Context: an optimization exercise on an open-source flow, tuned for small area, a short achievable clock period and few clock cycles per item. The choices shown serve that exercise and are no tape-out recipe.
Where RTL was checked, it was by simulation tests only, not by an equivalence proof against the original.
Some runs may be left out. An edit can pass the tests and still lose a function that they never use.
The RTL of runs 6, 7 and 21 was laid out without a check of its function.
In runs 14 to 21 the design's own scripts or RTL, not TritonCTS, make the clock network.
The flow treats the clock pin as an ideal source. Dropping or thinning the clock tree relies on that and would not hold on a real chip.

`flow/design.v`:
```
module RIM(
    input clk,rst_n,in_valid,
    input [7:0] maze,
    output reg out_valid,
    output reg [2:0] out_row,out_col
);
reg [79:0] map;
reg [3:0] count_rat;
reg [2:0] count_maze;
reg [2:0] col,row;
reg [2:0] ans_col [0:14];
reg [2:0] ans_row [0:14];
reg [3:0] path_num;
wire [3:0] stack_path_num;
wire [2:0] stack_row,stack_col;
wire down_right;
wire [6:0] project_p,project_p_d,project_p_r;
assign project_p = (row<<3)+row+col;
assign project_p_d = project_p+9;
assign project_p_r = project_p+1;
wire dead_path;
wire [6:0] map_l;
assign map_l = {count_maze,count_maze};
wire complete_ans;
assign complete_ans = (path_num==15 && count_rat!=15)? 1'b1:1'b0;
always@(posedge clk or negedge rst_n)begin
    if(!rst_n)begin
        count_maze <= 3'd0;
        col <= 3'd0;
        row <= 3'd0;
        map <= 80'd0;
        path_num <= 4'd15;
    end else begin
        if(in_valid)begin
            map[map_l]   <= maze[0];
            map[map_l+1] <= maze[1];
            map[map_l+2] <= maze[2];
            map[map_l+3] <= maze[3];
            map[map_l+4] <= maze[4];
            map[map_l+5] <= maze[5];
            map[map_l+6] <= maze[6];
            map[map_l+7] <= maze[7];
            map[79] <= 1'b1;
            count_maze <= count_maze+1;
            col<=3'd0;
            row<=3'd0;
            path_num <= 4'd0;
        end else begin
            map[project_p] <= 1'b0;
            if (path_num != 4'd15) begin
                if(dead_path) begin
                    row <= stack_row;
                    col <= stack_col;
                    path_num <= stack_path_num;
                end else begin
                    ans_row[path_num] <= row;
                    ans_col[path_num] <= col;
                    if(down_right)
                        col<=col+1;
                    else
                        row<=row+1;
                    path_num <= path_num+1;
                end
            end 
        end
    end
end
wire stack_w_en;
corner now_corner(
    .down_p(map[project_p_d]),
    .right_p(map[project_p_r]),
    .down_right(down_right),
    .dead_path(dead_path),
    .is_corner_out(stack_w_en)
);
stack my_stack(
    .clk(clk),
    .rst_n(rst_n),
    .w_en(stack_w_en),
    .pop(dead_path),
    .clr(in_valid),
    .row_in(row),
    .col_in(col),
    .path_num_in(path_num),
    .row_out(stack_row),
    .col_out(stack_col),
    .path_num_out(stack_path_num)
);
always@(posedge clk or negedge rst_n)begin
    if(!rst_n)begin
        count_rat<=4'd15;
        out_col<=0;
        out_row<=0;
    end else begin
        if(in_valid)begin
            count_rat<=0;
            out_col<=0;
            out_row<=0;
        end else if(complete_ans)begin
            out_col <=ans_col[count_rat];
            out_row <=ans_row[count_rat];
            count_rat <= count_rat+1;
        end else begin
            out_col<=0;
            out_row<=0;
        end
    end
end
always@(posedge clk,negedge rst_n)begin
    if(!rst_n)begin
        out_valid<=0;
    end else begin
        if(complete_ans)
            out_valid <= 1;
        else 
            out_valid <= 0;
    end
end
endmodule
module corner(
    input down_p,right_p,
    output down_right,dead_path,
    output is_corner_out
);
assign is_corner_out = down_p & right_p;
assign down_right = right_p ^ is_corner_out;
assign dead_path = ~(right_p | down_p);
endmodule
module stack(
    input clk,rst_n,w_en,pop,clr,
    input [2:0] row_in,col_in,
    input [3:0] path_num_in,
    output [2:0] row_out,col_out,
    output [3:0] path_num_out
);
reg [2:0] count;
reg [2:0] stack_row [0:6];
reg [2:0] stack_col [0:6];
reg [3:0] stack_path_num [0:6];
assign row_out=stack_row[count-1];
assign col_out=stack_col[count-1];
assign path_num_out=stack_path_num[count-1];
always@(posedge clk or negedge rst_n)begin
    if(!rst_n)begin
        count<=0;
    end else begin
        if(clr)
            count<=0;
        else if(w_en)begin
            stack_row[count] <= row_in;
            stack_col[count] <= col_in;
            stack_path_num[count] <= path_num_in;
            count <= count + 1;
        end else if(pop)
            count <= count - 1; 
    end
end
endmodule
```
`flow/run.sh`:
```
#!/bin/bash
# synth_recipe.tcl (not shown) runs the flow's synth.tcl, then flattens the netlist and writes it again
# the make line also repeats each setting of config.mk as NAME=value (left out here)
make -C /OpenROAD-flow-scripts/flow DESIGN_CONFIG=/design/flow/config.mk WORK_HOME=/design/flow/orfs CLKGATE_MAP_FILE= SYNTH_SCRIPT=/design/flow/synth_recipe.tcl finish
```
`flow/config.mk`:
```
export PLATFORM = sky130hd
export DESIGN_NAME = RIM
export DESIGN_NICKNAME = RIM
export VERILOG_FILES = /design/flow/design.v
export SDC_FILE = /design/flow/constraint.sdc
export NUM_CORES = 4
export LEC_CHECK = 0
export CAP_MARGIN = 20
export CORE_MARGIN = 2
export CORE_UTILIZATION = 40
export SLEW_MARGIN = 20
```
`flow/constraint.sdc`:
```
create_clock -name core_clock -period 8.0 [get_ports {clk}]
set_input_delay 1.6000 -clock core_clock [delete_from_list [all_inputs] [get_ports {clk}]]
set_output_delay 1.6000 -clock core_clock [all_outputs]
set_load 0.01 [all_outputs]
```
==> metrics.csv, run 1 <==
stage;metric;value;unit
status;status;no timing/DRC/antenna violations;
sta;Final WS setup;2.16;ns
placed_design;placed insts;3391;
setup_path;CP top delay family;compound AO/OA/AOI/OAI gates;
setup_path;R2R depth;14;
clocking;H-tree Lvls;1;
sta;RSZ-0062 raised after global routing;false;
synthesis;mux share of post-synthesis cell area;0.0406;
final_layout;Final Instance Area;0.0241;sq mm
global_route;GR Util met3;0.285;
global_route;largest net degree at the start of global routing;87;
setup_path;critical-path cell list;buf_4 > inv_1 > ha_1 > inv_1 > ha_1 > a211o_1 > or3_1 > nor2_1 > mux2i_1 > o22ai_1 > a22oi_1 > o22ai_1 > a22oi_1 > o21ai_0;
clocking;CTS Hold Bufs;0;
synthesis;share of the synthesized area in the top cell type;0.215;
setup_path;crit-path max FO;21;
synthesis;Mapped Avg Cell Area;8.07;sq um
flow_run;max_cap viols;0;
routing;Vias/cell;7.90;
clocking;number of setup buffers added after CTS;0;
final_layout;top cell class by occupied area;multi-input combinational cells;
final_layout;Non-CTS buffers;103;
placed_design;pre-CTS WS;2.21;ns
routing;Antenna Nets Post-Route;0;
clocking;clk buf depth;3;
synthesis;complex-gate fraction of the synthesized area;0.306;
Testbench counts for the RTL of run 1, summed over its fixed seeds: cycles 19,984, mazes 480.
### Layout detail, run 1

Scale bar: 10 um. Region (108, 108) to (133, 133) um. Cells in grey, sequential cells in the stronger grey; small squares are vias.
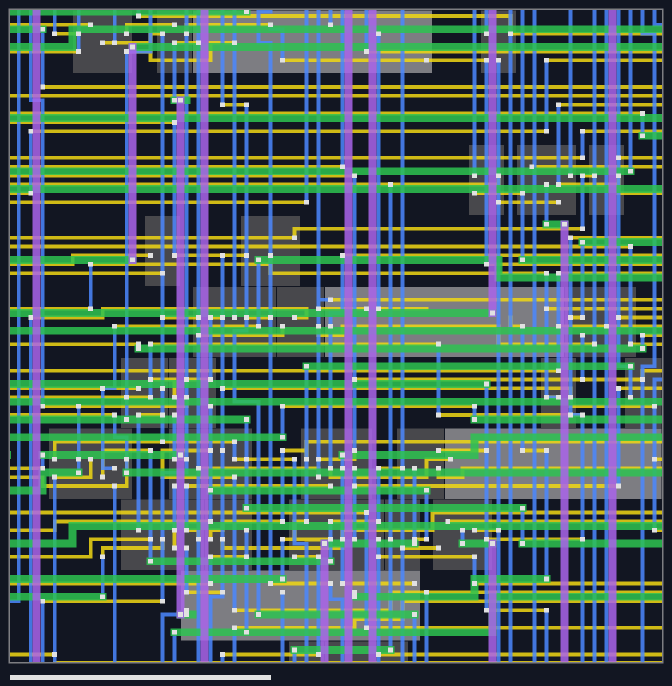
met3 -> green
met2 -> blue
met4 -> purple
met1 -> yellow
most frequent = nor2_1 (4), o21ai_0 (4), dfrtp_1 (4)
cells with their middle in the window = 28
netlist names of flops here include = `map` (4)
sequential cells in the window = 4

### Cells coloured by class, run 1

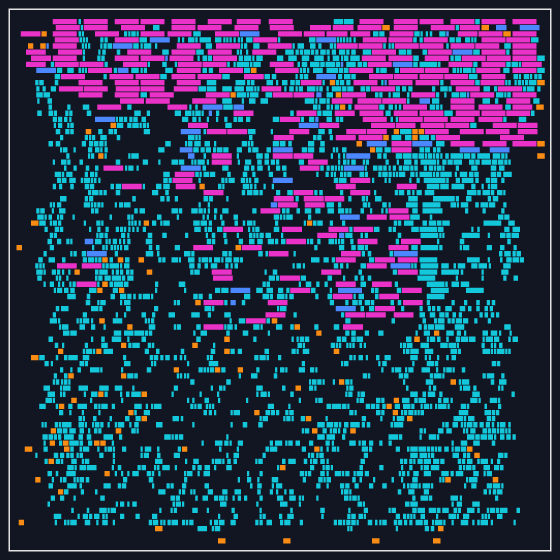
clock drivers and dummy loads -> blue  # cells 48
all other logic -> cyan  # cells 2274
flops -> magenta  # cells 267
other buffers and delay cells -> orange  # cells 103

### Clock tree branches, run 1

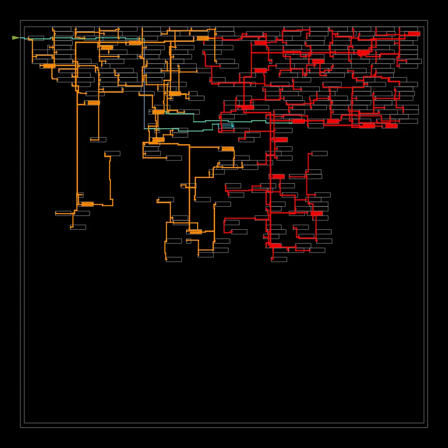
Root Buffer: clkbuf_16
final sequential cell count: 267

### Signal wires by layer, run 1

Only two layers are drawn.
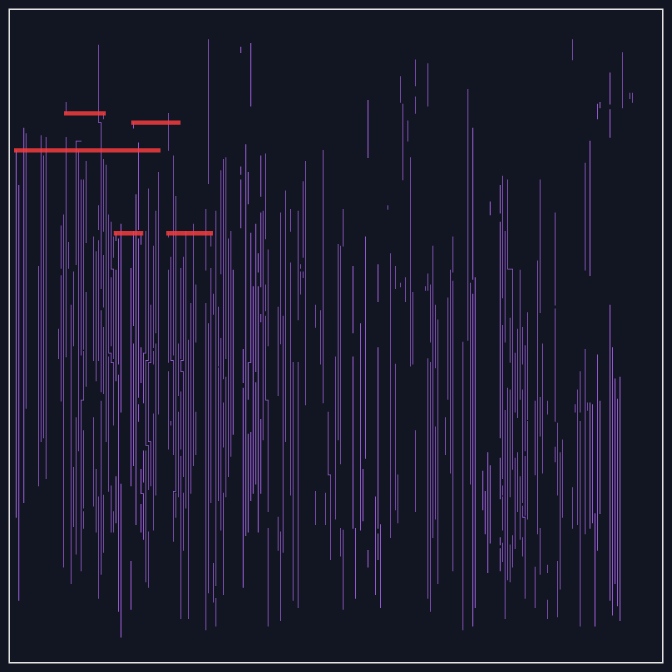
met5 -> red  # wire length 108 um
met4 -> purple  # wire length 13500 um

==> run 2: changes to the inputs <==
==> flow/design.v (replaced) <==
module RIM(
    input clk,rst_n,in_valid,
    input [7:0] maze,
    output reg out_valid,
    output reg [2:0] out_row,out_col
);
reg  [62:8] a;
wire [63:8] R = {1'b1, a};
wire [71:8] B;    
reg  [2:0] cnt;
reg        m_prev;
assign B[71:64] = 8'd0;
genvar r, c;
generate
    for (r = 1; r <= 7; r = r + 1) begin : g_r
        for (c = 0; c <= 7; c = c + 1) begin : g_c
            if (r == 7 && c == 7) begin : g_t
                assign B[63] = 1'b1;
            end else if (c == 7) begin : g_e
                assign B[r*8+c] = R[r*8+c] & B[(r+1)*8+c];
            end else begin : g_i
                assign B[r*8+c] = R[r*8+c] & (B[(r+1)*8+c] | B[r*8+c+1]);
            end
        end
    end
endgenerate
wire shift = ~out_valid | m_prev;
integer i;
always @(posedge clk) begin
    for (i = 8; i < 56; i = i + 1)
        a[i] <= shift ? R[i+8] : B[i];
    for (i = 56; i < 63; i = i + 1)
        a[i] <= ~out_valid ? maze[i-56] : (m_prev | B[i]);
end
wire at_start = (out_row == 3'd0) && (out_col == 3'd0);
wire at_end   = (out_row == 3'd7) && (out_col == 3'd7);
wire [7:0] below = m_prev ? R[23:16] : R[15:8];
wire down = at_start ? B[8] : ((out_row != 3'd7) && below[out_col]);
always @(posedge clk) begin
    m_prev <= out_valid & ~at_end & down;
end
always @(posedge clk or negedge rst_n) begin
    if (!rst_n) begin
        cnt <= 3'd0;
        out_valid <= 1'b0;
        out_row <= 3'd0;
        out_col <= 3'd0;
    end else begin
        if (in_valid)
            cnt <= cnt + 3'd1;
        if (out_valid) begin
            if (at_end) begin
                out_valid <= 1'b0;
                out_row <= 3'd0;
                out_col <= 3'd0;
            end else if (down)
                out_row <= out_row + 3'd1;
            else
                out_col <= out_col + 3'd1;
        end else if (in_valid && cnt == 3'd7)
            out_valid <= 1'b1;
    end
end
endmodule
--- a/flow/config.mk
+++ b/flow/config.mk
@@ -7,5 +7,6 @@
 export LEC_CHECK = 0
 export CAP_MARGIN = 20
 export CORE_MARGIN = 2
-export CORE_UTILIZATION = 40
+export CORE_UTILIZATION = 60
+export SETUP_SLACK_MARGIN = 5
 export SLEW_MARGIN = 20
==> run 2 against run 1 <==
- routed wire length decreased by 96%
- critical path type unchanged
- still clean on timing, DRC and antenna
- via count decreased by 92%
- critical path depth decreased by 1
- worst hold slack got worse by 0.043 ns
- core utilization increased by 33 points
- non-clock buffer count decreased by 75
- sequential share of layout area increased by 8.1 points
- fmax increased by 77%
- cell area decreased by 86%
==> metrics.csv, run 2 <==
stage;metric;value;unit;change
status;status;no timing/DRC/antenna violations;;
synthesis;mux share of post-synthesis cell area;0.0653;;+0.0247
flow_run;max_cap viols;0;;unchanged
final_layout;final sequential cell count;60;;-78%
sta;RSZ-0062 raised after global routing;true;;
routing;Antenna Nets Post-Route;0;;unchanged
sta;Worst Skew;0.00820;ns;
clocking;CTS Hold Bufs;0;;unchanged
global_route;GR Util met3;0.0591;;-0.226
synthesis;share of the synthesized area in the top cell type;0.321;;+0.107
setup_path;critical-path cell list;o2111a_1 > o31a_1 > buf_4 > o21ai_4 > nand2_2 > a22o_4 > a32oi_4 > a21boi_1 > o21ai_2 > a21oi_4 > nor4_4 > nand2b_4 > mux2_4;;
synthesis;Mapped Nets;308;;
final_layout;Final Instance Area;0.00337;sq mm;-86%
setup_path;CP top delay family;compound AO/OA/AOI/OAI gates;;
final_layout;#MultiIn Comb;208;;
clocking;clk buf depth;2;;-1
final_layout;final-layout fill cell count;300;;
floorplanning;Taps Inserted;52;;
placed_design;placed insts;346;;-90%
sta;Final WS setup;4.70;ns;+2.53 ns
routing;met3 wire len;250;um;
clocking;CTS tree;built;;
final_layout;top cell class by occupied area;multi-input combinational cells;;
floorplanning;Die Footprint;0.00512;sq mm;
synthesis;complex-gate fraction of the synthesized area;0.204;;-0.101
setup_path;R2R depth;13;;-1
clocking;number of setup buffers added after CTS;6;;+6
synthesis;largest area contributor in the netlist;dfxtp_1;;
routing;Vias/cell;5.84;;-26%
synthesis;Mapped Avg Cell Area;9.48;sq um;+18%
final_layout;Non-CTS buffers;28;;-73%
global_route;met2 usage;0.344;;
placed_design;pre-CTS WS;4.51;ns;+2.30 ns
setup_path;CP startpoint;a[60]$_DFF_P_;;
setup_path;crit-path max FO;5;;-76%
clocking;H-tree Lvls;3;;+2
global_route;largest net degree at the start of global routing;45;;-48%
synthesis;largest family of logic cells by synthesized area;compound AO/OA/AOI/OAI gates;;
Testbench counts for the RTL of run 2, summed over its fixed seeds: cycles 10,560, mazes 480.
### Signal wires by layer, run 2

Only two layers are drawn.
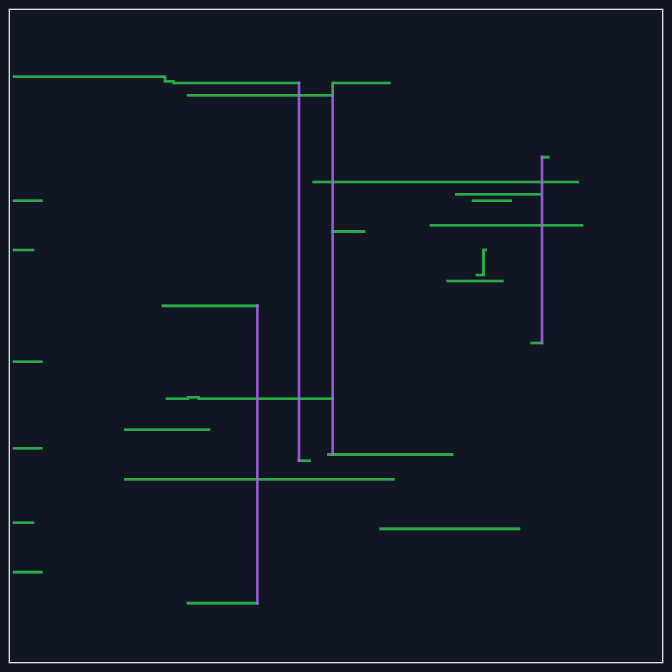
met3 -> green  # wire length 250 um
met4 -> purple  # wire length 134 um
WL per Instance: 15.6 um
via count of the routed design: 2171
gr usage total: 0.239
Post-Route WL: 5790 um

### Layout detail, run 2

Scale bar: 10 um. Region (23, 23) to (48, 48) um. Cells in grey, sequential cells in the stronger grey; small squares are vias.
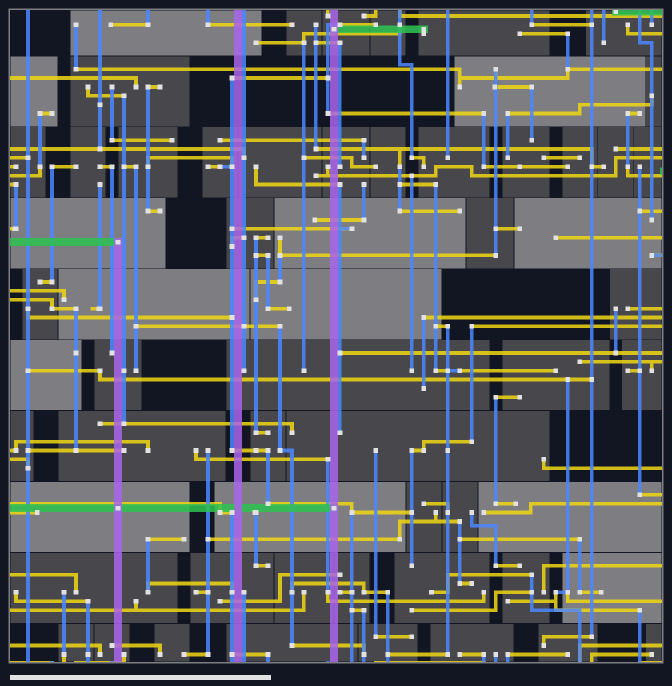
met4 -> purple
met1 -> yellow
met2 -> blue
met3 -> green
netlist names of flops here include = `a` (10), `out_row` (1)
sequential cells in the window = 11
most frequent = nand2_1 (15), dfxtp_1 (10), o21ai_0 (4)
cells with their middle in the window = 55

==> run 3: changes to the inputs <==
--- a/flow/config.mk
+++ b/flow/config.mk
@@ -5,8 +5,9 @@
 export SDC_FILE = /design/flow/constraint.sdc
 export NUM_CORES = 4
 export LEC_CHECK = 0
+export ABC_CLOCK_PERIOD_IN_PS = 2500
 export CAP_MARGIN = 20
 export CORE_MARGIN = 2
-export CORE_UTILIZATION = 60
+export CORE_UTILIZATION = 40
 export SETUP_SLACK_MARGIN = 5
 export SLEW_MARGIN = 20
==> run 3 against run 2 <==
- still clean
- clock skew fell by 0.0017 ns
- register-to-register slack improved by 0.02 ns
- cell area rose by 1.3%
- non-clock buffer count fell by 3
- largest cell class unchanged
==> metrics.csv, run 3 <==
stage;metric;value;unit;change
status;status;no timing/DRC/antenna violations;;
synthesis;complex-gate fraction of the synthesized area;0.204;;unchanged
setup_path;critical-path cell list;and3_4 > o31a_1 > o31ai_4 > nand2_2 > a22o_4 > a32oi_4 > buf_6 > a21boi_4 > o21ai_4 > a21oi_4 > nor4_4 > nand2b_4 > mux2_4;;
global_route;largest net degree at the start of global routing;36;;-20%
setup_path;R2R depth;13;;unchanged
final_layout;Non-CTS buffers;25;;-11%
routing;via count of the routed design;2088;;-3.8%
sta;RSZ-0062 raised after global routing;true;;
placed_design;placed insts;374;;+8.1%
setup_path;crit-path max FO;5;;unchanged
routing;Antenna Nets Post-Route;0;;unchanged
global_route;gr usage total;0.154;;-0.0844
routing;WL per Instance;13.2;um;-15%
placed_design;pre-CTS WS;4.53;ns;+0.0191 ns
setup_path;CP bufs+invs;1;;
setup_path;CP startpoint;a[54]$_DFFE_PP_;;
synthesis;Mapped Avg Cell Area;9.48;sq um;unchanged
synthesis;largest area contributor in the netlist;dfxtp_1;;
clocking;CTS tree;built;;
synthesis;mux share of post-synthesis cell area;0.0653;;unchanged
synthesis;largest family of logic cells by synthesized area;compound AO/OA/AOI/OAI gates;;
clocking;H-tree Lvls;3;;unchanged
final_layout;final-layout fill cell count;627;;+110%
final_layout;top cell class by occupied area;multi-input combinational cells;;
final_layout;final sequential cell count;60;;unchanged
flow_run;max_cap viols;0;;unchanged
global_route;GR Util met3;0.0457;;-0.0134
setup_path;CP top delay family;compound AO/OA/AOI/OAI gates;;
routing;Vias/cell;5.26;;-9.9%
clocking;clk buf depth;2;;unchanged
global_route;met2 usage;0.246;;-0.0975
synthesis;Mapped Nets;308;;unchanged
routing;Post-Route WL;5250;um;-9.3%
floorplanning;Die Footprint;0.00753;sq mm;+47%
synthesis;share of the synthesized area in the top cell type;0.321;;unchanged
clocking;CTS Hold Bufs;0;;unchanged
routing;met3 wire len;175;um;-30%
### Clock network drawn from the DEF, run 3

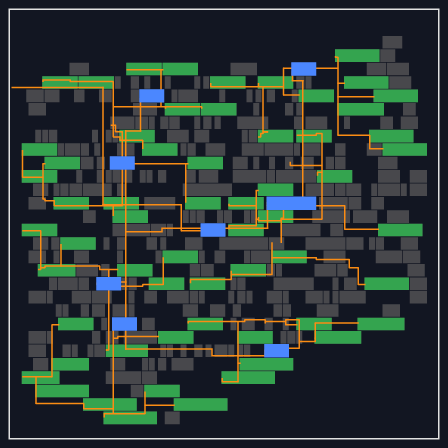
cells driving clock nets -> blue  # count 9
flip-flops -> green  # count 60
clock wires -> orange  # length 834 um
flops lie = spread over the die
Skew-Pair Late Insertion Delay: 0.34 ns
Worst Skew: 0.00654 ns

### Cells coloured by class, run 3

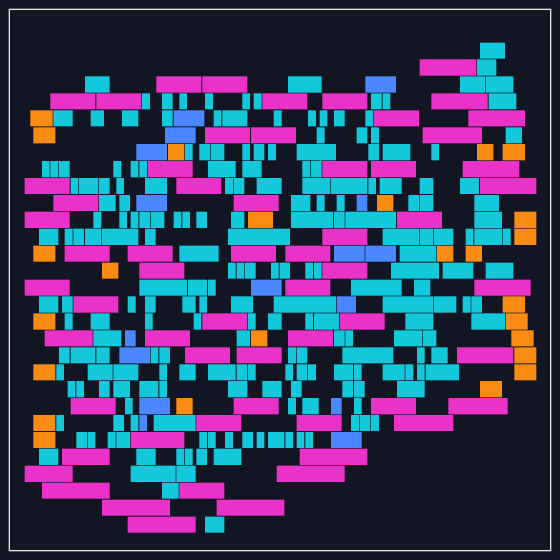
other buffers and delay cells -> orange  # cells 25
all other logic -> cyan  # cells 216
clock drivers and dummy loads -> blue  # cells 16
flops -> magenta  # cells 60
register share of the cell area: 0.387
Final Instance Area: 0.00342 sq mm
final core utilization: 0.508

==> run 4: changes to the inputs <==
==> flow/config.mk (replaced) <==
export PLATFORM = sky130hd
export DESIGN_NAME = RIM
export DESIGN_NICKNAME = RIM
export VERILOG_FILES = /design/flow/design.v
export SDC_FILE = /design/flow/constraint.sdc
export NUM_CORES = 4
export LEC_CHECK = 0
export CAP_MARGIN = 20
export CORE_MARGIN = 2
export CORE_UTILIZATION = 40
export SLEW_MARGIN = 20
==> run 4 against run 3 <==
- core utilization shrank 4.0 points
- sequential share of layout area rose by 3.0 points
- critical endpoint unchanged
- routed wire length is 2.4% lower
- still clean on timing, DRC and antenna
- critical path depth is 1 lower
- cell count is 1.8% lower
- die area unchanged
- synthesized cell count unchanged
- worst hold slack improved by 0.012 ns
- worst setup slack worse by 0.26 ns
- largest cell class unchanged
==> metrics.csv, run 4 <==
stage;metric;value;unit;change
setup_path;CP startpoint;a[54]$_DFFE_PP_;;
placed_design;placed insts;374;;unchanged
synthesis;share of the synthesized area in the top cell type;0.321;;unchanged
placed_design;pre-CTS WS;4.48;ns;-0.0478 ns
final_layout;Non-CTS buffers;18;;-28%
synthesis;Mapped Avg Cell Area;9.48;sq um;unchanged
final_layout;final core utilization;0.468;;-0.0400
clocking;H-tree Lvls;3;;unchanged
final_layout;register share of the cell area;0.417;;+0.0295
global_route;gr usage total;0.156;;+0.00201
global_route;met2 usage;0.244;;-0.00210
final_layout;Final Instance Area;0.00315;sq mm;-7.9%
clocking;CTS tree;built;;
routing;Vias/cell;5.28;;+0.33%
routing;WL per Instance;13.1;um;-0.61%
clocking;CTS Hold Bufs;0;;unchanged
status;status;no timing/DRC/antenna violations;;
setup_path;CP bufs+invs;0;;-1
sta;RSZ-0062 raised after global routing;false;;
routing;via count of the routed design;2058;;-1.4%
routing;met3 wire len;137;um;-22%
final_layout;final sequential cell count;60;;unchanged
clocking;Skew-Pair Late Insertion Delay;0.33;ns;about the same
setup_path;critical-path cell list;a21oi_1 > o22ai_1 > o31a_1 > o21ai_1 > a21bo_2 > a32oi_2 > and2_4 > o22ai_1 > o2111a_1 > nor4_2 > nand2b_1 > mux2_1;;
synthesis;complex-gate fraction of the synthesized area;0.204;;unchanged
clocking;clk buf depth;2;;unchanged
final_layout;top cell class by occupied area;multi-input combinational cells;;
setup_path;crit-path max FO;5;;unchanged
sta;Worst Skew;0.00715;ns;+0.000602 ns
synthesis;largest family of logic cells by synthesized area;compound AO/OA/AOI/OAI gates;;
flow_run;max_cap viols;0;;unchanged
synthesis;largest area contributor in the netlist;dfxtp_1;;
routing;Antenna Nets Post-Route;0;;unchanged
global_route;GR Util met3;0.0343;;-0.0114
setup_path;CP top delay family;compound AO/OA/AOI/OAI gates;;
global_route;largest net degree at the start of global routing;48;;+33%
### Layout detail, run 4

Scale bar: 10 um. Region (31, 31) to (56, 56) um. Cells in grey, sequential cells in the stronger grey; small squares are vias.
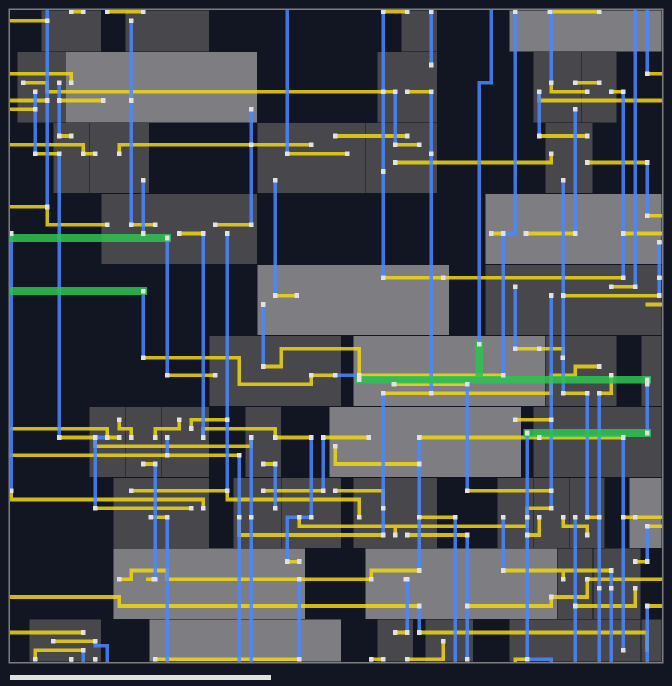
met1 -> yellow
met2 -> blue
met3 -> green
netlist names of flops here include = `a` (9)
cells with their middle in the window = 43
sequential cells in the window = 9
most frequent = nand2_1 (11), dfxtp_1 (9)

### Clock network drawn from the DEF, run 4

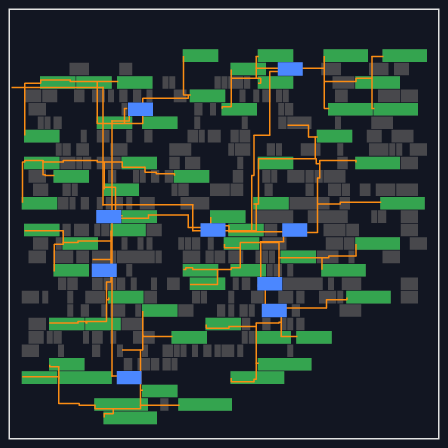
cells driving clock nets -> blue  # count 9
clock wires -> orange  # length 808 um
flip-flops -> green  # count 60
routed clock nets = 10

==> run 5: changes to the inputs <==
==> flow/flow/run.sh (new file) <==
#!/bin/bash
set -euo pipefail
MARGIN=$(cat flow/margin.txt)
bash standard.sh SETUP_SLACK_MARGIN=$MARGIN finish > standard_flow.log 2>&1
==> flow/flow/margin.txt (new file) <==
5.6
==> flow/standard.sh (new file) <==
#!/bin/bash
# synth_recipe.tcl (not shown) runs the flow's synth.tcl, then flattens the netlist and writes it again
# the make line also repeats each setting of config.mk as NAME=value (left out here)
make -C /OpenROAD-flow-scripts/flow DESIGN_CONFIG=/design/flow/config.mk WORK_HOME=/design/flow/orfs CLKGATE_MAP_FILE= SYNTH_SCRIPT=/design/flow/synth_recipe.tcl "${@:-finish}"
--- a/flow/config.mk
+++ b/flow/config.mk
@@ -5,6 +5,7 @@
 export SDC_FILE = /design/flow/constraint.sdc
 export NUM_CORES = 4
 export LEC_CHECK = 0
+export ABC_CLOCK_PERIOD_IN_PS = 2500
 export CAP_MARGIN = 20
 export CORE_MARGIN = 2
 export CORE_UTILIZATION = 40
removed: flow/run.sh
==> run 5 against run 4 <==
- still clean
- core utilization is 8.0 points higher
- area after synthesis did not move
- first-iteration DRC count is 12% lower
- global-route usage up 0.92 points
- worst setup slack improved by 0.18 ns
- worst hold slack worse by 0.016 ns
- cell count rose by 8.2%
- sequential share of layout area is 5.8 points lower
- die area unchanged
- critical path type unchanged
==> metrics.csv, run 5 <==
stage;metric;value;unit;change
clocking;CTS tree;built;;
global_route;met1 usage;0.200;;
sta;RSZ-0062 raised after global routing;true;;
hold_path;HP Start;a[32]$_DFF_P_;;
setup_path;WP data required;8.22;ns;
final_layout;top cell class by occupied area;multi-input combinational cells;;
setup_path;critical-path cell list;and3_4 > o31a_1 > o31ai_4 > nand2_2 > a22o_4 > a32oi_4 > and2_4 > o22ai_4 > o2111a_2 > buf_6 > nor3_4 > o21ai_2 > mux2_4;;
final_layout;max FFs per register;49;;
global_route;grt total ovfl;0;;
setup_path;crit-path max FO;5;;unchanged
routing;Antenna Nets Post-Route;0;;unchanged
final_layout;Final Instance Area;0.00368;sq mm;+17%
setup_path;CP bufs+invs;1;;+1
setup_path;CP startpoint;a[54]$_DFFE_PP_;;
status;status;no timing/DRC/antenna violations;;
clocking;Skew-Pair Late Insertion Delay;0.34;ns;about the same
sta;Setup TNS;0;ns;
flow_run;max_cap viols;0;;unchanged
placed_design;placed insts;375;;+0.27%
routing;via count of the routed design;2212;;+7.5%
synthesis;largest family of logic cells by synthesized area;compound AO/OA/AOI/OAI gates;;
routing;Vias/cell;5.24;;-0.67%
global_route;GR Util met3;0.0552;;+0.0210
global_route;vias in the first global route;2218;;
global_route;first-pass GRT wire length;9800;um;
clocking;CTS Hold Bufs;0;;unchanged
synthesis;#FFs+latches synth;60;;
final_layout;Synth-to-Final Area Change;34.3;%;
sta;Worst Skew;0.00744;ns;+0.000290 ns
synthesis;Post-synth ARST share;0.167;;
global_route;gr usage total;0.165;;+0.00916
sta;Worst Tran Pin Value;0.690;ns;
final_layout;Non-CTS buffers;50;;+32
synthesis;share of the synthesized area in the top cell type;0.321;;unchanged
synthesis;Mapped Avg Cell Area;9.48;sq um;unchanged
synthesis;complex-gate fraction of the synthesized area;0.204;;unchanged
final_layout;Clock buffer cells;12;;
synthesis;EDFF count, synth;6;;
global_route;met2 usage;0.277;;+0.0329
clocking;clk buf depth;2;;unchanged
synthesis;mapped cell area;0.00274;sq mm;
placed_design;pre-CTS WS;4.54;ns;+0.0631 ns
setup_path;CP top delay family;compound AO/OA/AOI/OAI gates;;
### Clock tree branches, run 5

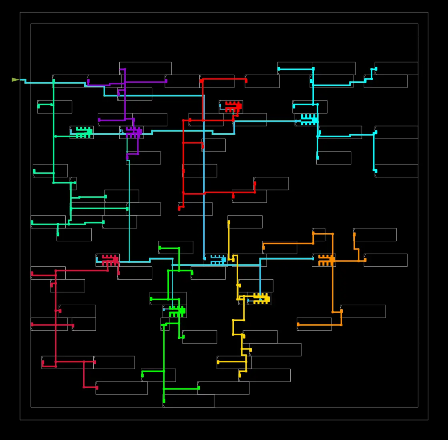
Clock Sinks: 60
clock buffer count from CTS: 9
Root Buffer: clkbuf_8
H-tree Lvls: 3
final sequential cell count: 60

### Cells coloured by class, run 5

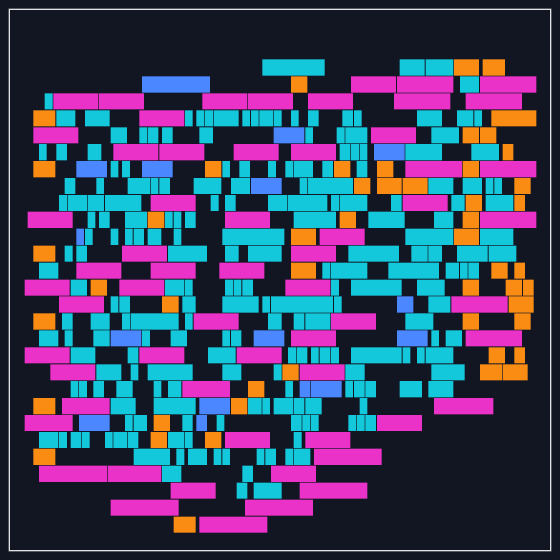
clock drivers and dummy loads -> blue  # cells 16
all other logic -> cyan  # cells 216
other buffers and delay cells -> orange  # cells 50
flops -> magenta  # cells 60
final core utilization: 0.548
register share of the cell area: 0.359
row cnt: 30

==> run 6: changes to the inputs <==
==> flow/design.v (replaced) <==
module RIM(
    input clk,rst_n,in_valid,
    input [7:0] maze,
    output reg out_valid,
    output reg [2:0] out_row,out_col
);
localparam CUT = 7;
reg  [62:8] a;
wire [63:8] R = {1'b1, a};
wire [71:8] B;    
reg  [2:0] cnt;
reg        calc;
reg        m_prev;
assign B[71:64] = 8'd0;
genvar r, c;
generate
    for (r = 1; r <= 7; r = r + 1) begin : g_r
        for (c = 0; c <= 7; c = c + 1) begin : g_c
            if (r == 7 && c == 7) begin : g_t
                assign B[63] = 1'b1;
            end else if (r + c == CUT - 1) begin : g_u
                assign B[r*8+c] = R[r*8+c] & (R[(r+1)*8+c] | ((c == 7) ? 1'b0 : R[r*8+c+1]));
            end else if (c == 7) begin : g_e
                assign B[r*8+c] = R[r*8+c] & B[(r+1)*8+c];
            end else begin : g_i
                assign B[r*8+c] = R[r*8+c] & (B[(r+1)*8+c] | B[r*8+c+1]);
            end
        end
    end
endgenerate
wire busy = calc | out_valid;
wire shift = ~busy | m_prev;
integer i;
always @(posedge clk) begin
    for (i = 8; i < 56; i = i + 1)
        a[i] <= shift ? R[i+8] : B[i];
    for (i = 56; i < 63; i = i + 1)
        a[i] <= ~busy ? maze[i-56] : (m_prev | B[i]);
end
wire at_start = (out_row == 3'd0) && (out_col == 3'd0);
wire at_end   = (out_row == 3'd7) && (out_col == 3'd7);
wire [7:0] below = m_prev ? R[23:16] : R[15:8];
wire down_w = (out_row != 3'd7) && below[out_col];
wire down = at_start ? B[8] : down_w;
always @(posedge clk) begin
    m_prev <= out_valid & ~at_end & down;
end
always @(posedge clk or negedge rst_n) begin
    if (!rst_n) begin
        cnt <= 3'd0;
        calc <= 1'b0;
        out_valid <= 1'b0;
        out_row <= 3'd0;
        out_col <= 3'd0;
    end else begin
        if (in_valid)
            cnt <= cnt + 3'd1;
        calc <= in_valid && cnt == 3'd7;
        if (calc)
            out_valid <= 1'b1;
        else if (out_valid) begin
            if (at_end) begin
                out_valid <= 1'b0;
                out_row <= 3'd0;
                out_col <= 3'd0;
            end else if (at_start) begin
                out_row <= {2'b00, B[8]};
                out_col <= {2'b00, ~B[8]};
            end else if (down_w)
                out_row <= out_row + 3'd1;
            else
                out_col <= out_col + 3'd1;
        end
    end
end
endmodule
==> flow/run.sh (new file) <==
#!/bin/bash
# synth_recipe.tcl (not shown) runs the flow's synth.tcl, then flattens the netlist and writes it again
# the make line also repeats each setting of config.mk as NAME=value (left out here)
make -C /OpenROAD-flow-scripts/flow DESIGN_CONFIG=/design/flow/config.mk WORK_HOME=/design/flow/orfs CLKGATE_MAP_FILE= SYNTH_SCRIPT=/design/flow/synth_recipe.tcl finish
--- a/flow/config.mk
+++ b/flow/config.mk
@@ -5,7 +5,6 @@
 export SDC_FILE = /design/flow/constraint.sdc
 export NUM_CORES = 4
 export LEC_CHECK = 0
-export ABC_CLOCK_PERIOD_IN_PS = 2500
 export CAP_MARGIN = 20
 export CORE_MARGIN = 2
 export CORE_UTILIZATION = 40
removed: flow/flow/run.sh
removed: flow/flow/margin.txt
removed: flow/standard.sh
==> run 6 against run 5 <==
- worst setup slack gained 0.24 ns
- die area shrank 3.2%
- via count shrank 8.3%
- critical path depth shrank 12
- area after synthesis shrank 3.4%
- critical endpoint is now out_valid
- sequential share of layout area grew 7.6 points
- cell count shrank 7.3%
- still clean
- worst hold slack gained 0.0025 ns
- core utilization shrank 6.7 points
- register-to-register slack gained 1.0 ns
- global-route usage shrank 1.3 points
==> metrics.csv, run 6 <==
stage;metric;value;unit;change
final_layout;Non-CTS buffers;17;;-66%
synthesis;Post-synth ARST share;0.180;;+0.0137
routing;Vias/cell;5.19;;-1.0%
routing;Antenna Nets Post-Route;0;;unchanged
floorplanning;row cnt;29;;-3.3%
clocking;CTS tree;built;;
final_layout;Synth-to-Final Area Change;16.0;%;
synthesis;share of the synthesized area in the top cell type;0.333;;+0.0112
synthesis;EDFF count, synth;6;;unchanged
sta;RSZ-0062 raised after global routing;false;;
global_route;grt total ovfl;0;;unchanged
final_layout;final core utilization;0.481;;-0.0669
clocking;Skew-Pair Late Insertion Delay;0.33;ns;about the same
sta;Worst Skew;0.00630;ns;-0.00114 ns
hold_path;HP Start;a[25]$_DFF_P_;;
clocking;Root Buffer;clkbuf_8;;
global_route;gr usage total;0.153;;-0.0128
routing;via count of the routed design;2029;;-8.3%
placed_design;placed insts;375;;unchanged
global_route;met1 usage;0.216;;+0.0163
final_layout;top cell class by occupied area;registers;;
setup_path;CP top delay family;buffers and inverters;;
synthesis;complex-gate fraction of the synthesized area;0.202;;-0.00184
setup_path;CP startpoint;out_valid$_DFF_PN0_;;
status;status;no timing/DRC/antenna violations;;
clocking;CTS Hold Bufs;0;;unchanged
setup_path;WP data required;6.40;ns;-1.82 ns
final_layout;Clock buffer cells;12;;unchanged
placed_design;pre-CTS WS;5.24;ns;+0.696 ns
synthesis;mapped cell area;0.00265;sq mm;-3.4%
global_route;vias in the first global route;1880;;-15%
setup_path;critical-path cell list;clkdlybuf4s50_1;;
clocking;clock buffer count from CTS;9;;unchanged
flow_run;max_cap viols;0;;unchanged
setup_path;CP arrival;1.51;ns;
clocking;clk buf depth;2;;unchanged
global_route;GR Util met3;0.0321;;-0.0231
clocking;H-tree Lvls;3;;unchanged
### Cells coloured by class, run 6

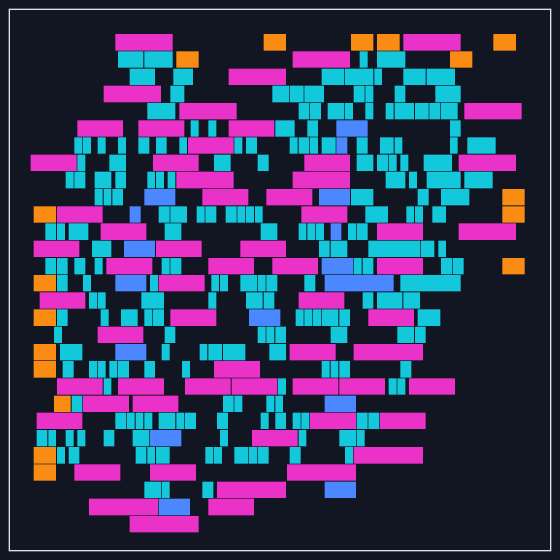
clock drivers and dummy loads -> blue  # cells 16
other buffers and delay cells -> orange  # cells 17
flops -> magenta  # cells 61
all other logic -> cyan  # cells 220
Final Instance Area: 0.00307 sq mm
register share of the cell area: 0.435

### Clock tree branches, run 6

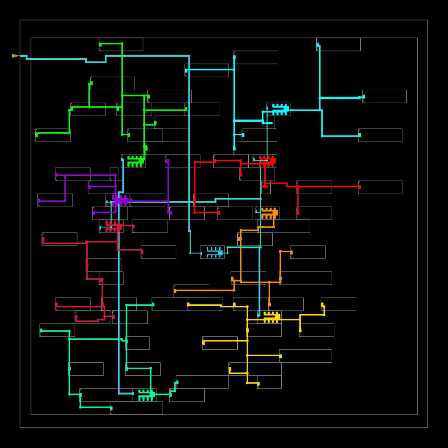
Clock Sinks: 61
final sequential cell count: 61

==> run 7: changes to the inputs <==
--- a/flow/config.mk
+++ b/flow/config.mk
@@ -5,7 +5,9 @@
 export SDC_FILE = /design/flow/constraint.sdc
 export NUM_CORES = 4
 export LEC_CHECK = 0
+export ABC_CLOCK_PERIOD_IN_PS = 2500
 export CAP_MARGIN = 20
 export CORE_MARGIN = 2
 export CORE_UTILIZATION = 40
+export SETUP_SLACK_MARGIN = 5
 export SLEW_MARGIN = 20
==> run 7 against run 6 <==
- still clean
- register-to-register slack got worse by 0.04 ns
- clock skew decreased by 0.00066 ns
- area after synthesis unchanged
- synthesized cell count unchanged
- largest cell class unchanged
- highest routed layer unchanged
==> metrics.csv, run 7 <==
stage;metric;value;unit;change
status;status;no timing/DRC/antenna violations;;
flow_run;max_cap viols;0;;unchanged
final_layout;Synth-to-Final Area Change;16.8;%;
setup_path;WP data required;6.40;ns;about the same
final_layout;Final Instance Area;0.00309;sq mm;+0.65%
global_route;gr usage total;0.153;;+0.000204
placed_design;placed insts;375;;unchanged
synthesis;Post-synth ARST share;0.180;;unchanged
synthesis;complex-gate fraction of the synthesized area;0.202;;unchanged
setup_path;CP arrival;1.33;ns;-0.18 ns
hold_path;HP Start;a[25]$_DFF_P_;;
global_route;met1 usage;0.216;;+0.000613
synthesis;EDFF count, synth;6;;unchanged
sta;RSZ-0062 raised after global routing;false;;
sta;Worst Skew;0.00564;ns;-0.000661 ns
final_layout;Non-CTS buffers;19;;+2
setup_path;CP top delay family;buffers and inverters;;
clocking;CTS Hold Bufs;0;;unchanged
global_route;vias in the first global route;1880;;unchanged
final_layout;top cell class by occupied area;registers;;
routing;Vias/cell;5.20;;+0.18%
clocking;Clock Sinks;61;;unchanged
synthesis;share of the synthesized area in the top cell type;0.333;;unchanged
### Signal wires by layer, run 7

Only two layers are drawn.
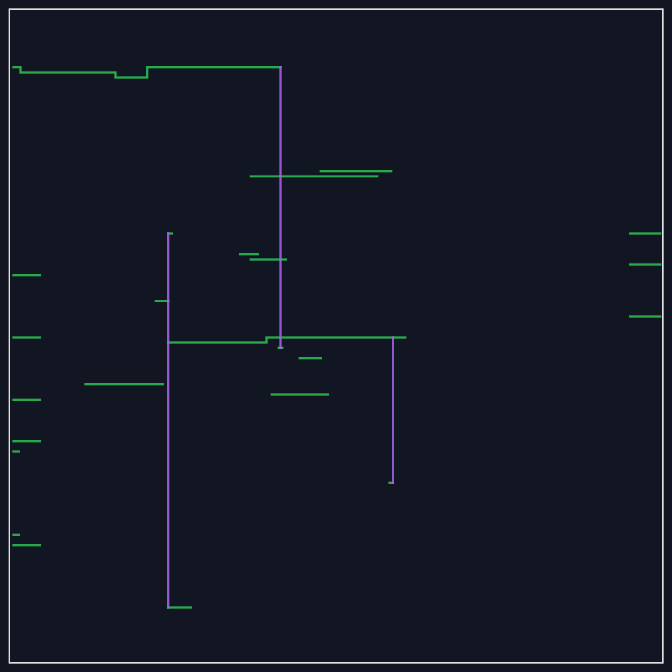
met4 -> purple  # wire length 105 um
met3 -> green  # wire length 158 um

### Cells coloured by class, run 7

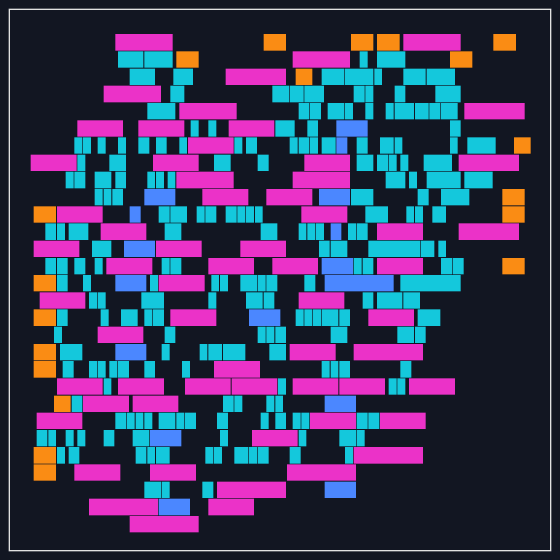
clock drivers and dummy loads -> blue  # cells 16
all other logic -> cyan  # cells 220
flops -> magenta  # cells 61
other buffers and delay cells -> orange  # cells 19
core box area: 0.00639 sq mm
register share of the cell area: 0.434
row cnt: 29

==> run 8: changes to the inputs <==
--- a/flow/design.v
+++ b/flow/design.v
@@ -19,7 +19,7 @@
             if (r == 7 && c == 7) begin : g_t
                 assign B[63] = 1'b1;
             end else if (r + c == CUT - 1) begin : g_u
-                assign B[r*8+c] = R[r*8+c] & (R[(r+1)*8+c] | ((c == 7) ? 1'b0 : R[r*8+c+1]));
+                assign B[r*8+c] = R[r*8+c] & (((r == 7) ? 1'b0 : R[(r+1)*8+c]) | ((c == 7) ? 1'b0 : R[r*8+c+1]));
             end else if (c == 7) begin : g_e
                 assign B[r*8+c] = R[r*8+c] & B[(r+1)*8+c];
             end else begin : g_i
==> flow/flow/run.sh (new file) <==
#!/bin/bash
set -euo pipefail
MARGIN=$(cat flow/margin.txt)
bash standard.sh SETUP_SLACK_MARGIN=$MARGIN finish > standard_flow.log 2>&1
==> flow/flow/margin.txt (new file) <==
5.6
==> flow/standard.sh (new file) <==
#!/bin/bash
# synth_recipe.tcl (not shown) runs the flow's synth.tcl, then flattens the netlist and writes it again
# the make line also repeats each setting of config.mk as NAME=value (left out here)
make -C /OpenROAD-flow-scripts/flow DESIGN_CONFIG=/design/flow/config.mk WORK_HOME=/design/flow/orfs CLKGATE_MAP_FILE= SYNTH_SCRIPT=/design/flow/synth_recipe.tcl "${@:-finish}"
--- a/flow/config.mk
+++ b/flow/config.mk
@@ -9,5 +9,4 @@
 export CAP_MARGIN = 20
 export CORE_MARGIN = 2
 export CORE_UTILIZATION = 40
-export SETUP_SLACK_MARGIN = 5
 export SLEW_MARGIN = 20
removed: flow/run.sh
==> run 8 against run 7 <==
- still clean on timing, DRC and antenna
- synthesized cell count stayed put
- worst setup slack better by 0.47 ns
- sequential share of layout area shrank 0.52 points
- critical endpoint is now out_row[0]
- largest cell class unchanged
==> metrics.csv, run 8 <==
stage;metric;value;unit;change
synthesis;EDFF count, synth;6;;unchanged
placed_design;placed insts;375;;unchanged
flow_run;max_cap viols;0;;unchanged
setup_path;CP Capture Type;output port;;
floorplanning;core box area;0.00639;sq mm;unchanged
sta;Max Slew Vio Count;0;;
clocking;Post-CTS Resized;35;;
sta;RSZ-0062 raised after global routing;true;;
synthesis;most frequent cells after synthesis;nand2_1 (62), dfxtp_1 (44), o21ai_0 (38);;
setup_path;R2R setup slack;5.76;ns;
global_route;vias in the first global route;1913;;+1.8%
setup_path;WP data required;6.40;ns;about the same
setup_path;startpoint types;flop;;
sta;Setup TNS;0;ns;
clocking;CTS Hold Bufs;0;;unchanged
final_layout;top cell class by occupied area;registers;;
floorplanning;row cnt;29;;unchanged
synthesis;Post-synth ARST share;0.180;;unchanged
final_layout;multi-input combinational area share;0.391;;
final_layout;Clock buffer cells;12;;
sta;Worst Skew;0.00712;ns;+0.00148 ns
synthesis;mux share of post-synthesis cell area;0.0558;;
global_route;met1 usage;0.218;;+0.00123
synthesis;share of the synthesized area in the top cell type;0.333;;unchanged
routing;Vias/cell;5.14;;-1.1%
setup_path;CP arrival;0.87;ns;-0.46 ns
sta;Setup violations, final;0;;
global_route;first-pass GRT wire length;8910;um;
synthesis;Mapped Avg Cell Area;9.07;sq um;
final_layout;Synth-to-Final Area Change;18.2;%;
final_layout;Non-CTS buffers;25;;+6
synthesis;mapped cell area;0.00265;sq mm;
clocking;clock buffer count from CTS;9;;
status;status;no timing/DRC/antenna violations;;
final_layout;multi-input logic area;0.00122;sq mm;
setup_path;CP bufs+invs;1;;
synthesis;complex-gate fraction of the synthesized area;0.202;;unchanged
setup_path;CP top delay family;flip-flops;;
sta;Worst Tran Pin Value;0.563;ns;
floorplanning;Taps Inserted;77;;
hold_path;HP Start;a[25]$_DFF_P_;;
Testbench counts for the RTL of run 8, summed over its fixed seeds: cycles 11,040, mazes 480.
### Signal wires by layer, run 8

Only two layers are drawn.
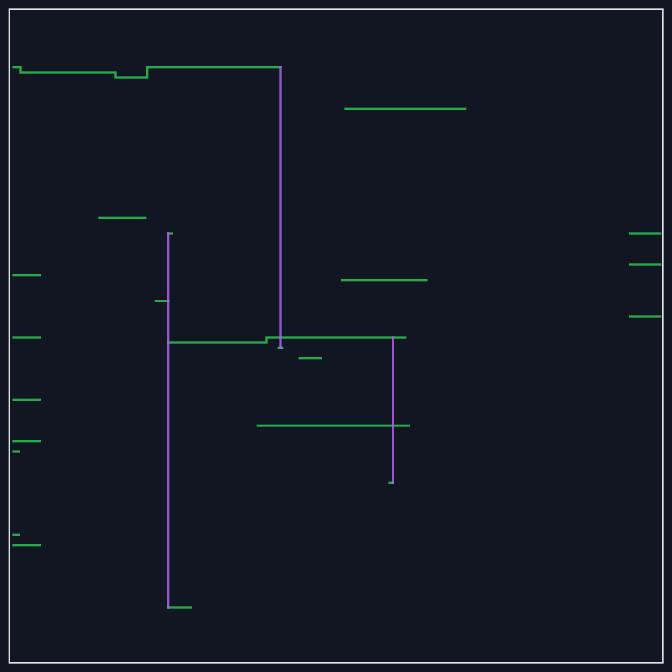
met3 -> green  # wire length 160 um
met4 -> purple  # wire length 105 um

### Cells coloured by class, run 8

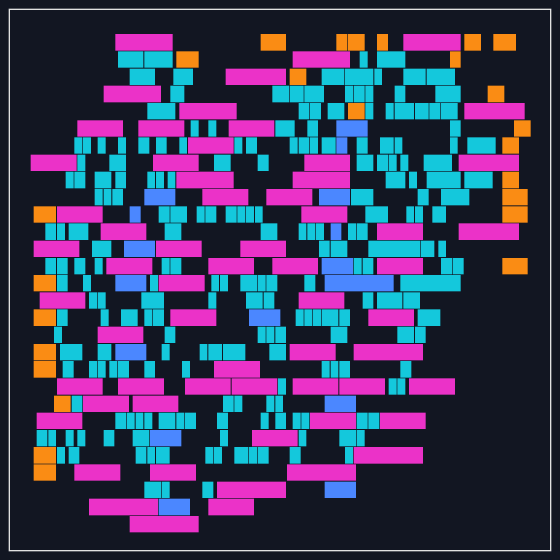
other buffers and delay cells -> orange  # cells 25
flops -> magenta  # cells 61
clock drivers and dummy loads -> blue  # cells 16
all other logic -> cyan  # cells 220
register share of the cell area: 0.429
Final Instance Area: 0.00313 sq mm
final core utilization: 0.490

==> run 9: changes to the inputs <==
==> flow/flow/run.sh (replaced) <==
#!/bin/bash
# Standard ORFS layout (standard.sh, standard synthesis unchanged),
# with the extra make settings listed in flow/args.txt (one per line).
set -euo pipefail
mapfile -t ARGS < <(grep -v '^#' flow/args.txt | grep -v '^$')
bash standard.sh "${ARGS[@]}" finish > standard_flow.log 2>&1
==> flow/flow/args.txt (new file) <==
SETUP_SLACK_MARGIN=5.7
BUFFER_PORTS_ARGS=-buffer_cell sky130_fd_sc_hd__buf_2
removed: flow/flow/margin.txt
==> run 9 against run 8 <==
- still clean on timing, DRC and antenna
- die area did not move
- register-to-register slack barely moved
- clock-buffer cell count fell by 1
- cell area fell by 0.12%
- synthesized cell count did not move
- worst hold slack improved by 0.0016 ns
- core utilization fell by 0.059 points
- worst setup slack improved by 0.0026 ns
==> metrics.csv, run 9 <==
stage;metric;value;unit;change
status;status;no timing/DRC/antenna violations;;
setup_path;CP Capture Type;output port;;
global_route;vias in the first global route;1908;;-0.26%
global_route;first-pass GRT wire length;8800;um;-1.2%
final_layout;top cell class by occupied area;registers;;
flow_run;max_cap viols;0;;unchanged
final_layout;final core utilization;0.489;;-0.000588
placed_design;placed insts;375;;unchanged
final_layout;multi-input combinational area share;0.399;;+0.00768
sta;Worst Skew;0.00830;ns;+0.00118 ns
synthesis;mux share of post-synthesis cell area;0.0558;;unchanged
synthesis;most frequent cells after synthesis;nand2_1 (62), dfxtp_1 (44), o21ai_0 (38);;
sta;Setup TNS;0;ns;unchanged
sta;hold_ws;0.438;ns;
synthesis;Synth Area in Adders;0.0378;;
sta;Max Slew Vio Count;0;;unchanged
final_layout;register share of the cell area;0.429;;+0.000514
sta;Setup violations, final;0;;unchanged
clocking;CTS Hold Bufs;0;;unchanged
clocking;clock buffer count from CTS;9;;unchanged
setup_path;CP arrival;0.86;ns;about the same
setup_path;startpoint types;flop;;
synthesis;Ys Warns;1;;
setup_path;CP top delay family;flip-flops;;
final_layout;Final #Nets;339;;
floorplanning;Taps Inserted;77;;unchanged
setup_path;critical-path cell list;buf_6;;
sta;Worst Tran Pin Value;0.542;ns;-0.0210 ns
final_layout;Clock buffer cells;11;;-1
clocking;Post-CTS Resized;8;;-77%
final_layout;Non-CTS buffers;28;;+12%
synthesis;EDFF count, synth;6;;unchanged
floorplanning;row cnt;29;;unchanged
synthesis;mapped cell area;0.00265;sq mm;unchanged
setup_path;R2R setup slack;5.77;ns;about the same
setup_path;WP data required;6.40;ns;about the same
final_layout;Synth-to-Final Area Change;18.1;%;
synthesis;Post-synth ARST share;0.180;;unchanged
global_route;met1 usage;0.210;;-0.00749
synthesis;share of the synthesized area in the top cell type;0.333;;unchanged
final_layout;Final Instance Area;0.00313;sq mm;-0.12%
final_layout;multi-input logic area;0.00125;sq mm;+1.8%
setup_path;CP bufs+invs;1;;unchanged
synthesis;complex-gate fraction of the synthesized area;0.202;;unchanged
routing;Vias/cell;5.20;;+1.2%
clocking;Clock Sinks;61;;
placed_design;hpwl dp;3350;um;
sta;RSZ-0062 raised after global routing;true;;
### Clock tree branches, run 9

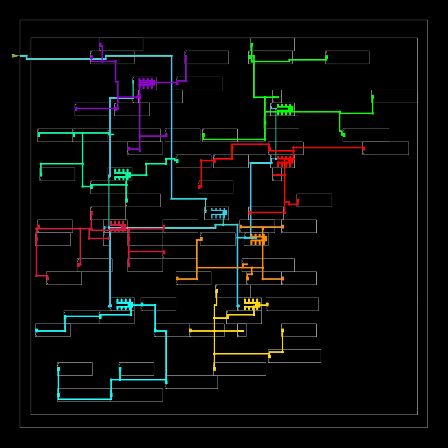

### Cells coloured by class, run 9

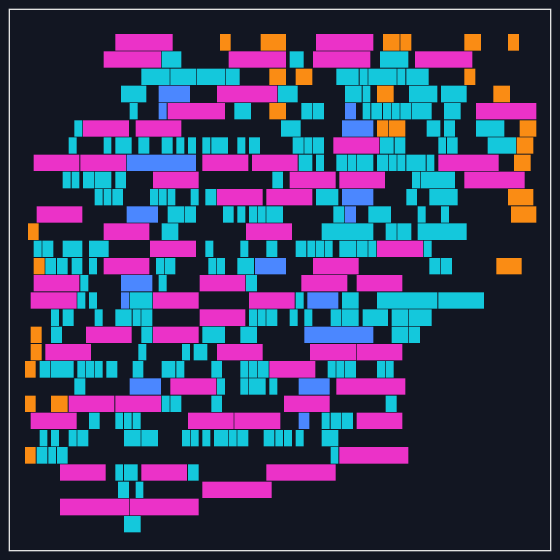
clock drivers and dummy loads -> blue  # cells 16
all other logic -> cyan  # cells 220
other buffers and delay cells -> orange  # cells 28
flops -> magenta  # cells 61

==> run 10: changes to the inputs <==
==> flow/flow/args.txt (replaced) <==
SETUP_SLACK_MARGIN=5.5
BUFFER_PORTS_ARGS=-buffer_cell sky130_fd_sc_hd__buf_1
==> run 10 against run 9 <==
- sequential share of layout area grew 1.3 points
- die area stayed put
- worst hold slack about the same
- cell area shrank 3.0%
- largest cell class unchanged
- highest routed layer unchanged
==> metrics.csv, run 10 <==
stage;metric;value;unit;change
status;status;no timing/DRC/antenna violations;;
sta;Setup violations, final;0;;unchanged
setup_path;CP top delay family;flip-flops;;
global_route;vias in the first global route;1853;;-2.9%
final_layout;multi-input combinational area share;0.403;;+0.00474
flow_run;max_cap viols;0;;unchanged
clocking;Clock Sinks;61;;unchanged
synthesis;mux share of post-synthesis cell area;0.0558;;unchanged
clocking;CTS Hold Bufs;0;;unchanged
sta;Worst Tran Pin Value;0.601;ns;+0.0584 ns
synthesis;Post-synth ARST share;0.180;;unchanged
floorplanning;Taps Inserted;77;;unchanged
sta;Worst Skew;0.0112;ns;+0.00293 ns
routing;Vias/cell;5.11;;-1.9%
sta;RSZ-0062 raised after global routing;false;;
sta;Max Slew Vio Count;0;;unchanged
final_layout;register share of the cell area;0.442;;+0.0131
final_layout;Non-CTS buffers;26;;-7.1%
synthesis;share of the synthesized area in the top cell type;0.333;;unchanged
global_route;met1 usage;0.196;;-0.0140
setup_path;R2R setup slack;5.77;ns;about the same
clocking;Post-CTS Resized;6;;-2
synthesis;most frequent cells after synthesis;nand2_1 (62), dfxtp_1 (44), o21ai_0 (38);;
final_layout;final core utilization;0.475;;-0.0145
synthesis;Ys Warns;1;;unchanged
synthesis;mapped cell area;0.00265;sq mm;unchanged
placed_design;hpwl dp;3230;um;-3.6%
global_route;first-pass GRT wire length;8390;um;-4.7%
synthesis;Synth Area in Adders;0.0378;;unchanged
final_layout;multi-input logic area;0.00122;sq mm;-1.8%
sta;hold_ws;0.437;ns;-0.000310 ns
final_layout;Final Instance Area;0.00303;sq mm;-3.0%
synthesis;EDFF count, synth;6;;unchanged
setup_path;CP Capture Type;output port;;
final_layout;top cell class by occupied area;registers;;
### Clock tree branches, run 10

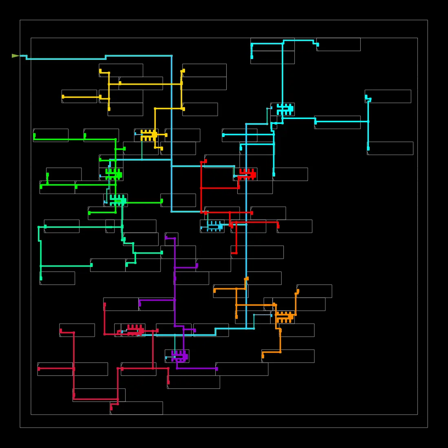

### Cells coloured by class, run 10

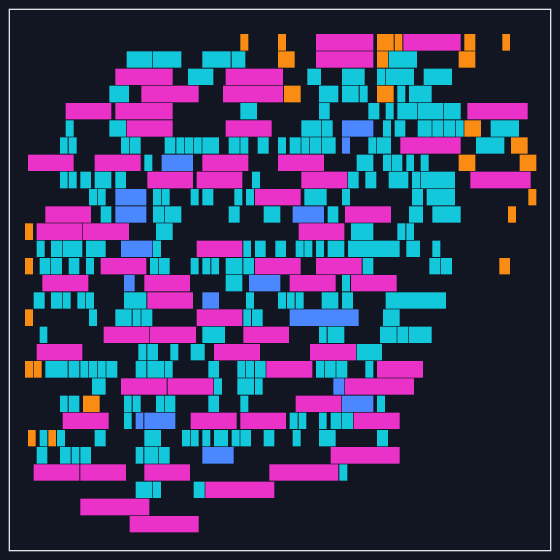
other buffers and delay cells -> orange  # cells 26
flops -> magenta  # cells 61
clock drivers and dummy loads -> blue  # cells 16
all other logic -> cyan  # cells 220

==> run 11: changes to the inputs <==
==> flow/flow/args.txt (replaced) <==
SETUP_SLACK_MARGIN=5.7
BUFFER_PORTS_ARGS=-buffer_cell sky130_fd_sc_hd__buf_1
--- a/flow/config.mk
+++ b/flow/config.mk
@@ -8,5 +8,5 @@
 export ABC_CLOCK_PERIOD_IN_PS = 2500
 export CAP_MARGIN = 20
 export CORE_MARGIN = 2
-export CORE_UTILIZATION = 40
+export CORE_UTILIZATION = 65
 export SLEW_MARGIN = 20
==> run 11 against run 10 <==
- still clean on timing, DRC and antenna
- clock-buffer cell count decreased by 3
- critical path depth did not move
- cell area increased by 0.74%
- flip-flop and latch count unchanged
- die area fell by 37%
- register-to-register slack lost 0.04 ns
- first-iteration DRC count up 110%
- critical path type unchanged
- largest cell class unchanged
- highest routed layer unchanged
==> metrics.csv, run 11 <==
stage;metric;value;unit;change
synthesis;share of the synthesized area in the top cell type;0.333;;unchanged
final_layout;Non-CTS buffers;26;;unchanged
sta;Worst Skew;0.00842;ns;-0.00281 ns
synthesis;most frequent cells after synthesis;nand2_1 (62), dfxtp_1 (44), o21ai_0 (38);;
final_layout;register share of the cell area;0.439;;-0.00367
synthesis;mux share of post-synthesis cell area;0.0558;;unchanged
setup_path;R2R setup slack;5.73;ns;-0.04 ns
sta;hold_ws;0.442;ns;+0.00506 ns
synthesis;Post-synth ARST share;0.180;;unchanged
sta;Max Slew Vio Count;0;;unchanged
global_route;met1 usage;0.347;;+0.151
flow_run;max_cap viols;0;;unchanged
final_layout;Final Instance Area;0.00306;sq mm;+0.74%
synthesis;EDFF count, synth;6;;unchanged
clocking;CTS Hold Bufs;0;;unchanged
sta;Worst Tran Pin Value;0.639;ns;+0.0380 ns
synthesis;Ys Warns;1;;unchanged
placed_design;hpwl dp;3370;um;+4.3%
global_route;first-pass GRT wire length;8720;um;+3.9%
sta;RSZ-0062 raised after global routing;true;;
setup_path;CP top delay family;flip-flops;;
final_layout;multi-input combinational area share;0.406;;+0.00276
floorplanning;Taps Inserted;50;;-35%
synthesis;mapped cell area;0.00265;sq mm;unchanged
clocking;Clock Sinks;61;;unchanged
routing;Vias/cell;5.76;;+13%
status;status;no timing/DRC/antenna violations;;
### Clock tree branches, run 11

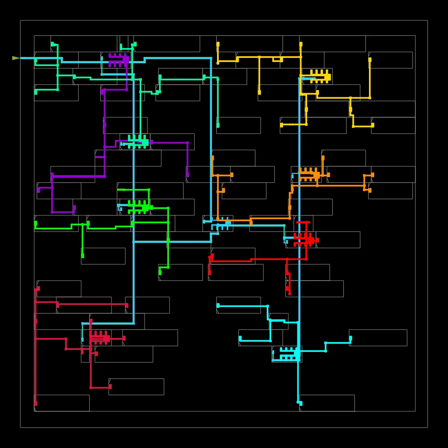

### Clock network drawn from the DEF, run 11

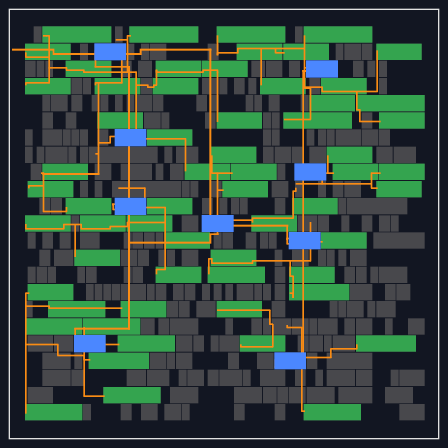
clock wires -> orange  # length 700 um
flip-flops -> green  # count 61
cells driving clock nets -> blue  # count 9
flops lie = spread over the die

==> run 12: changes to the inputs <==
==> flow/flow/args.txt (replaced) <==
SETUP_SLACK_MARGIN=5.7
CTS_CLUSTER_SIZE=40
CTS_CLUSTER_DIAMETER=100
BUFFER_PORTS_ARGS=-buffer_cell sky130_fd_sc_hd__buf_1
--- a/flow/config.mk
+++ b/flow/config.mk
@@ -8,5 +8,5 @@
 export ABC_CLOCK_PERIOD_IN_PS = 2500
 export CAP_MARGIN = 20
 export CORE_MARGIN = 2
-export CORE_UTILIZATION = 65
+export CORE_UTILIZATION = 40
 export SLEW_MARGIN = 20
==> run 12 against run 11 <==
- via count decreased by 4.3%
- first-iteration DRC count decreased by 51%
- clock-buffer cell count grew 3
- critical endpoint unchanged
- worst setup slack lost 0.0037 ns
- cell count increased by 7.5%
- die area up 58%
==> metrics.csv, run 12 <==
stage;metric;value;unit;change
status;status;no timing/DRC/antenna violations;;
flow_run;max_cap viols;0;;unchanged
global_route;met1 usage;0.196;;-0.151
setup_path;WP data required;6.40;ns;
routing;Vias/cell;5.13;;-11%
clocking;CTS Hold Bufs;0;;unchanged
synthesis;mapped cell area;0.00265;sq mm;unchanged
synthesis;#FFs+latches synth;61;;
synthesis;Post-synth ARST share;0.180;;unchanged
hold_path;Hold Path Class;flop to flop;;
clocking;number of setup buffers added after CTS;9;;
routing;drt drc;0;;
final_layout;register share of the cell area;0.437;;-0.00156
clocking;Clock Sinks;61;;unchanged
floorplanning;Taps Inserted;77;;+54%
placed_design;hpwl dp;3230;um;-4.1%
placed_design;Placed Area;0.00276;sq mm;
global_route;first-pass GRT wire length;8390;um;-3.8%
sta;hold_ws;0.436;ns;-0.00652 ns
synthesis;share of the synthesized area in the top cell type;0.333;;unchanged
final_layout;Final Instance Area;0.00307;sq mm;+0.45%
hold_path;HP Start;a[25]$_DFF_P_;;
sta;RSZ-0062 raised after global routing;true;;
final_layout;Post-Layout Cell Count;401;;
clocking;H-tree Lvls;3;;
synthesis;mux share of post-synthesis cell area;0.0558;;unchanged
sta;Worst Tran Pin Value;0.601;ns;-0.0382 ns
synthesis;Ys Warns;1;;unchanged
final_layout;multi-input logic area;0.00124;sq mm;
setup_path;CP arrival;0.88;ns;
clocking;clk buf depth;2;;
final_layout;Non-CTS buffers;27;;+3.8%
setup_path;CP bufs+invs;1;;
setup_path;CP top delay family;flip-flops;;
synthesis;EDFF count, synth;6;;unchanged
sta;Max Slew Vio Count;0;;unchanged
setup_path;R2R setup slack;5.80;ns;+0.07 ns
setup_path;reg-to-reg startpoint;out_col[1]$_DFFE_PN0P_;;
synthesis;most frequent cells after synthesis;nand2_1 (62), dfxtp_1 (44), o21ai_0 (38);;
final_layout;multi-input combinational area share;0.403;;-0.00304
### Signal wires by layer, run 12

Only two layers are drawn.
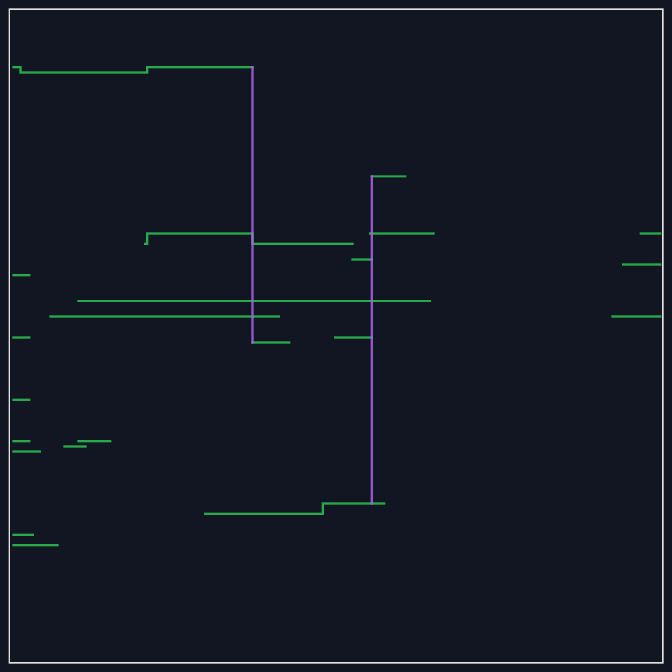
met3 -> green  # wire length 229 um
met4 -> purple  # wire length 78.9 um
via count of the routed design: 2056
gr usage total: 0.147
WL per Instance: 12.5 um

### Clock network drawn from the DEF, run 12

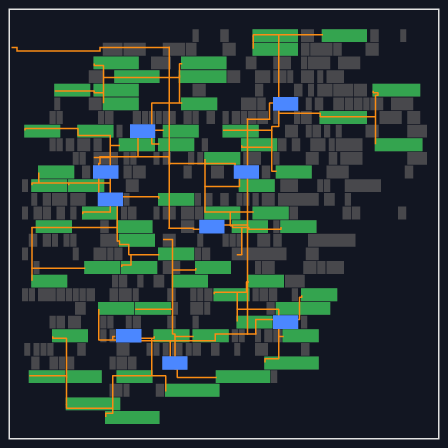
flip-flops -> green  # count 61
clock wires -> orange  # length 757 um
cells driving clock nets -> blue  # count 9
routed clock nets = 10
Skew-Pair Late Insertion Delay: 0.33 ns
Worst Skew: 0.00979 ns

==> run 13: changes to the inputs <==
--- a/flow/design.v
+++ b/flow/design.v
@@ -35,15 +35,15 @@
     for (i = 8; i < 56; i = i + 1)
         a[i] <= shift ? R[i+8] : B[i];
     for (i = 56; i < 63; i = i + 1)
-        a[i] <= ~busy ? maze[i-56] : (m_prev | B[i]);
+        a[i] <= ~busy ? maze[i-56] : (~m_prev & B[i]);
 end
 wire at_start = (out_row == 3'd0) && (out_col == 3'd0);
 wire at_end   = (out_row == 3'd7) && (out_col == 3'd7);
 wire [7:0] below = m_prev ? R[23:16] : R[15:8];
-wire down_w = (out_row != 3'd7) && below[out_col];
+wire down_w = below[out_col];
 wire down = at_start ? B[8] : down_w;
 always @(posedge clk) begin
-    m_prev <= out_valid & ~at_end & down;
+    m_prev <= out_valid & down;
 end
 always @(posedge clk or negedge rst_n) begin
     if (!rst_n) begin
@@ -63,10 +63,7 @@
                 out_valid <= 1'b0;
                 out_row <= 3'd0;
                 out_col <= 3'd0;
-            end else if (at_start) begin
-                out_row <= {2'b00, B[8]};
-                out_col <= {2'b00, ~B[8]};
-            end else if (down_w)
+            end else if (down)
                 out_row <= out_row + 3'd1;
             else
                 out_col <= out_col + 3'd1;
==> flow/flow/args.txt (replaced) <==
SETUP_SLACK_MARGIN=5.5
BUFFER_PORTS_ARGS=-buffer_cell sky130_fd_sc_hd__buf_1
==> run 13 against run 12 <==
- clock-buffer cell count did not move
- routed wire length fell by 6.5%
- still clean
- sequential share of layout area rose by 0.86 points
- critical endpoint is now out_valid
- global-route usage rose by 0.37 points
- non-clock buffer count fell by 2
- worst hold slack improved by 0.0095 ns
==> metrics.csv, run 13 <==
stage;metric;value;unit;change
clocking;Clock Sinks;61;;unchanged
clocking;H-tree Lvls;3;;unchanged
synthesis;most frequent cells after synthesis;nand2_1 (59), dfxtp_1 (44), o21ai_1 (28);;
clocking;clk buf depth;2;;unchanged
final_layout;Non-CTS buffers;25;;-7.4%
setup_path;reg-to-reg startpoint;a[14]$_DFFE_PP_;;
synthesis;mux share of post-synthesis cell area;0.0695;;+0.0137
global_route;gr usage total;0.151;;+0.00370
synthesis;Ys Warns;1;;unchanged
global_route;met1 usage;0.200;;+0.00368
routing;drt drc;0;;unchanged
final_layout;register share of the cell area;0.446;;+0.00863
clocking;Skew-Pair Late Insertion Delay;0.33;ns;about the same
sta;Max Slew Vio Count;0;;unchanged
synthesis;EDFF count, synth;6;;unchanged
routing;WL per Instance;12.5;um;-0.55%
placed_design;hpwl dp;3110;um;-3.6%
synthesis;#FFs+latches synth;61;;unchanged
hold_path;HP Start;a[44]$_DFF_P_;;
final_layout;multi-input logic area;0.00118;sq mm;-4.8%
floorplanning;Taps Inserted;77;;unchanged
status;status;no timing/DRC/antenna violations;;
sta;Worst Tran Pin Value;0.608;ns;+0.00690 ns
synthesis;Post-synth ARST share;0.180;;unchanged
sta;Worst Skew;0.00638;ns;-0.00341 ns
flow_run;max_cap viols;0;;unchanged
Testbench counts for the RTL of run 13, summed over its fixed seeds: cycles 11,040, mazes 480.
### Layout detail, run 13

Scale bar: 10 um. Region (30, 30) to (55, 55) um. Cells in grey, sequential cells in the stronger grey; small squares are vias.
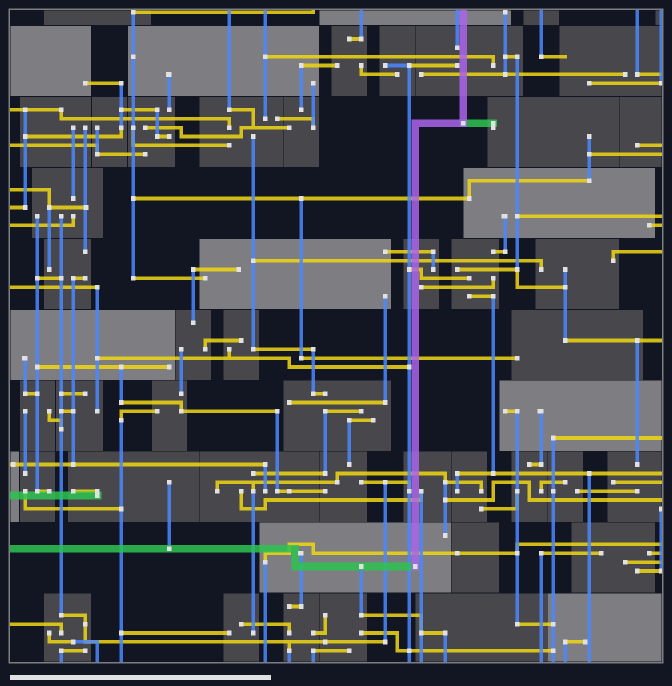
met3 -> green
met2 -> blue
met1 -> yellow
met4 -> purple
cells with their middle in the window = 44
netlist names of flops here include = `a` (7)
most frequent = nand2_1 (11), dfxtp_1 (7), o21ai_1 (6)
sequential cells in the window = 7

### Signal wires by layer, run 13

Only two layers are drawn.
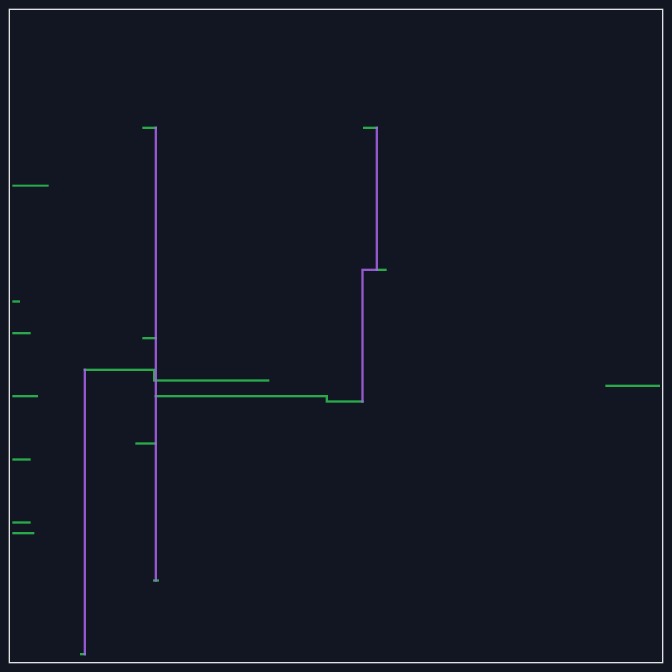
met3 -> green  # wire length 85.0 um
met4 -> purple  # wire length 132 um

==> run 14: changes to the inputs <==
==> flow/flow/run.sh (replaced) <==
#!/bin/bash
# Standard ORFS layout (standard.sh, standard synthesis unchanged),
# with the extra make settings listed in flow/args.txt (one per line), and
# the clock tree replaced by flow/oneclk.tcl (run as the PRE_CTS hook).
set -euo pipefail
mapfile -t ARGS < <(grep -v '^#' flow/args.txt | grep -v '^$')
bash standard.sh "${ARGS[@]}" PRE_CTS_TCL=$PWD/flow/oneclk.tcl finish > standard_flow.log 2>&1
==> flow/flow/args.txt (replaced) <==
SETUP_SLACK_MARGIN=5.8
BUFFER_PORTS_ARGS=-buffer_cell sky130_fd_sc_hd__buf_1
==> flow/flow/oneclk.tcl (new file) <==
# PRE_CTS hook: replace the clock tree by a few clock buffers, each driving an
# equal share of the clock sinks (split by x position) from the centre of its
# share, so the clock reaches every register through exactly one buffer.
# TritonCTS is then skipped: clock_tree_synthesis becomes a no-op.
set clkbuf_cell sky130_fd_sc_hd__clkbuf_16
set sinks_per_buf 32
set db [ord::get_db]
set block [ord::get_db_block]
set m [$db findMaster $clkbuf_cell]
set clk [$block findNet clk]
set sinks {}
foreach it [$clk getITerms] {
  set bb [[$it getInst] getBBox]
  lappend sinks [list [expr {([$bb xMin]+[$bb xMax])/2}] [expr {([$bb yMin]+[$bb yMax])/2}] $it]
}
set sinks [lsort -integer -index 0 $sinks]
set ns [llength $sinks]
set nb [expr {($ns + $sinks_per_buf - 1) / $sinks_per_buf}]
puts "oneclk: $ns clock sinks, $nb buffers ($clkbuf_cell)"
for {set g 0} {$g < $nb} {incr g} {
  set lo [expr {$g*$ns/$nb}]
  set hi [expr {($g+1)*$ns/$nb - 1}]
  set nn [odb::dbNet_create $block clknet_root_$g]
  $nn setSigType CLOCK
  set inst [odb::dbInst_create $block $m clkbuf_root_$g]
  set xs 0; set ys 0; set n 0
  foreach s [lrange $sinks $lo $hi] {
    lassign $s x y it
    incr xs $x; incr ys $y; incr n
    $it disconnect
    $it connect $nn
  }
  $inst setLocation [expr {$xs/$n}] [expr {$ys/$n}]
  $inst setPlacementStatus PLACED
  foreach it [$inst getITerms] {
    set mt [[$it getMTerm] getName]
    if {$mt == "A"} {$it connect $clk}
    if {$mt == "X"} {$it connect $nn}
  }
}
detailed_placement
rename clock_tree_synthesis {}
proc clock_tree_synthesis {args} { puts "clock_tree_synthesis skipped: clock buffers placed by oneclk.tcl" }
==> run 14 against run 13 <==
- worst hold slack worse by 0.015 ns
- critical path depth unchanged
- fmax up 7.0%
- register-to-register slack better by 0.08 ns
- critical path type unchanged
- highest routed layer unchanged
==> metrics.csv, run 14 <==
stage;metric;value;unit;change
synthesis;#FFs+latches synth;61;;unchanged
floorplanning;I/O Pins;18;;
hold_path;HP Start;a[44]$_DFF_P_;;
final_layout;multi-input logic area;0.00126;sq mm;+6.6%
global_route;met1 usage;0.185;;-0.0151
routing;WL per Instance;12.6;um;+0.98%
sta;Setup violations, final;0;;
floorplanning;Taps Inserted;77;;unchanged
final_layout;Synth-to-Final Area Change;17.3;%;
final_layout;register share of the cell area;0.447;;+0.00174
setup_path;CP bufs+invs;1;;
synthesis;most frequent cells after synthesis;nand2_1 (59), dfxtp_1 (44), o21ai_1 (28);;
clocking;CTS Hold Bufs;0;;
setup_path;reg-to-reg startpoint;a[42]$_DFF_P_;;
flow_run;max_cap viols;0;;unchanged
synthesis;Ys Warns;1;;unchanged
hold_path;hold worst-path end;a[36]$_DFF_P_;;
sta;Worst Skew;0.0170;ns;+0.0106 ns
setup_path;Crit. path cell count;1;;
placed_design;Placed Area;0.00271;sq mm;
sta;Max Slew Vio Count;0;;unchanged
synthesis;dominant synthesized flop cell;dfxtp_1;;
routing;drt drc;0;;unchanged
synthesis;mux share of post-synthesis cell area;0.0695;;unchanged
sta;Worst Tran Pin Value;0.615;ns;+0.00716 ns
synthesis;mapped cell area;0.00257;sq mm;
final_layout;#MultiIn Comb;190;;
clocking;Skew-Pair Late Insertion Delay;0.18;ns;-0.15 ns
global_route;gr usage total;0.133;;-0.0180
status;status;no timing/DRC/antenna violations;;
placed_design;hpwl dp;3110;um;unchanged
synthesis;EDFF count, synth;6;;unchanged
sta;Period minus WS final;2.34;ns;
sta;Peak Freq;0.427;GHz;
### Layout detail, run 14

Scale bar: 10 um. Region (30, 30) to (55, 55) um. Cells in grey, sequential cells in the stronger grey; small squares are vias.
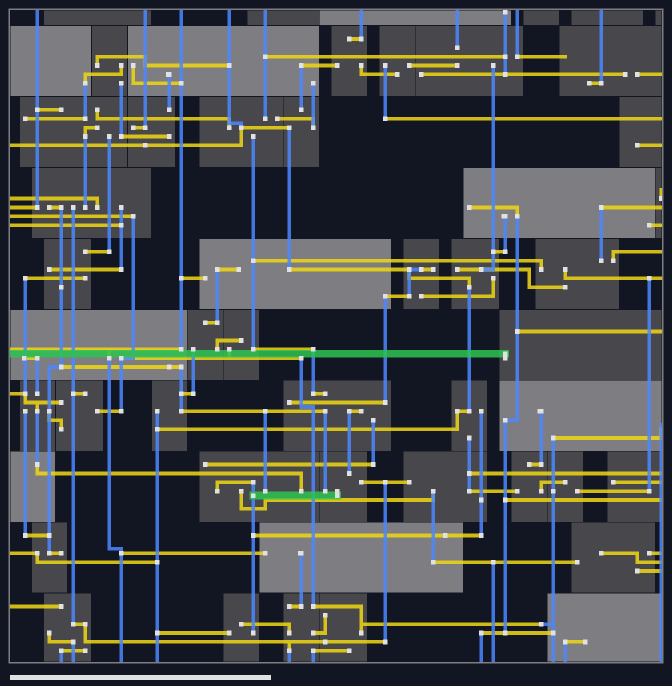
met1 -> yellow
met3 -> green
met2 -> blue
cells with their middle in the window = 40
sequential cells in the window = 7
netlist names of flops here include = `a` (7)
most frequent = nand2_1 (11), o21ai_1 (5), dfxtp_1 (5)

### Clock network drawn from the DEF, run 14

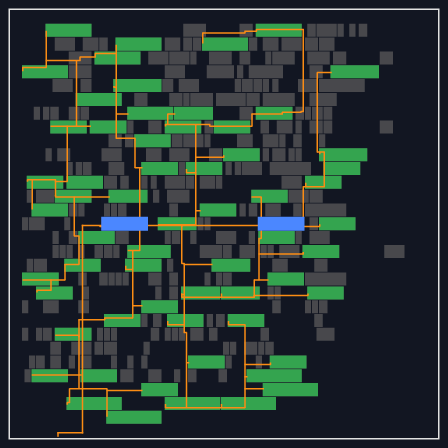
flip-flops -> green  # count 61
clock wires -> orange  # length 646 um
cells driving clock nets -> blue  # count 2
routed clock nets = 3

==> run 15: changes to the inputs <==
==> flow/flow/args.txt (replaced) <==
SETUP_SLACK_MARGIN=6.0
BUFFER_PORTS_ARGS=-buffer_cell sky130_fd_sc_hd__buf_1
==> run 15 against run 14 <==
- core utilization fell by 0.12 points
- global-route usage rose by 0.075 points
- critical path depth did not move
- synthesized cell count did not move
- routed wire length rose by 0.62%
- first-iteration DRC count fell by 15%
- die area did not move
- flip-flop and latch count did not move
- cell area fell by 0.25%
- highest routed layer unchanged
==> metrics.csv, run 15 <==
stage;metric;value;unit;change
sta;Max Slew Vio Count;0;;unchanged
sta;final hold vios;0;;
final_layout;final sequential cell count;61;;
global_route;initial antenna violation count;0;;
synthesis;share of the synthesized area in the top cell type;0.342;;
hold_path;HP Start;a[43]$_DFF_P_;;
synthesis;cells after synthesis;267;;
synthesis;Synth Area in Adders;0.0389;;
setup_path;Crit. path cell count;1;;unchanged
routing;WL per Instance;12.7;um;+0.89%
synthesis;EDFF count, synth;6;;unchanged
final_layout;#MultiIn Comb;190;;unchanged
routing;drt drc;0;;unchanged
sta;Period minus WS final;2.36;ns;+0.0173 ns
floorplanning;Taps Inserted;77;;unchanged
routing;DRT Pass-1 Iters;4;;
global_route;GR Util met3;0.00590;;
sta;Setup violations, final;0;;unchanged
setup_path;CP bufs+invs;1;;unchanged
global_route;met2 usage;0.225;;
final_layout;multi-input logic area;0.00125;sq mm;-0.30%
synthesis;post-synthesis sequential area ratio;0.519;;
final_layout;final-layout fill cell count;604;;
sta;Tcrit/Tclk final;0.295;;
final_layout;Synth-to-Final Area Change;17.0;%;
synthesis;largest area contributor in the netlist;dfxtp_1;;
floorplanning;Die H;84.2;um;
routing;Post-Route WL;4710;um;
synthesis;mapped cell area;0.00257;sq mm;unchanged
routing;Iter 0 DRT Violations;71;;
setup_path;critical-path cell list;buf_6;;
synthesis;XOR/XNOR Fraction of Synth Area;0.00340;;
flow_run;max_cap viols;0;;unchanged
sta;Worst Skew;0.0104;ns;-0.00657 ns
synthesis;mux share of post-synthesis cell area;0.0695;;unchanged
global_route;gr usage total;0.133;;+0.000745
global_route;met1 usage;0.199;;+0.0146
synthesis;dominant synthesized flop cell;dfxtp_1;;
placed_design;Port Buffer Count;16;;
synthesis;#FFs+latches synth;61;;unchanged
placed_design;hpwl dp;3080;um;-0.92%
setup_path;crit-path max FO;3;;
sta;Worst Tran Pin Value;0.483;ns;-0.132 ns
status;status;no timing/DRC/antenna violations;;
synthesis;Ys Warns;1;;unchanged
setup_path;reg-to-reg startpoint;a[42]$_DFF_P_;;
synthesis;most frequent cells after synthesis;nand2_1 (59), dfxtp_1 (44), o21ai_1 (28);;
hold_path;hold worst-path end;a[35]$_DFF_P_;;
clocking;Post-CTS Resized;22;;
clocking;CTS Hold Bufs;0;;unchanged
clocking;Skew-Pair Late Insertion Delay;0.18;ns;about the same
placed_design;Placed Area;0.00274;sq mm;+1.1%
final_layout;most flop-heavy register;a;;
floorplanning;I/O Pins;18;;unchanged
sta;Peak Freq;0.424;GHz;-0.73%
routing;Antenna Nets Post-Route;0;;
### Cells coloured by class, run 15

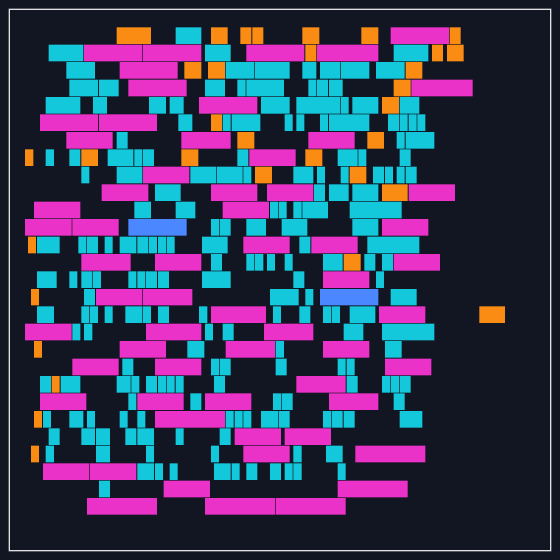
all other logic -> cyan  # cells 198
cells driving clock nets -> blue  # cells 2
other buffers and delay cells -> orange  # cells 33
flops -> magenta  # cells 61
register share of the cell area: 0.450
core box area: 0.00628 sq mm
Final Instance Area: 0.00301 sq mm
final core utilization: 0.480

### Layout detail, run 15

Scale bar: 10 um. Region (30, 30) to (55, 55) um. Cells in grey, sequential cells in the stronger grey; small squares are vias.
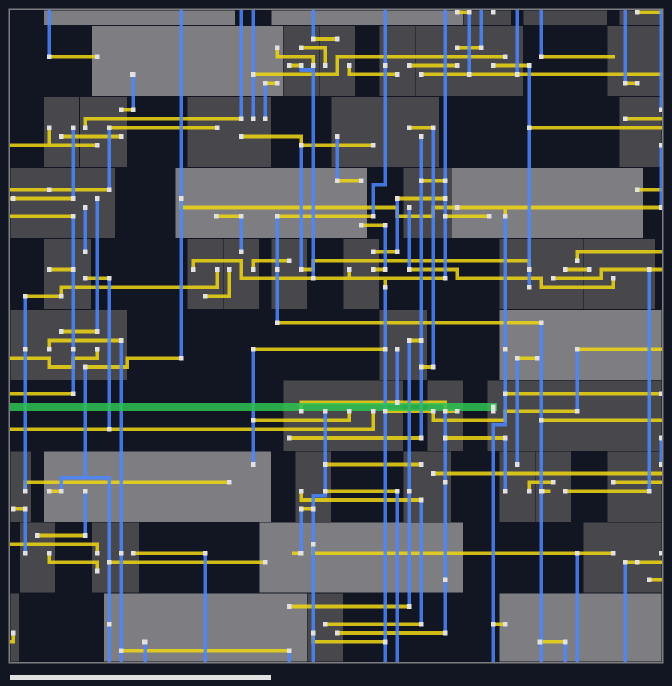
met1 -> yellow
met2 -> blue
met3 -> green
netlist names of flops here include = `a` (8)
sequential cells in the window = 8
cells with their middle in the window = 40
most frequent = nand2_1 (11), o21ai_1 (5), dfxtp_1 (5)

==> run 16: changes to the inputs <==
==> flow/flow/args.txt (replaced) <==
SETUP_SLACK_MARGIN=5.3
BUFFER_PORTS_ARGS=-buffer_cell sky130_fd_sc_hd__buf_1
==> run 16 against run 15 <==
- still clean
- flip-flop and latch count is the same
- core utilization down 4.0 points
- critical path depth stayed put
- area after synthesis stayed put
- die area unchanged
- cell count is 4.3% lower
- largest cell class unchanged
- highest routed layer unchanged
==> metrics.csv, run 16 <==
stage;metric;value;unit;change
synthesis;EDFF count, synth;6;;unchanged
routing;Iter 0 DRT Violations;95;;+34%
final_layout;Final Instance Area;0.00276;sq mm;-8.4%
global_route;met2 usage;0.237;;+0.0115
synthesis;share of the synthesized area in the top cell type;0.342;;unchanged
sta;Tcrit/Tclk final;0.311;;+0.0167
setup_path;critical-path cell list;buf_1;;
status;status;no timing/DRC/antenna violations;;
synthesis;mapped cell area;0.00257;sq mm;unchanged
synthesis;#FFs+latches synth;61;;unchanged
synthesis;dominant synthesized flop cell;dfxtp_1;;
sta;Peak Freq;0.401;GHz;-5.4%
final_layout;#MultiIn Comb;190;;unchanged
clocking;Post-CTS Resized;0;;-100%
hold_path;hold worst-path end;a[36]$_DFF_P_;;
final_layout;Synth-to-Final Area Change;7.19;%;
placed_design;Placed Area;0.00271;sq mm;-1.1%
final_layout;register share of the cell area;0.484;;+0.0344
hold_path;HP Start;a[44]$_DFF_P_;;
sta;Period minus WS final;2.49;ns;+0.134 ns
setup_path;CP bufs+invs;1;;unchanged
global_route;GR Util met3;0.00688;;+0.000983
synthesis;post-synthesis sequential area ratio;0.519;;unchanged
routing;DRT Pass-1 Iters;4;;unchanged
final_layout;final core utilization;0.440;;-0.0403
sta;Setup violations, final;0;;unchanged
floorplanning;Initial Util;0.410;;
sta;final hold vios;0;;unchanged
synthesis;most frequent cells after synthesis;nand2_1 (59), dfxtp_1 (44), o21ai_1 (28);;
setup_path;CP top delay family;flip-flops;;
synthesis;cells after synthesis;267;;unchanged
setup_path;crit-path max FO;7;;+4
routing;Antenna Nets Post-Route;0;;unchanged
sta;Worst Skew;0.0122;ns;+0.00183 ns
sta;Worst Tran Pin Value;0.669;ns;+0.186 ns
floorplanning;Taps Inserted;77;;unchanged
setup_path;R2R depth;9;;
clocking;Skew-Pair Late Insertion Delay;0.17;ns;about the same
floorplanning;core box area;0.00628;sq mm;unchanged
flow_run;max_cap viols;0;;unchanged
floorplanning;I/O Pins;18;;unchanged
global_route;met1 usage;0.185;;-0.0146
final_layout;final sequential cell count;61;;unchanged
synthesis;Synth Area in Adders;0.0389;;unchanged
floorplanning;row cnt;29;;
routing;WL per Instance;12.6;um;-0.88%
routing;metal1 wirelength;2230;um;
clocking;CTS Hold Bufs;0;;unchanged
synthesis;Ys Warns;1;;unchanged
floorplanning;Die H;84.2;um;unchanged
global_route;gr usage total;0.132;;-0.00157
setup_path;Crit. path cell count;1;;unchanged
sta;Max Slew Vio Count;0;;unchanged
placed_design;Port Buffer Count;16;;unchanged
synthesis;largest area contributor in the netlist;dfxtp_1;;
setup_path;reg-to-reg startpoint;a[14]$_DFFE_PP_;;
### Clock network drawn from the DEF, run 16

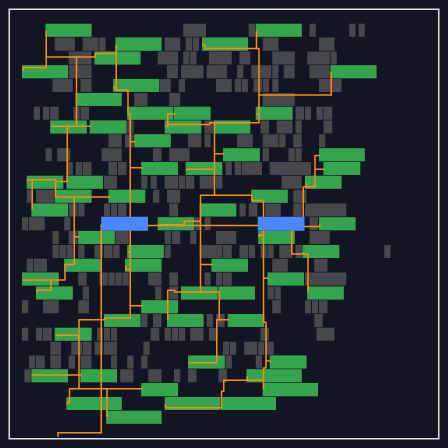
flip-flops -> green  # count 61
cells driving clock nets -> blue  # count 2
clock wires -> orange  # length 617 um
routed clock nets = 3

### Layout detail, run 16

Scale bar: 10 um. Region (30, 30) to (55, 55) um. Cells in grey, sequential cells in the stronger grey; small squares are vias.
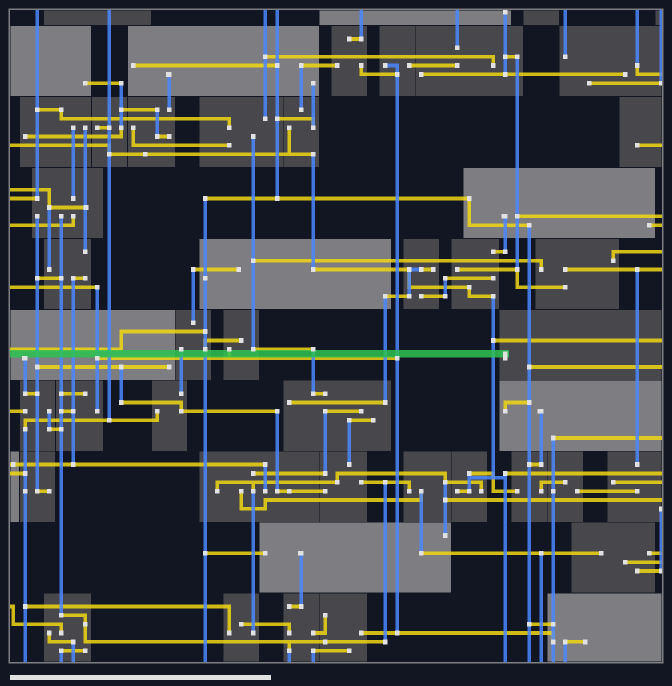
met3 -> green
met2 -> blue
met1 -> yellow
sequential cells in the window = 7
most frequent = nand2_1 (11), dfxtp_1 (7), o21ai_1 (6)
cells with their middle in the window = 40
netlist names of flops here include = `a` (7)

==> run 17: changes to the inputs <==
==> flow/flow/args.txt (replaced) <==
SETUP_SLACK_MARGIN=5.65
BUFFER_PORTS_ARGS=-buffer_cell sky130_fd_sc_hd__buf_1
==> run 17 against run 16 <==
- still clean
- core utilization up 2.2 points
- synthesized cell count stayed put
- worst setup slack improved by 0.076 ns
- via count up 2.3%
- global-route usage stayed put
- routed wire length increased by 3.2%
- worst hold slack got worse by 0.0041 ns
- critical path type unchanged
- critical endpoint unchanged
- largest cell class unchanged
==> metrics.csv, run 17 <==
stage;metric;value;unit;change
synthesis;#FFs+latches synth;61;;unchanged
final_layout;#MultiIn Comb;190;;unchanged
clocking;CTS Hold Bufs;0;;unchanged
floorplanning;row cnt;29;;unchanged
global_route;met1 usage;0.185;;unchanged
final_layout;final core utilization;0.461;;+0.0215
sta;Peak Freq;0.414;GHz;+3.2%
routing;WL per Instance;12.7;um;+0.88%
synthesis;mapped cell area;0.00257;sq mm;unchanged
setup_path;crit-path max FO;7;;unchanged
sta;final hold vios;0;;unchanged
synthesis;EDFF count, synth;6;;unchanged
synthesis;dominant synthesized flop cell;dfxtp_1;;
synthesis;post-synthesis sequential area ratio;0.519;;unchanged
sta;Worst Skew;0.0174;ns;+0.00516 ns
final_layout;register share of the cell area;0.467;;-0.0170
placed_design;Port Buffer Count;16;;unchanged
hold_path;Hold Path Class;flop to flop;;
setup_path;CP bufs+invs;1;;unchanged
synthesis;largest area contributor in the netlist;dfxtp_1;;
sta;Setup violations, final;0;;unchanged
final_layout;Final Instance Area;0.00290;sq mm;+4.9%
global_route;gr usage total;0.132;;unchanged
sta;Tcrit/Tclk final;0.302;;-0.00952
final_layout;final sequential cell count;61;;unchanged
routing;metal1 wirelength;2310;um;+3.5%
synthesis;cells after synthesis;267;;unchanged
synthesis;share of the synthesized area in the top cell type;0.342;;unchanged
setup_path;CP top delay family;flip-flops;;
hold_path;hold worst-path end;a[36]$_DFF_P_;;
floorplanning;Die H;84.2;um;unchanged
floorplanning;Taps Inserted;77;;unchanged
global_route;met2 usage;0.237;;unchanged
placed_design;Placed Area;0.00271;sq mm;unchanged
floorplanning;core box area;0.00628;sq mm;unchanged
setup_path;critical-path cell list;buf_1;;
setup_path;Crit. path cell count;1;;unchanged
clocking;Post-CTS Resized;1;;+1
sta;Max Slew Vio Count;0;;unchanged
floorplanning;Initial Util;0.410;;unchanged
clocking;Skew-Pair Late Insertion Delay;0.18;ns;about the same
flow_run;max_cap viols;0;;unchanged
setup_path;reg-to-reg startpoint;a[14]$_DFFE_PP_;;
hold_path;HP Start;a[44]$_DFF_P_;;
global_route;GR Util met3;0.00688;;unchanged
sta;Worst Tran Pin Value;0.610;ns;-0.0584 ns
final_layout;Synth-to-Final Area Change;12.4;%;
floorplanning;I/O Pins;18;;unchanged
status;status;no timing/DRC/antenna violations;;
sta;Period minus WS final;2.42;ns;-0.0762 ns
### Layout detail, run 17

Scale bar: 10 um. Region (30, 30) to (55, 55) um. Cells in grey, sequential cells in the stronger grey; small squares are vias.
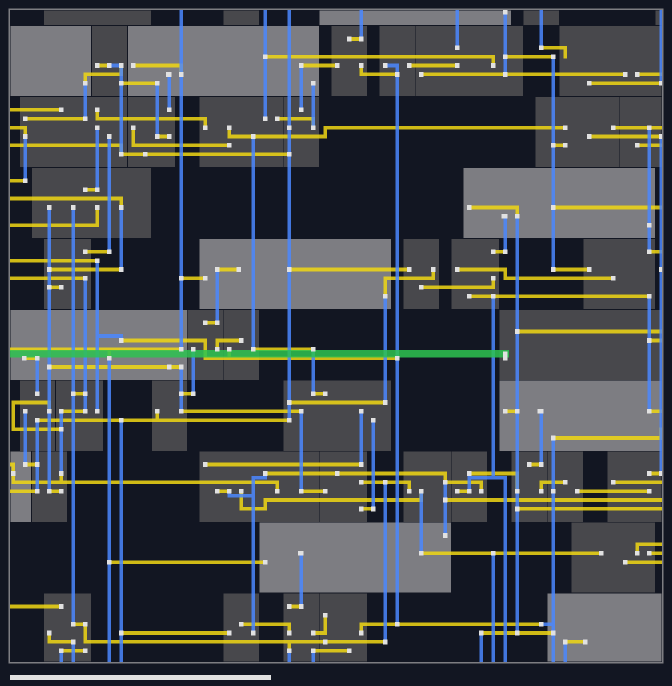
met2 -> blue
met3 -> green
met1 -> yellow
cells with their middle in the window = 41
most frequent = nand2_1 (11), o21ai_1 (6), dfxtp_1 (6)
netlist names of flops here include = `a` (7)
sequential cells in the window = 7

### Signal wires by layer, run 17

Only two layers are drawn.
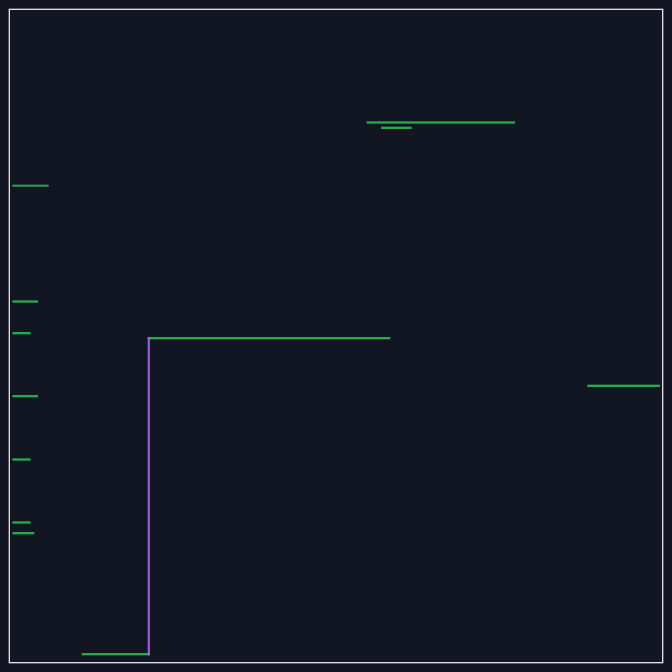
met3 -> green  # wire length 90.3 um
met4 -> purple  # wire length 40.8 um

==> run 18: changes to the inputs <==
==> flow/flow/args.txt (replaced) <==
SETUP_SLACK_MARGIN=5.5
BUFFER_PORTS_ARGS=-buffer_cell sky130_fd_sc_hd__buf_1
==> run 18 against run 17 <==
- still clean
- sequential share of layout area is 1.5 points higher
- core utilization is 2.0 points lower
- cell area is 4.2% lower
- worst setup slack got worse by 0.0020 ns
- via count down 1.8%
- worst hold slack gained 0.0052 ns
==> metrics.csv, run 18 <==
stage;metric;value;unit;change
status;status;no timing/DRC/antenna violations;;
clocking;Skew-Pair Late Insertion Delay;0.17;ns;about the same
setup_path;crit-path max FO;7;;unchanged
clocking;CTS Hold Bufs;0;;unchanged
synthesis;largest area contributor in the netlist;dfxtp_1;;
sta;Period minus WS final;2.42;ns;+0.00198 ns
sta;final hold vios;0;;unchanged
floorplanning;core box area;0.00628;sq mm;unchanged
synthesis;#FFs+latches synth;61;;unchanged
hold_path;HP Start;a[44]$_DFF_P_;;
setup_path;Crit. path cell count;1;;unchanged
routing;metal1 wirelength;2230;um;-3.5%
clocking;Post-CTS Resized;1;;unchanged
floorplanning;Taps Inserted;77;;unchanged
placed_design;Port Buffer Count;16;;unchanged
sta;Max Slew Vio Count;0;;unchanged
global_route;GR Util met3;0.00688;;unchanged
global_route;met2 usage;0.237;;unchanged
global_route;met1 usage;0.185;;unchanged
routing;WL per Instance;12.6;um;-1.2%
sta;Peak Freq;0.414;GHz;about the same
hold_path;Hold Path Class;flop to flop;;
placed_design;Placed Area;0.00271;sq mm;unchanged
synthesis;mapped cell area;0.00257;sq mm;unchanged
### Clock network drawn from the DEF, run 18

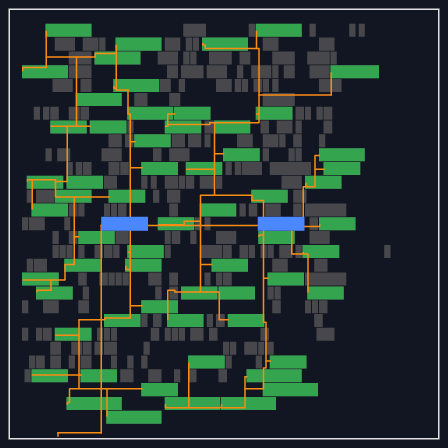
cells driving clock nets -> blue  # count 2
clock wires -> orange  # length 612 um
flip-flops -> green  # count 61
routed clock nets = 3

### Layout detail, run 18

Scale bar: 10 um. Region (30, 30) to (55, 55) um. Cells in grey, sequential cells in the stronger grey; small squares are vias.
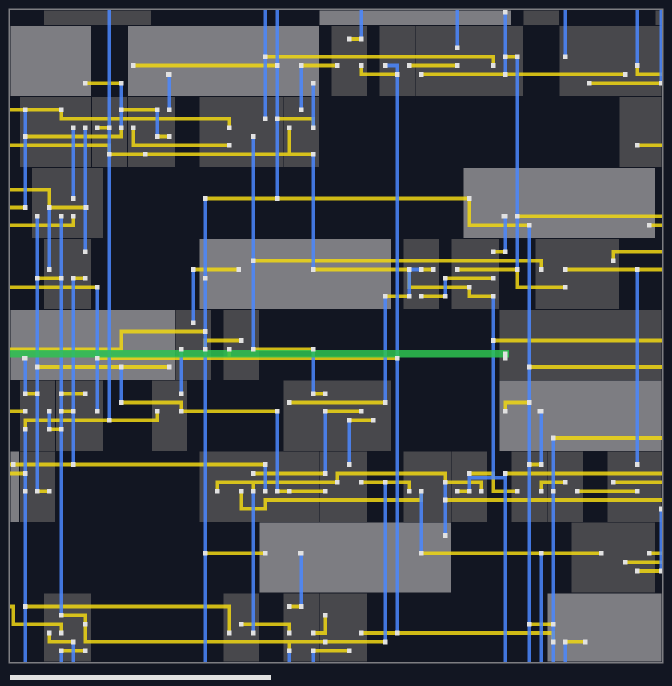
met3 -> green
met2 -> blue
met1 -> yellow
most frequent = nand2_1 (11), dfxtp_1 (7), o21ai_1 (6)
sequential cells in the window = 7
cells with their middle in the window = 40
netlist names of flops here include = `a` (7)

==> run 19: changes to the inputs <==
--- a/flow/flow/oneclk.tcl
+++ b/flow/flow/oneclk.tcl
@@ -3,7 +3,7 @@
 # share, so the clock reaches every register through exactly one buffer.
 # TritonCTS is then skipped: clock_tree_synthesis becomes a no-op.
 set clkbuf_cell sky130_fd_sc_hd__clkbuf_16
-set sinks_per_buf 32
+set sinks_per_buf 21
 set db [ord::get_db]
 set block [ord::get_db_block]
 set m [$db findMaster $clkbuf_cell]
==> run 19 against run 18 <==
- clock skew fell by 0.0024 ns
- flip-flop and latch count did not move
- critical path depth unchanged
- register-to-register slack improved by 0.06 ns
- critical path type unchanged
- largest cell class unchanged
==> metrics.csv, run 19 <==
stage;metric;value;unit;change
status;status;no timing/DRC/antenna violations;;
final_layout;#MultiIn Comb;190;;
setup_path;CP arrival;0.79;ns;
setup_path;crit-path max FO;7;;unchanged
synthesis;Ys Warns;1;;
floorplanning;Die Footprint;0.00710;sq mm;
routing;DR WL met2;2140;um;
routing;metal1 wirelength;2240;um;+0.63%
routing;DRT Pass-1 Iters;4;;
setup_path;Crit. path cell count;1;;unchanged
hold_path;hold worst-path end;a[29]$_DFF_P_;;
sta;hold_ws;0.441;ns;
synthesis;most frequent cells after synthesis;nand2_1 (59), dfxtp_1 (44), o21ai_1 (28);;
setup_path;Worst R2R End;out_col[1]$_DFFE_PN0P_;;
setup_path;CP startpoint;out_col[0]$_DFFE_PN0P_;;
global_route;GR peak layer;met2;;
final_layout;most flop-heavy register;a;;
synthesis;largest family of logic cells by synthesized area;compound AO/OA/AOI/OAI gates;;
sta;Rel. slew slack;0.599;;
routing;via count of the routed design;1799;;
sta;final hold vios;0;;unchanged
final_layout;final-layout fill cell count;620;;
global_route;GR Util met3;0.00787;;+0.000983
setup_path;CP Capture Type;output port;;
flow_run;max_cap viols;0;;
placed_design;Placed Area;0.00271;sq mm;unchanged
sta;Max Slew Vio Count;0;;unchanged
final_layout;final sequential cell count;61;;
setup_path;CP top delay family;flip-flops;;
placed_design;placed insts;353;;
final_layout;multi-input logic area;0.00118;sq mm;
clocking;CTS Hold Bufs;0;;unchanged
floorplanning;Initial Util;0.410;;
synthesis;mapped cell area;0.00257;sq mm;unchanged
sta;Peak Freq;0.419;GHz;+1.3%
synthesis;#FFs+latches synth;61;;unchanged
synthesis;largest area contributor in the netlist;dfxtp_1;;
sta;Period minus WS final;2.39;ns;-0.0299 ns
hold_path;HP Start;a[37]$_DFF_P_;;
final_layout;Synth-to-Final Area Change;8.65;%;
final_layout;commonest non-fill, non-tap cells in the layout;nand2_1 (59), dfxtp_1 (44), o21ai_1 (29);;
global_route;met2 usage;0.237;;unchanged
final_layout;Signal inverters;8;;
hold_path;Hold Path Class;flop to flop;;
global_route;met1 usage;0.187;;+0.00187
clocking;Post-CTS Resized;1;;unchanged
placed_design;Port Buffer Count;16;;unchanged
floorplanning;core box area;0.00628;sq mm;unchanged
floorplanning;Taps Inserted;77;;unchanged
routing;WL per Instance;12.6;um;+0.63%
final_layout;Post-Layout Cell Count;357;;
setup_path;critical-path cell list;buf_1;;
synthesis;XOR/XNOR Fraction of Synth Area;0.00340;;
final_layout;layout cells sized above 1;0.107;;
### Clock network drawn from the DEF, run 19

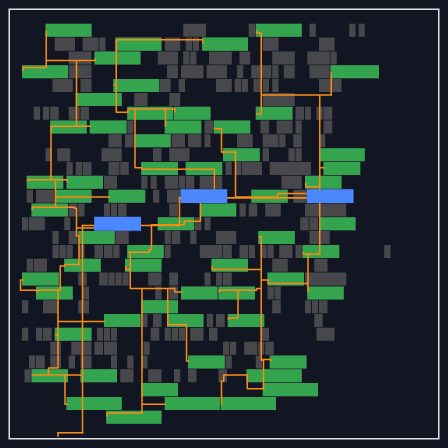
clock wires -> orange  # length 662 um
flip-flops -> green  # count 61
cells driving clock nets -> blue  # count 3
routed clock nets = 4
Worst Skew: 0.00908 ns
Skew-Pair Late Insertion Delay: 0.15 ns

### Cells coloured by class, run 19

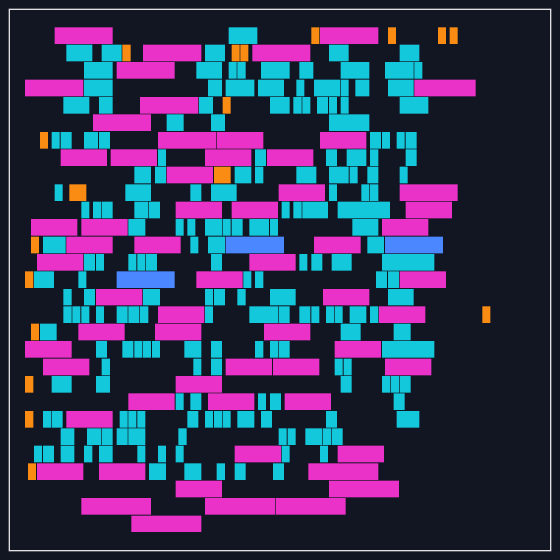
flops -> magenta  # cells 61
cells driving clock nets -> blue  # cells 3
other buffers and delay cells -> orange  # cells 18
all other logic -> cyan  # cells 198
final core utilization: 0.446
Final Instance Area: 0.00280 sq mm
register share of the cell area: 0.478

==> run 20: changes to the inputs <==
--- a/flow/flow/oneclk.tcl
+++ b/flow/flow/oneclk.tcl
@@ -2,8 +2,8 @@
 # equal share of the clock sinks (split by x position) from the centre of its
 # share, so the clock reaches every register through exactly one buffer.
 # TritonCTS is then skipped: clock_tree_synthesis becomes a no-op.
-set clkbuf_cell sky130_fd_sc_hd__clkbuf_16
-set sinks_per_buf 21
+set clkbuf_cell sky130_fd_sc_hd__clkbuf_8
+set sinks_per_buf 16
 set db [ord::get_db]
 set block [ord::get_db_block]
 set m [$db findMaster $clkbuf_cell]
==> run 20 against run 19 <==
- cell area decreased by 0.72%
- still clean
- via count grew 0.28%
- critical endpoint unchanged
- synthesized cell count unchanged
- worst hold slack worse by 0.0024 ns
- clock skew grew 0.0029 ns
==> metrics.csv, run 20 <==
stage;metric;value;unit;change
status;status;no timing/DRC/antenna violations;;
final_layout;commonest non-fill, non-tap cells in the layout;nand2_1 (59), dfxtp_1 (44), o21ai_1 (29);;
setup_path;critical-path cell list;buf_1;;
setup_path;CP arrival;0.80;ns;about the same
final_layout;Post-Layout Cell Count;358;;+0.28%
placed_design;Port Buffer Count;16;;unchanged
synthesis;XOR/XNOR Fraction of Synth Area;0.00340;;unchanged
global_route;GR peak layer;met2;;
final_layout;layout cells sized above 1;0.110;;+0.00318
sta;final hold vios;0;;unchanged
final_layout;Signal inverters;8;;unchanged
placed_design;placed insts;353;;unchanged
setup_path;Crit. path cell count;1;;unchanged
sta;Max Slew Vio Count;0;;unchanged
synthesis;largest family of logic cells by synthesized area;compound AO/OA/AOI/OAI gates;;
synthesis;largest area contributor in the netlist;dfxtp_1;;
hold_path;hold worst-path end;a[21]$_DFF_P_;;
synthesis;#FFs+latches synth;61;;unchanged
flow_run;max_cap viols;0;;unchanged
setup_path;crit-path max FO;7;;unchanged
floorplanning;core box area;0.00628;sq mm;unchanged
setup_path;CP Capture Type;output port;;
final_layout;multi-input logic area;0.00118;sq mm;unchanged
floorplanning;Taps Inserted;77;;unchanged
### Layout detail, run 20

Scale bar: 10 um. Region (30, 30) to (55, 55) um. Cells in grey, sequential cells in the stronger grey; small squares are vias.
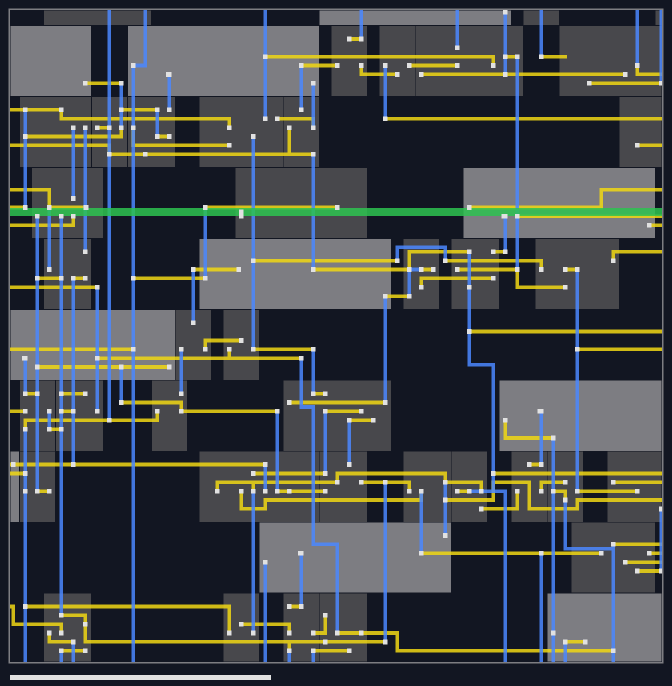
met3 -> green
met2 -> blue
met1 -> yellow
netlist names of flops here include = `a` (7)
cells with their middle in the window = 40
sequential cells in the window = 7
most frequent = nand2_1 (11), dfxtp_1 (7), o21ai_1 (6)

### Signal wires by layer, run 20

Only two layers are drawn.
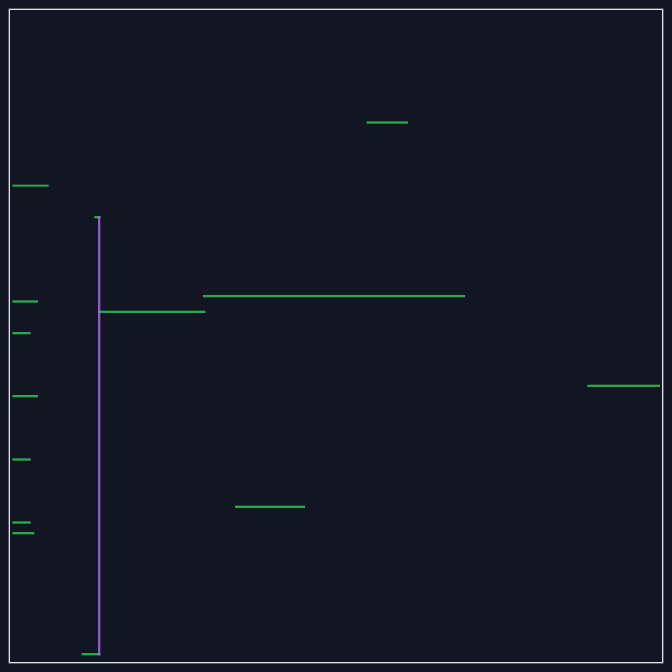
met4 -> purple  # wire length 56.4 um
met3 -> green  # wire length 91.4 um
via count of the routed design: 1804
gr usage total: 0.133
Post-Route WL: 4510 um
WL per Instance: 12.6 um

==> run 21: changes to the inputs <==
--- a/flow/design.v
+++ b/flow/design.v
@@ -45,17 +45,16 @@
 always @(posedge clk) begin
     m_prev <= out_valid & down;
 end
+always @(posedge clk) begin
+    cnt <= in_valid ? cnt + 3'd1 : 3'd0;
+    calc <= in_valid && cnt == 3'd7;
+end
 always @(posedge clk or negedge rst_n) begin
     if (!rst_n) begin
-        cnt <= 3'd0;
-        calc <= 1'b0;
         out_valid <= 1'b0;
         out_row <= 3'd0;
         out_col <= 3'd0;
     end else begin
-        if (in_valid)
-            cnt <= cnt + 3'd1;
-        calc <= in_valid && cnt == 3'd7;
         if (calc)
             out_valid <= 1'b1;
         else if (out_valid) begin
--- a/flow/flow/oneclk.tcl
+++ b/flow/flow/oneclk.tcl
@@ -2,8 +2,8 @@
 # equal share of the clock sinks (split by x position) from the centre of its
 # share, so the clock reaches every register through exactly one buffer.
 # TritonCTS is then skipped: clock_tree_synthesis becomes a no-op.
-set clkbuf_cell sky130_fd_sc_hd__clkbuf_8
-set sinks_per_buf 16
+set clkbuf_cell sky130_fd_sc_hd__clkbuf_16
+set sinks_per_buf 21
 set db [ord::get_db]
 set block [ord::get_db_block]
 set m [$db findMaster $clkbuf_cell]
==> run 21 against run 20 <==
- cell area shrank 0.90%
- via count decreased by 0.44%
- still clean
- worst setup slack got worse by 0.026 ns
- largest cell class unchanged
==> metrics.csv, run 21 <==
stage;metric;value;unit;change
final_layout;Final #Nets;300;;
hold_path;hold worst-path end;cnt[0]$_SDFF_PN0_;;
synthesis;Ys Warns;1;;
routing;Vias/cell;5.04;;
global_route;GR peak layer;met2;;
setup_path;CP arrival;0.83;ns;+0.03 ns
hold_path;Hold Crit Depth;1;;
synthesis;Mapped Nets;286;;
synthesis;largest area contributor in the netlist;dfxtp_1;;
final_layout;multi-input combinational area share;0.424;;
global_route;largest net degree at the start of global routing;53;;
final_layout;commonest non-fill, non-tap cells in the layout;nand2_1 (59), dfxtp_1 (48), o21ai_1 (29);;
synthesis;largest family of logic cells by synthesized area;compound AO/OA/AOI/OAI gates;;
setup_path;startpoint types;flop;;
floorplanning;Taps Inserted;77;;unchanged
status;status;no timing/DRC/antenna violations;;
global_route;gr usage total;0.119;;-0.0141
final_layout;multi-input logic area;0.00117;sq mm;-1.3%
synthesis;XOR/XNOR Fraction of Synth Area;0;;-0.00340
sta;final hold vios;0;;unchanged
global_route;initial antenna violation count;0;;
final_layout;Signal inverters;8;;unchanged
sta;Peak Freq;0.412;GHz;
placed_design;Port Buffer Count;16;;unchanged
sta;Period minus WS final;2.43;ns;
synthesis;#FFs+latches synth;61;;unchanged
final_layout;layout cells sized above 1;0.0896;;-0.0207
routing;via count of the routed design;1796;;-0.44%
final_layout;Post-Layout Cell Count;356;;-0.56%
routing;WL per Instance;12.1;um;-3.9%
setup_path;Crit. path cell count;1;;unchanged
placed_design;placed insts;353;;unchanged
setup_path;crit-path max FO;7;;unchanged
final_layout;top cell class by occupied area;registers;;
sta;Max Slew Vio Count;0;;unchanged
flow_run;max_cap viols;0;;unchanged
placed_design;GP Congestion;0.714;;
final_layout;Synth-to-Final Area Change;8.27;%;
setup_path;CP Capture Type;output port;;
placed_design;pre-CTS WS;5.64;ns;
### Clock network drawn from the DEF, run 21

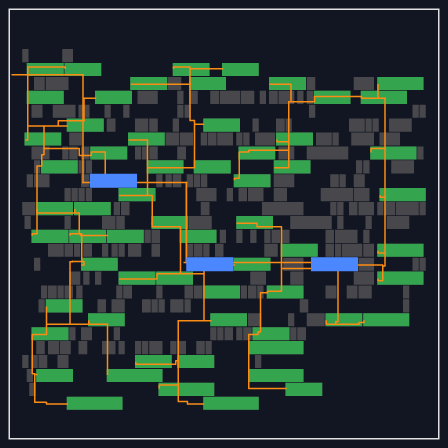
cells driving clock nets -> blue  # count 3
clock wires -> orange  # length 657 um
flip-flops -> green  # count 61
flops lie = spread over the die
routed clock nets = 4

### Cells coloured by class, run 21

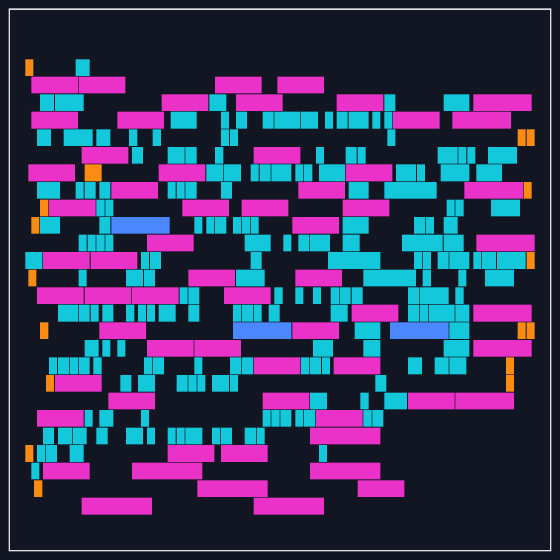
flops -> magenta  # cells 61
other buffers and delay cells -> orange  # cells 17
all other logic -> cyan  # cells 198
cells driving clock nets -> blue  # cells 3
core box area: 0.00624 sq mm
Final Instance Area: 0.00275 sq mm
register share of the cell area: 0.478


==> gallery <==
Clock tree branches.
panel A
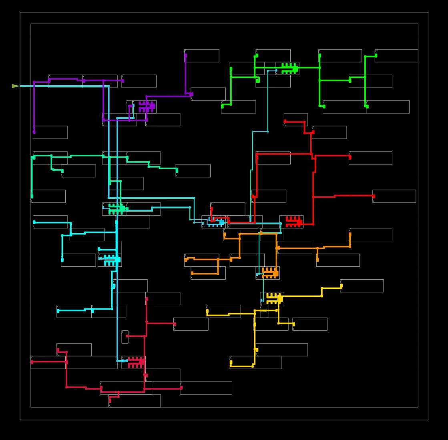
panel B
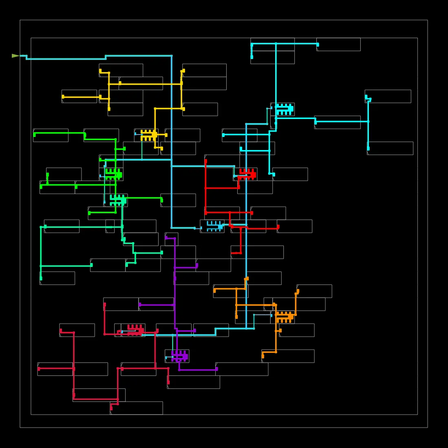
panel C
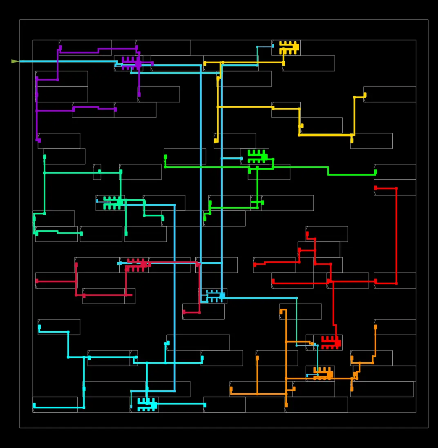
panel D
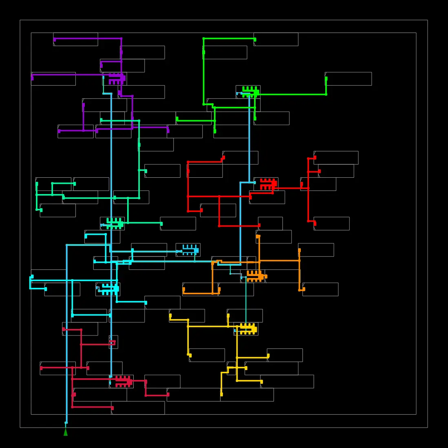
panel E
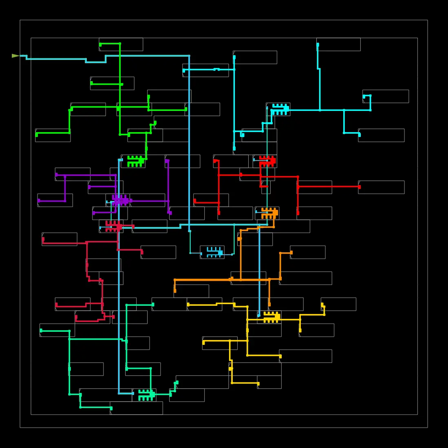
run 4 -> panel A
run 13 -> panel D
run 2 -> panel C
run 8 -> panel E
run 12 -> panel B


==> layout pictures side by side <==
Clock network drawn from the DEF.
Plate I
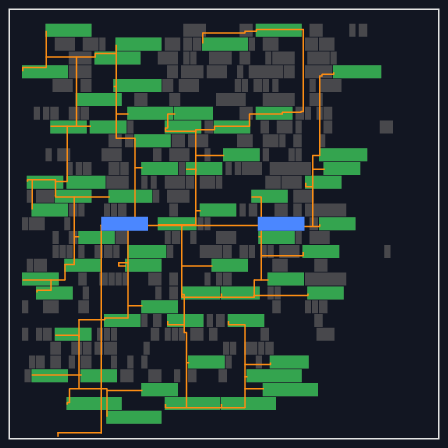
Plate II
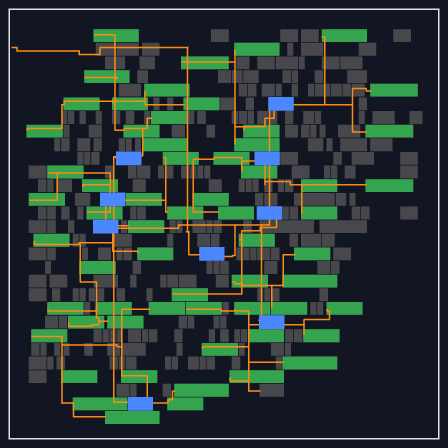
Plate III
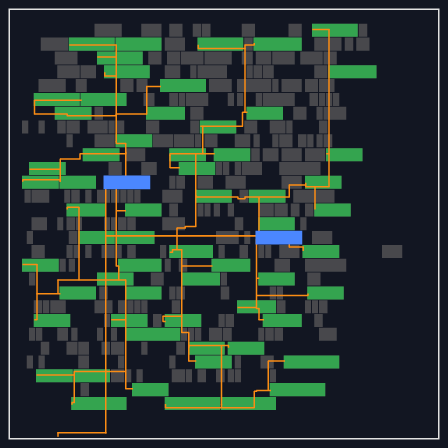
Plate IV
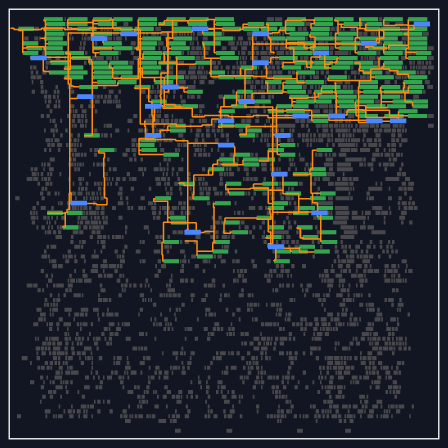
Plate V
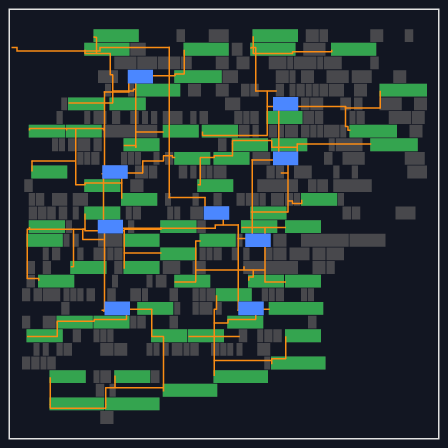
Plate VI
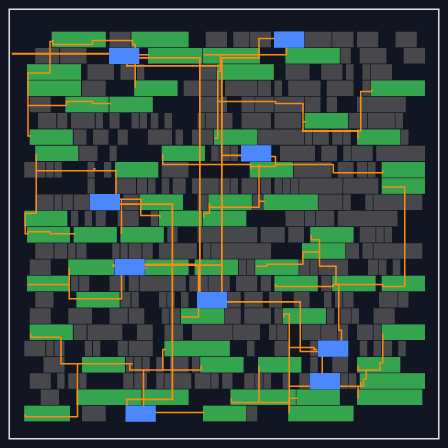
- most sequential cells: Plate IV
- run 17 = Plate I
- run 9 = Plate V
- run 1 = Plate IV
- run 15 = Plate III
- run 7 = Plate II
- run 2 = Plate VI

[what the ideal ports hide]
No port has a modelled driver above. Below, the same layouts with a new extraction and two added sets of constraints. Step 1, drivers: a clkbuf_16 drives clk and a buf_2 each remaining input, both assumed. Step 2 times the ports against the registers' clock, not the clock port: input delays grow and output delays shrink by t, the midpoint of the rising clock arrivals with the driver on. Three values: ideal, step 1, step 2; two values: the first two.
run	t, ns	setup WS [ns]	worst setup path at the end	slew at the worst register clock pin (ns)	worst slew at a driven data input, ns
run 1	0.613	2.164 / 2.164 / 2.164	register to register	0.07 / 0.07	0.03
run 2	0.367	4.695 / 4.695 / 4.695	register to register	0.07 / 0.07	0.04
run 3	0.365	4.719 / 4.719 / 4.719	register to register	0.07 / 0.07	0.03
run 4	0.357	4.462 / 4.462 / 4.462	register to register	0.07 / 0.07	0.03
run 5	0.361	4.646 / 4.646 / 4.646	register to register	0.07 / 0.07	0.03
run 6	0.358	4.889 / 4.859 / 5.217	register to output	0.07 / 0.07	0.03
run 7	0.359	5.069 / 5.039 / 5.373	input to register	0.07 / 0.07	0.03
run 8	0.358	5.534 / 5.504 / 5.373	input to register	0.07 / 0.07	0.03
run 9	0.354	5.536 / 5.508 / 5.774	register to register	0.07 / 0.07	0.03
run 10	0.358	5.521 / 5.492 / 5.714	input to register	0.07 / 0.07	0.03
run 11	0.365	5.527 / 5.500 / 5.731	register to register	0.07 / 0.07	0.03
run 12	0.357	5.524 / 5.495 / 5.715	input to register	0.07 / 0.07	0.03
run 13	0.357	5.496 / 5.469 / 5.672	register to register	0.07 / 0.07	0.03
run 14	0.217	5.660 / 5.613 / 5.752	register to register	0.12 / 0.12	0.03
run 15	0.217	5.642 / 5.595 / 5.768	register to register	0.12 / 0.12	0.05
run 16	0.214	5.508 / 5.463 / 5.629	register to register	0.12 / 0.12	0.03
run 17	0.215	5.585 / 5.539 / 5.749	input to register	0.12 / 0.12	0.03
run 18	0.213	5.583 / 5.537 / 5.628	register to register	0.11 / 0.11	0.03
run 19	0.206	5.612 / 5.554 / 5.685	register to register	0.09 / 0.09	0.03
run 20	0.205	5.599 / 5.548 / 5.691	register to register	0.10 / 0.10	0.03
run 21	0.203	5.573 / 5.516 / 5.675	register to register	0.09 / 0.09	0.03
After both steps setup and hold are still met in every run listed. The setup slack of run 8, which loses most, moves by -0.030 ns with the drivers and by -0.161 ns with both steps.
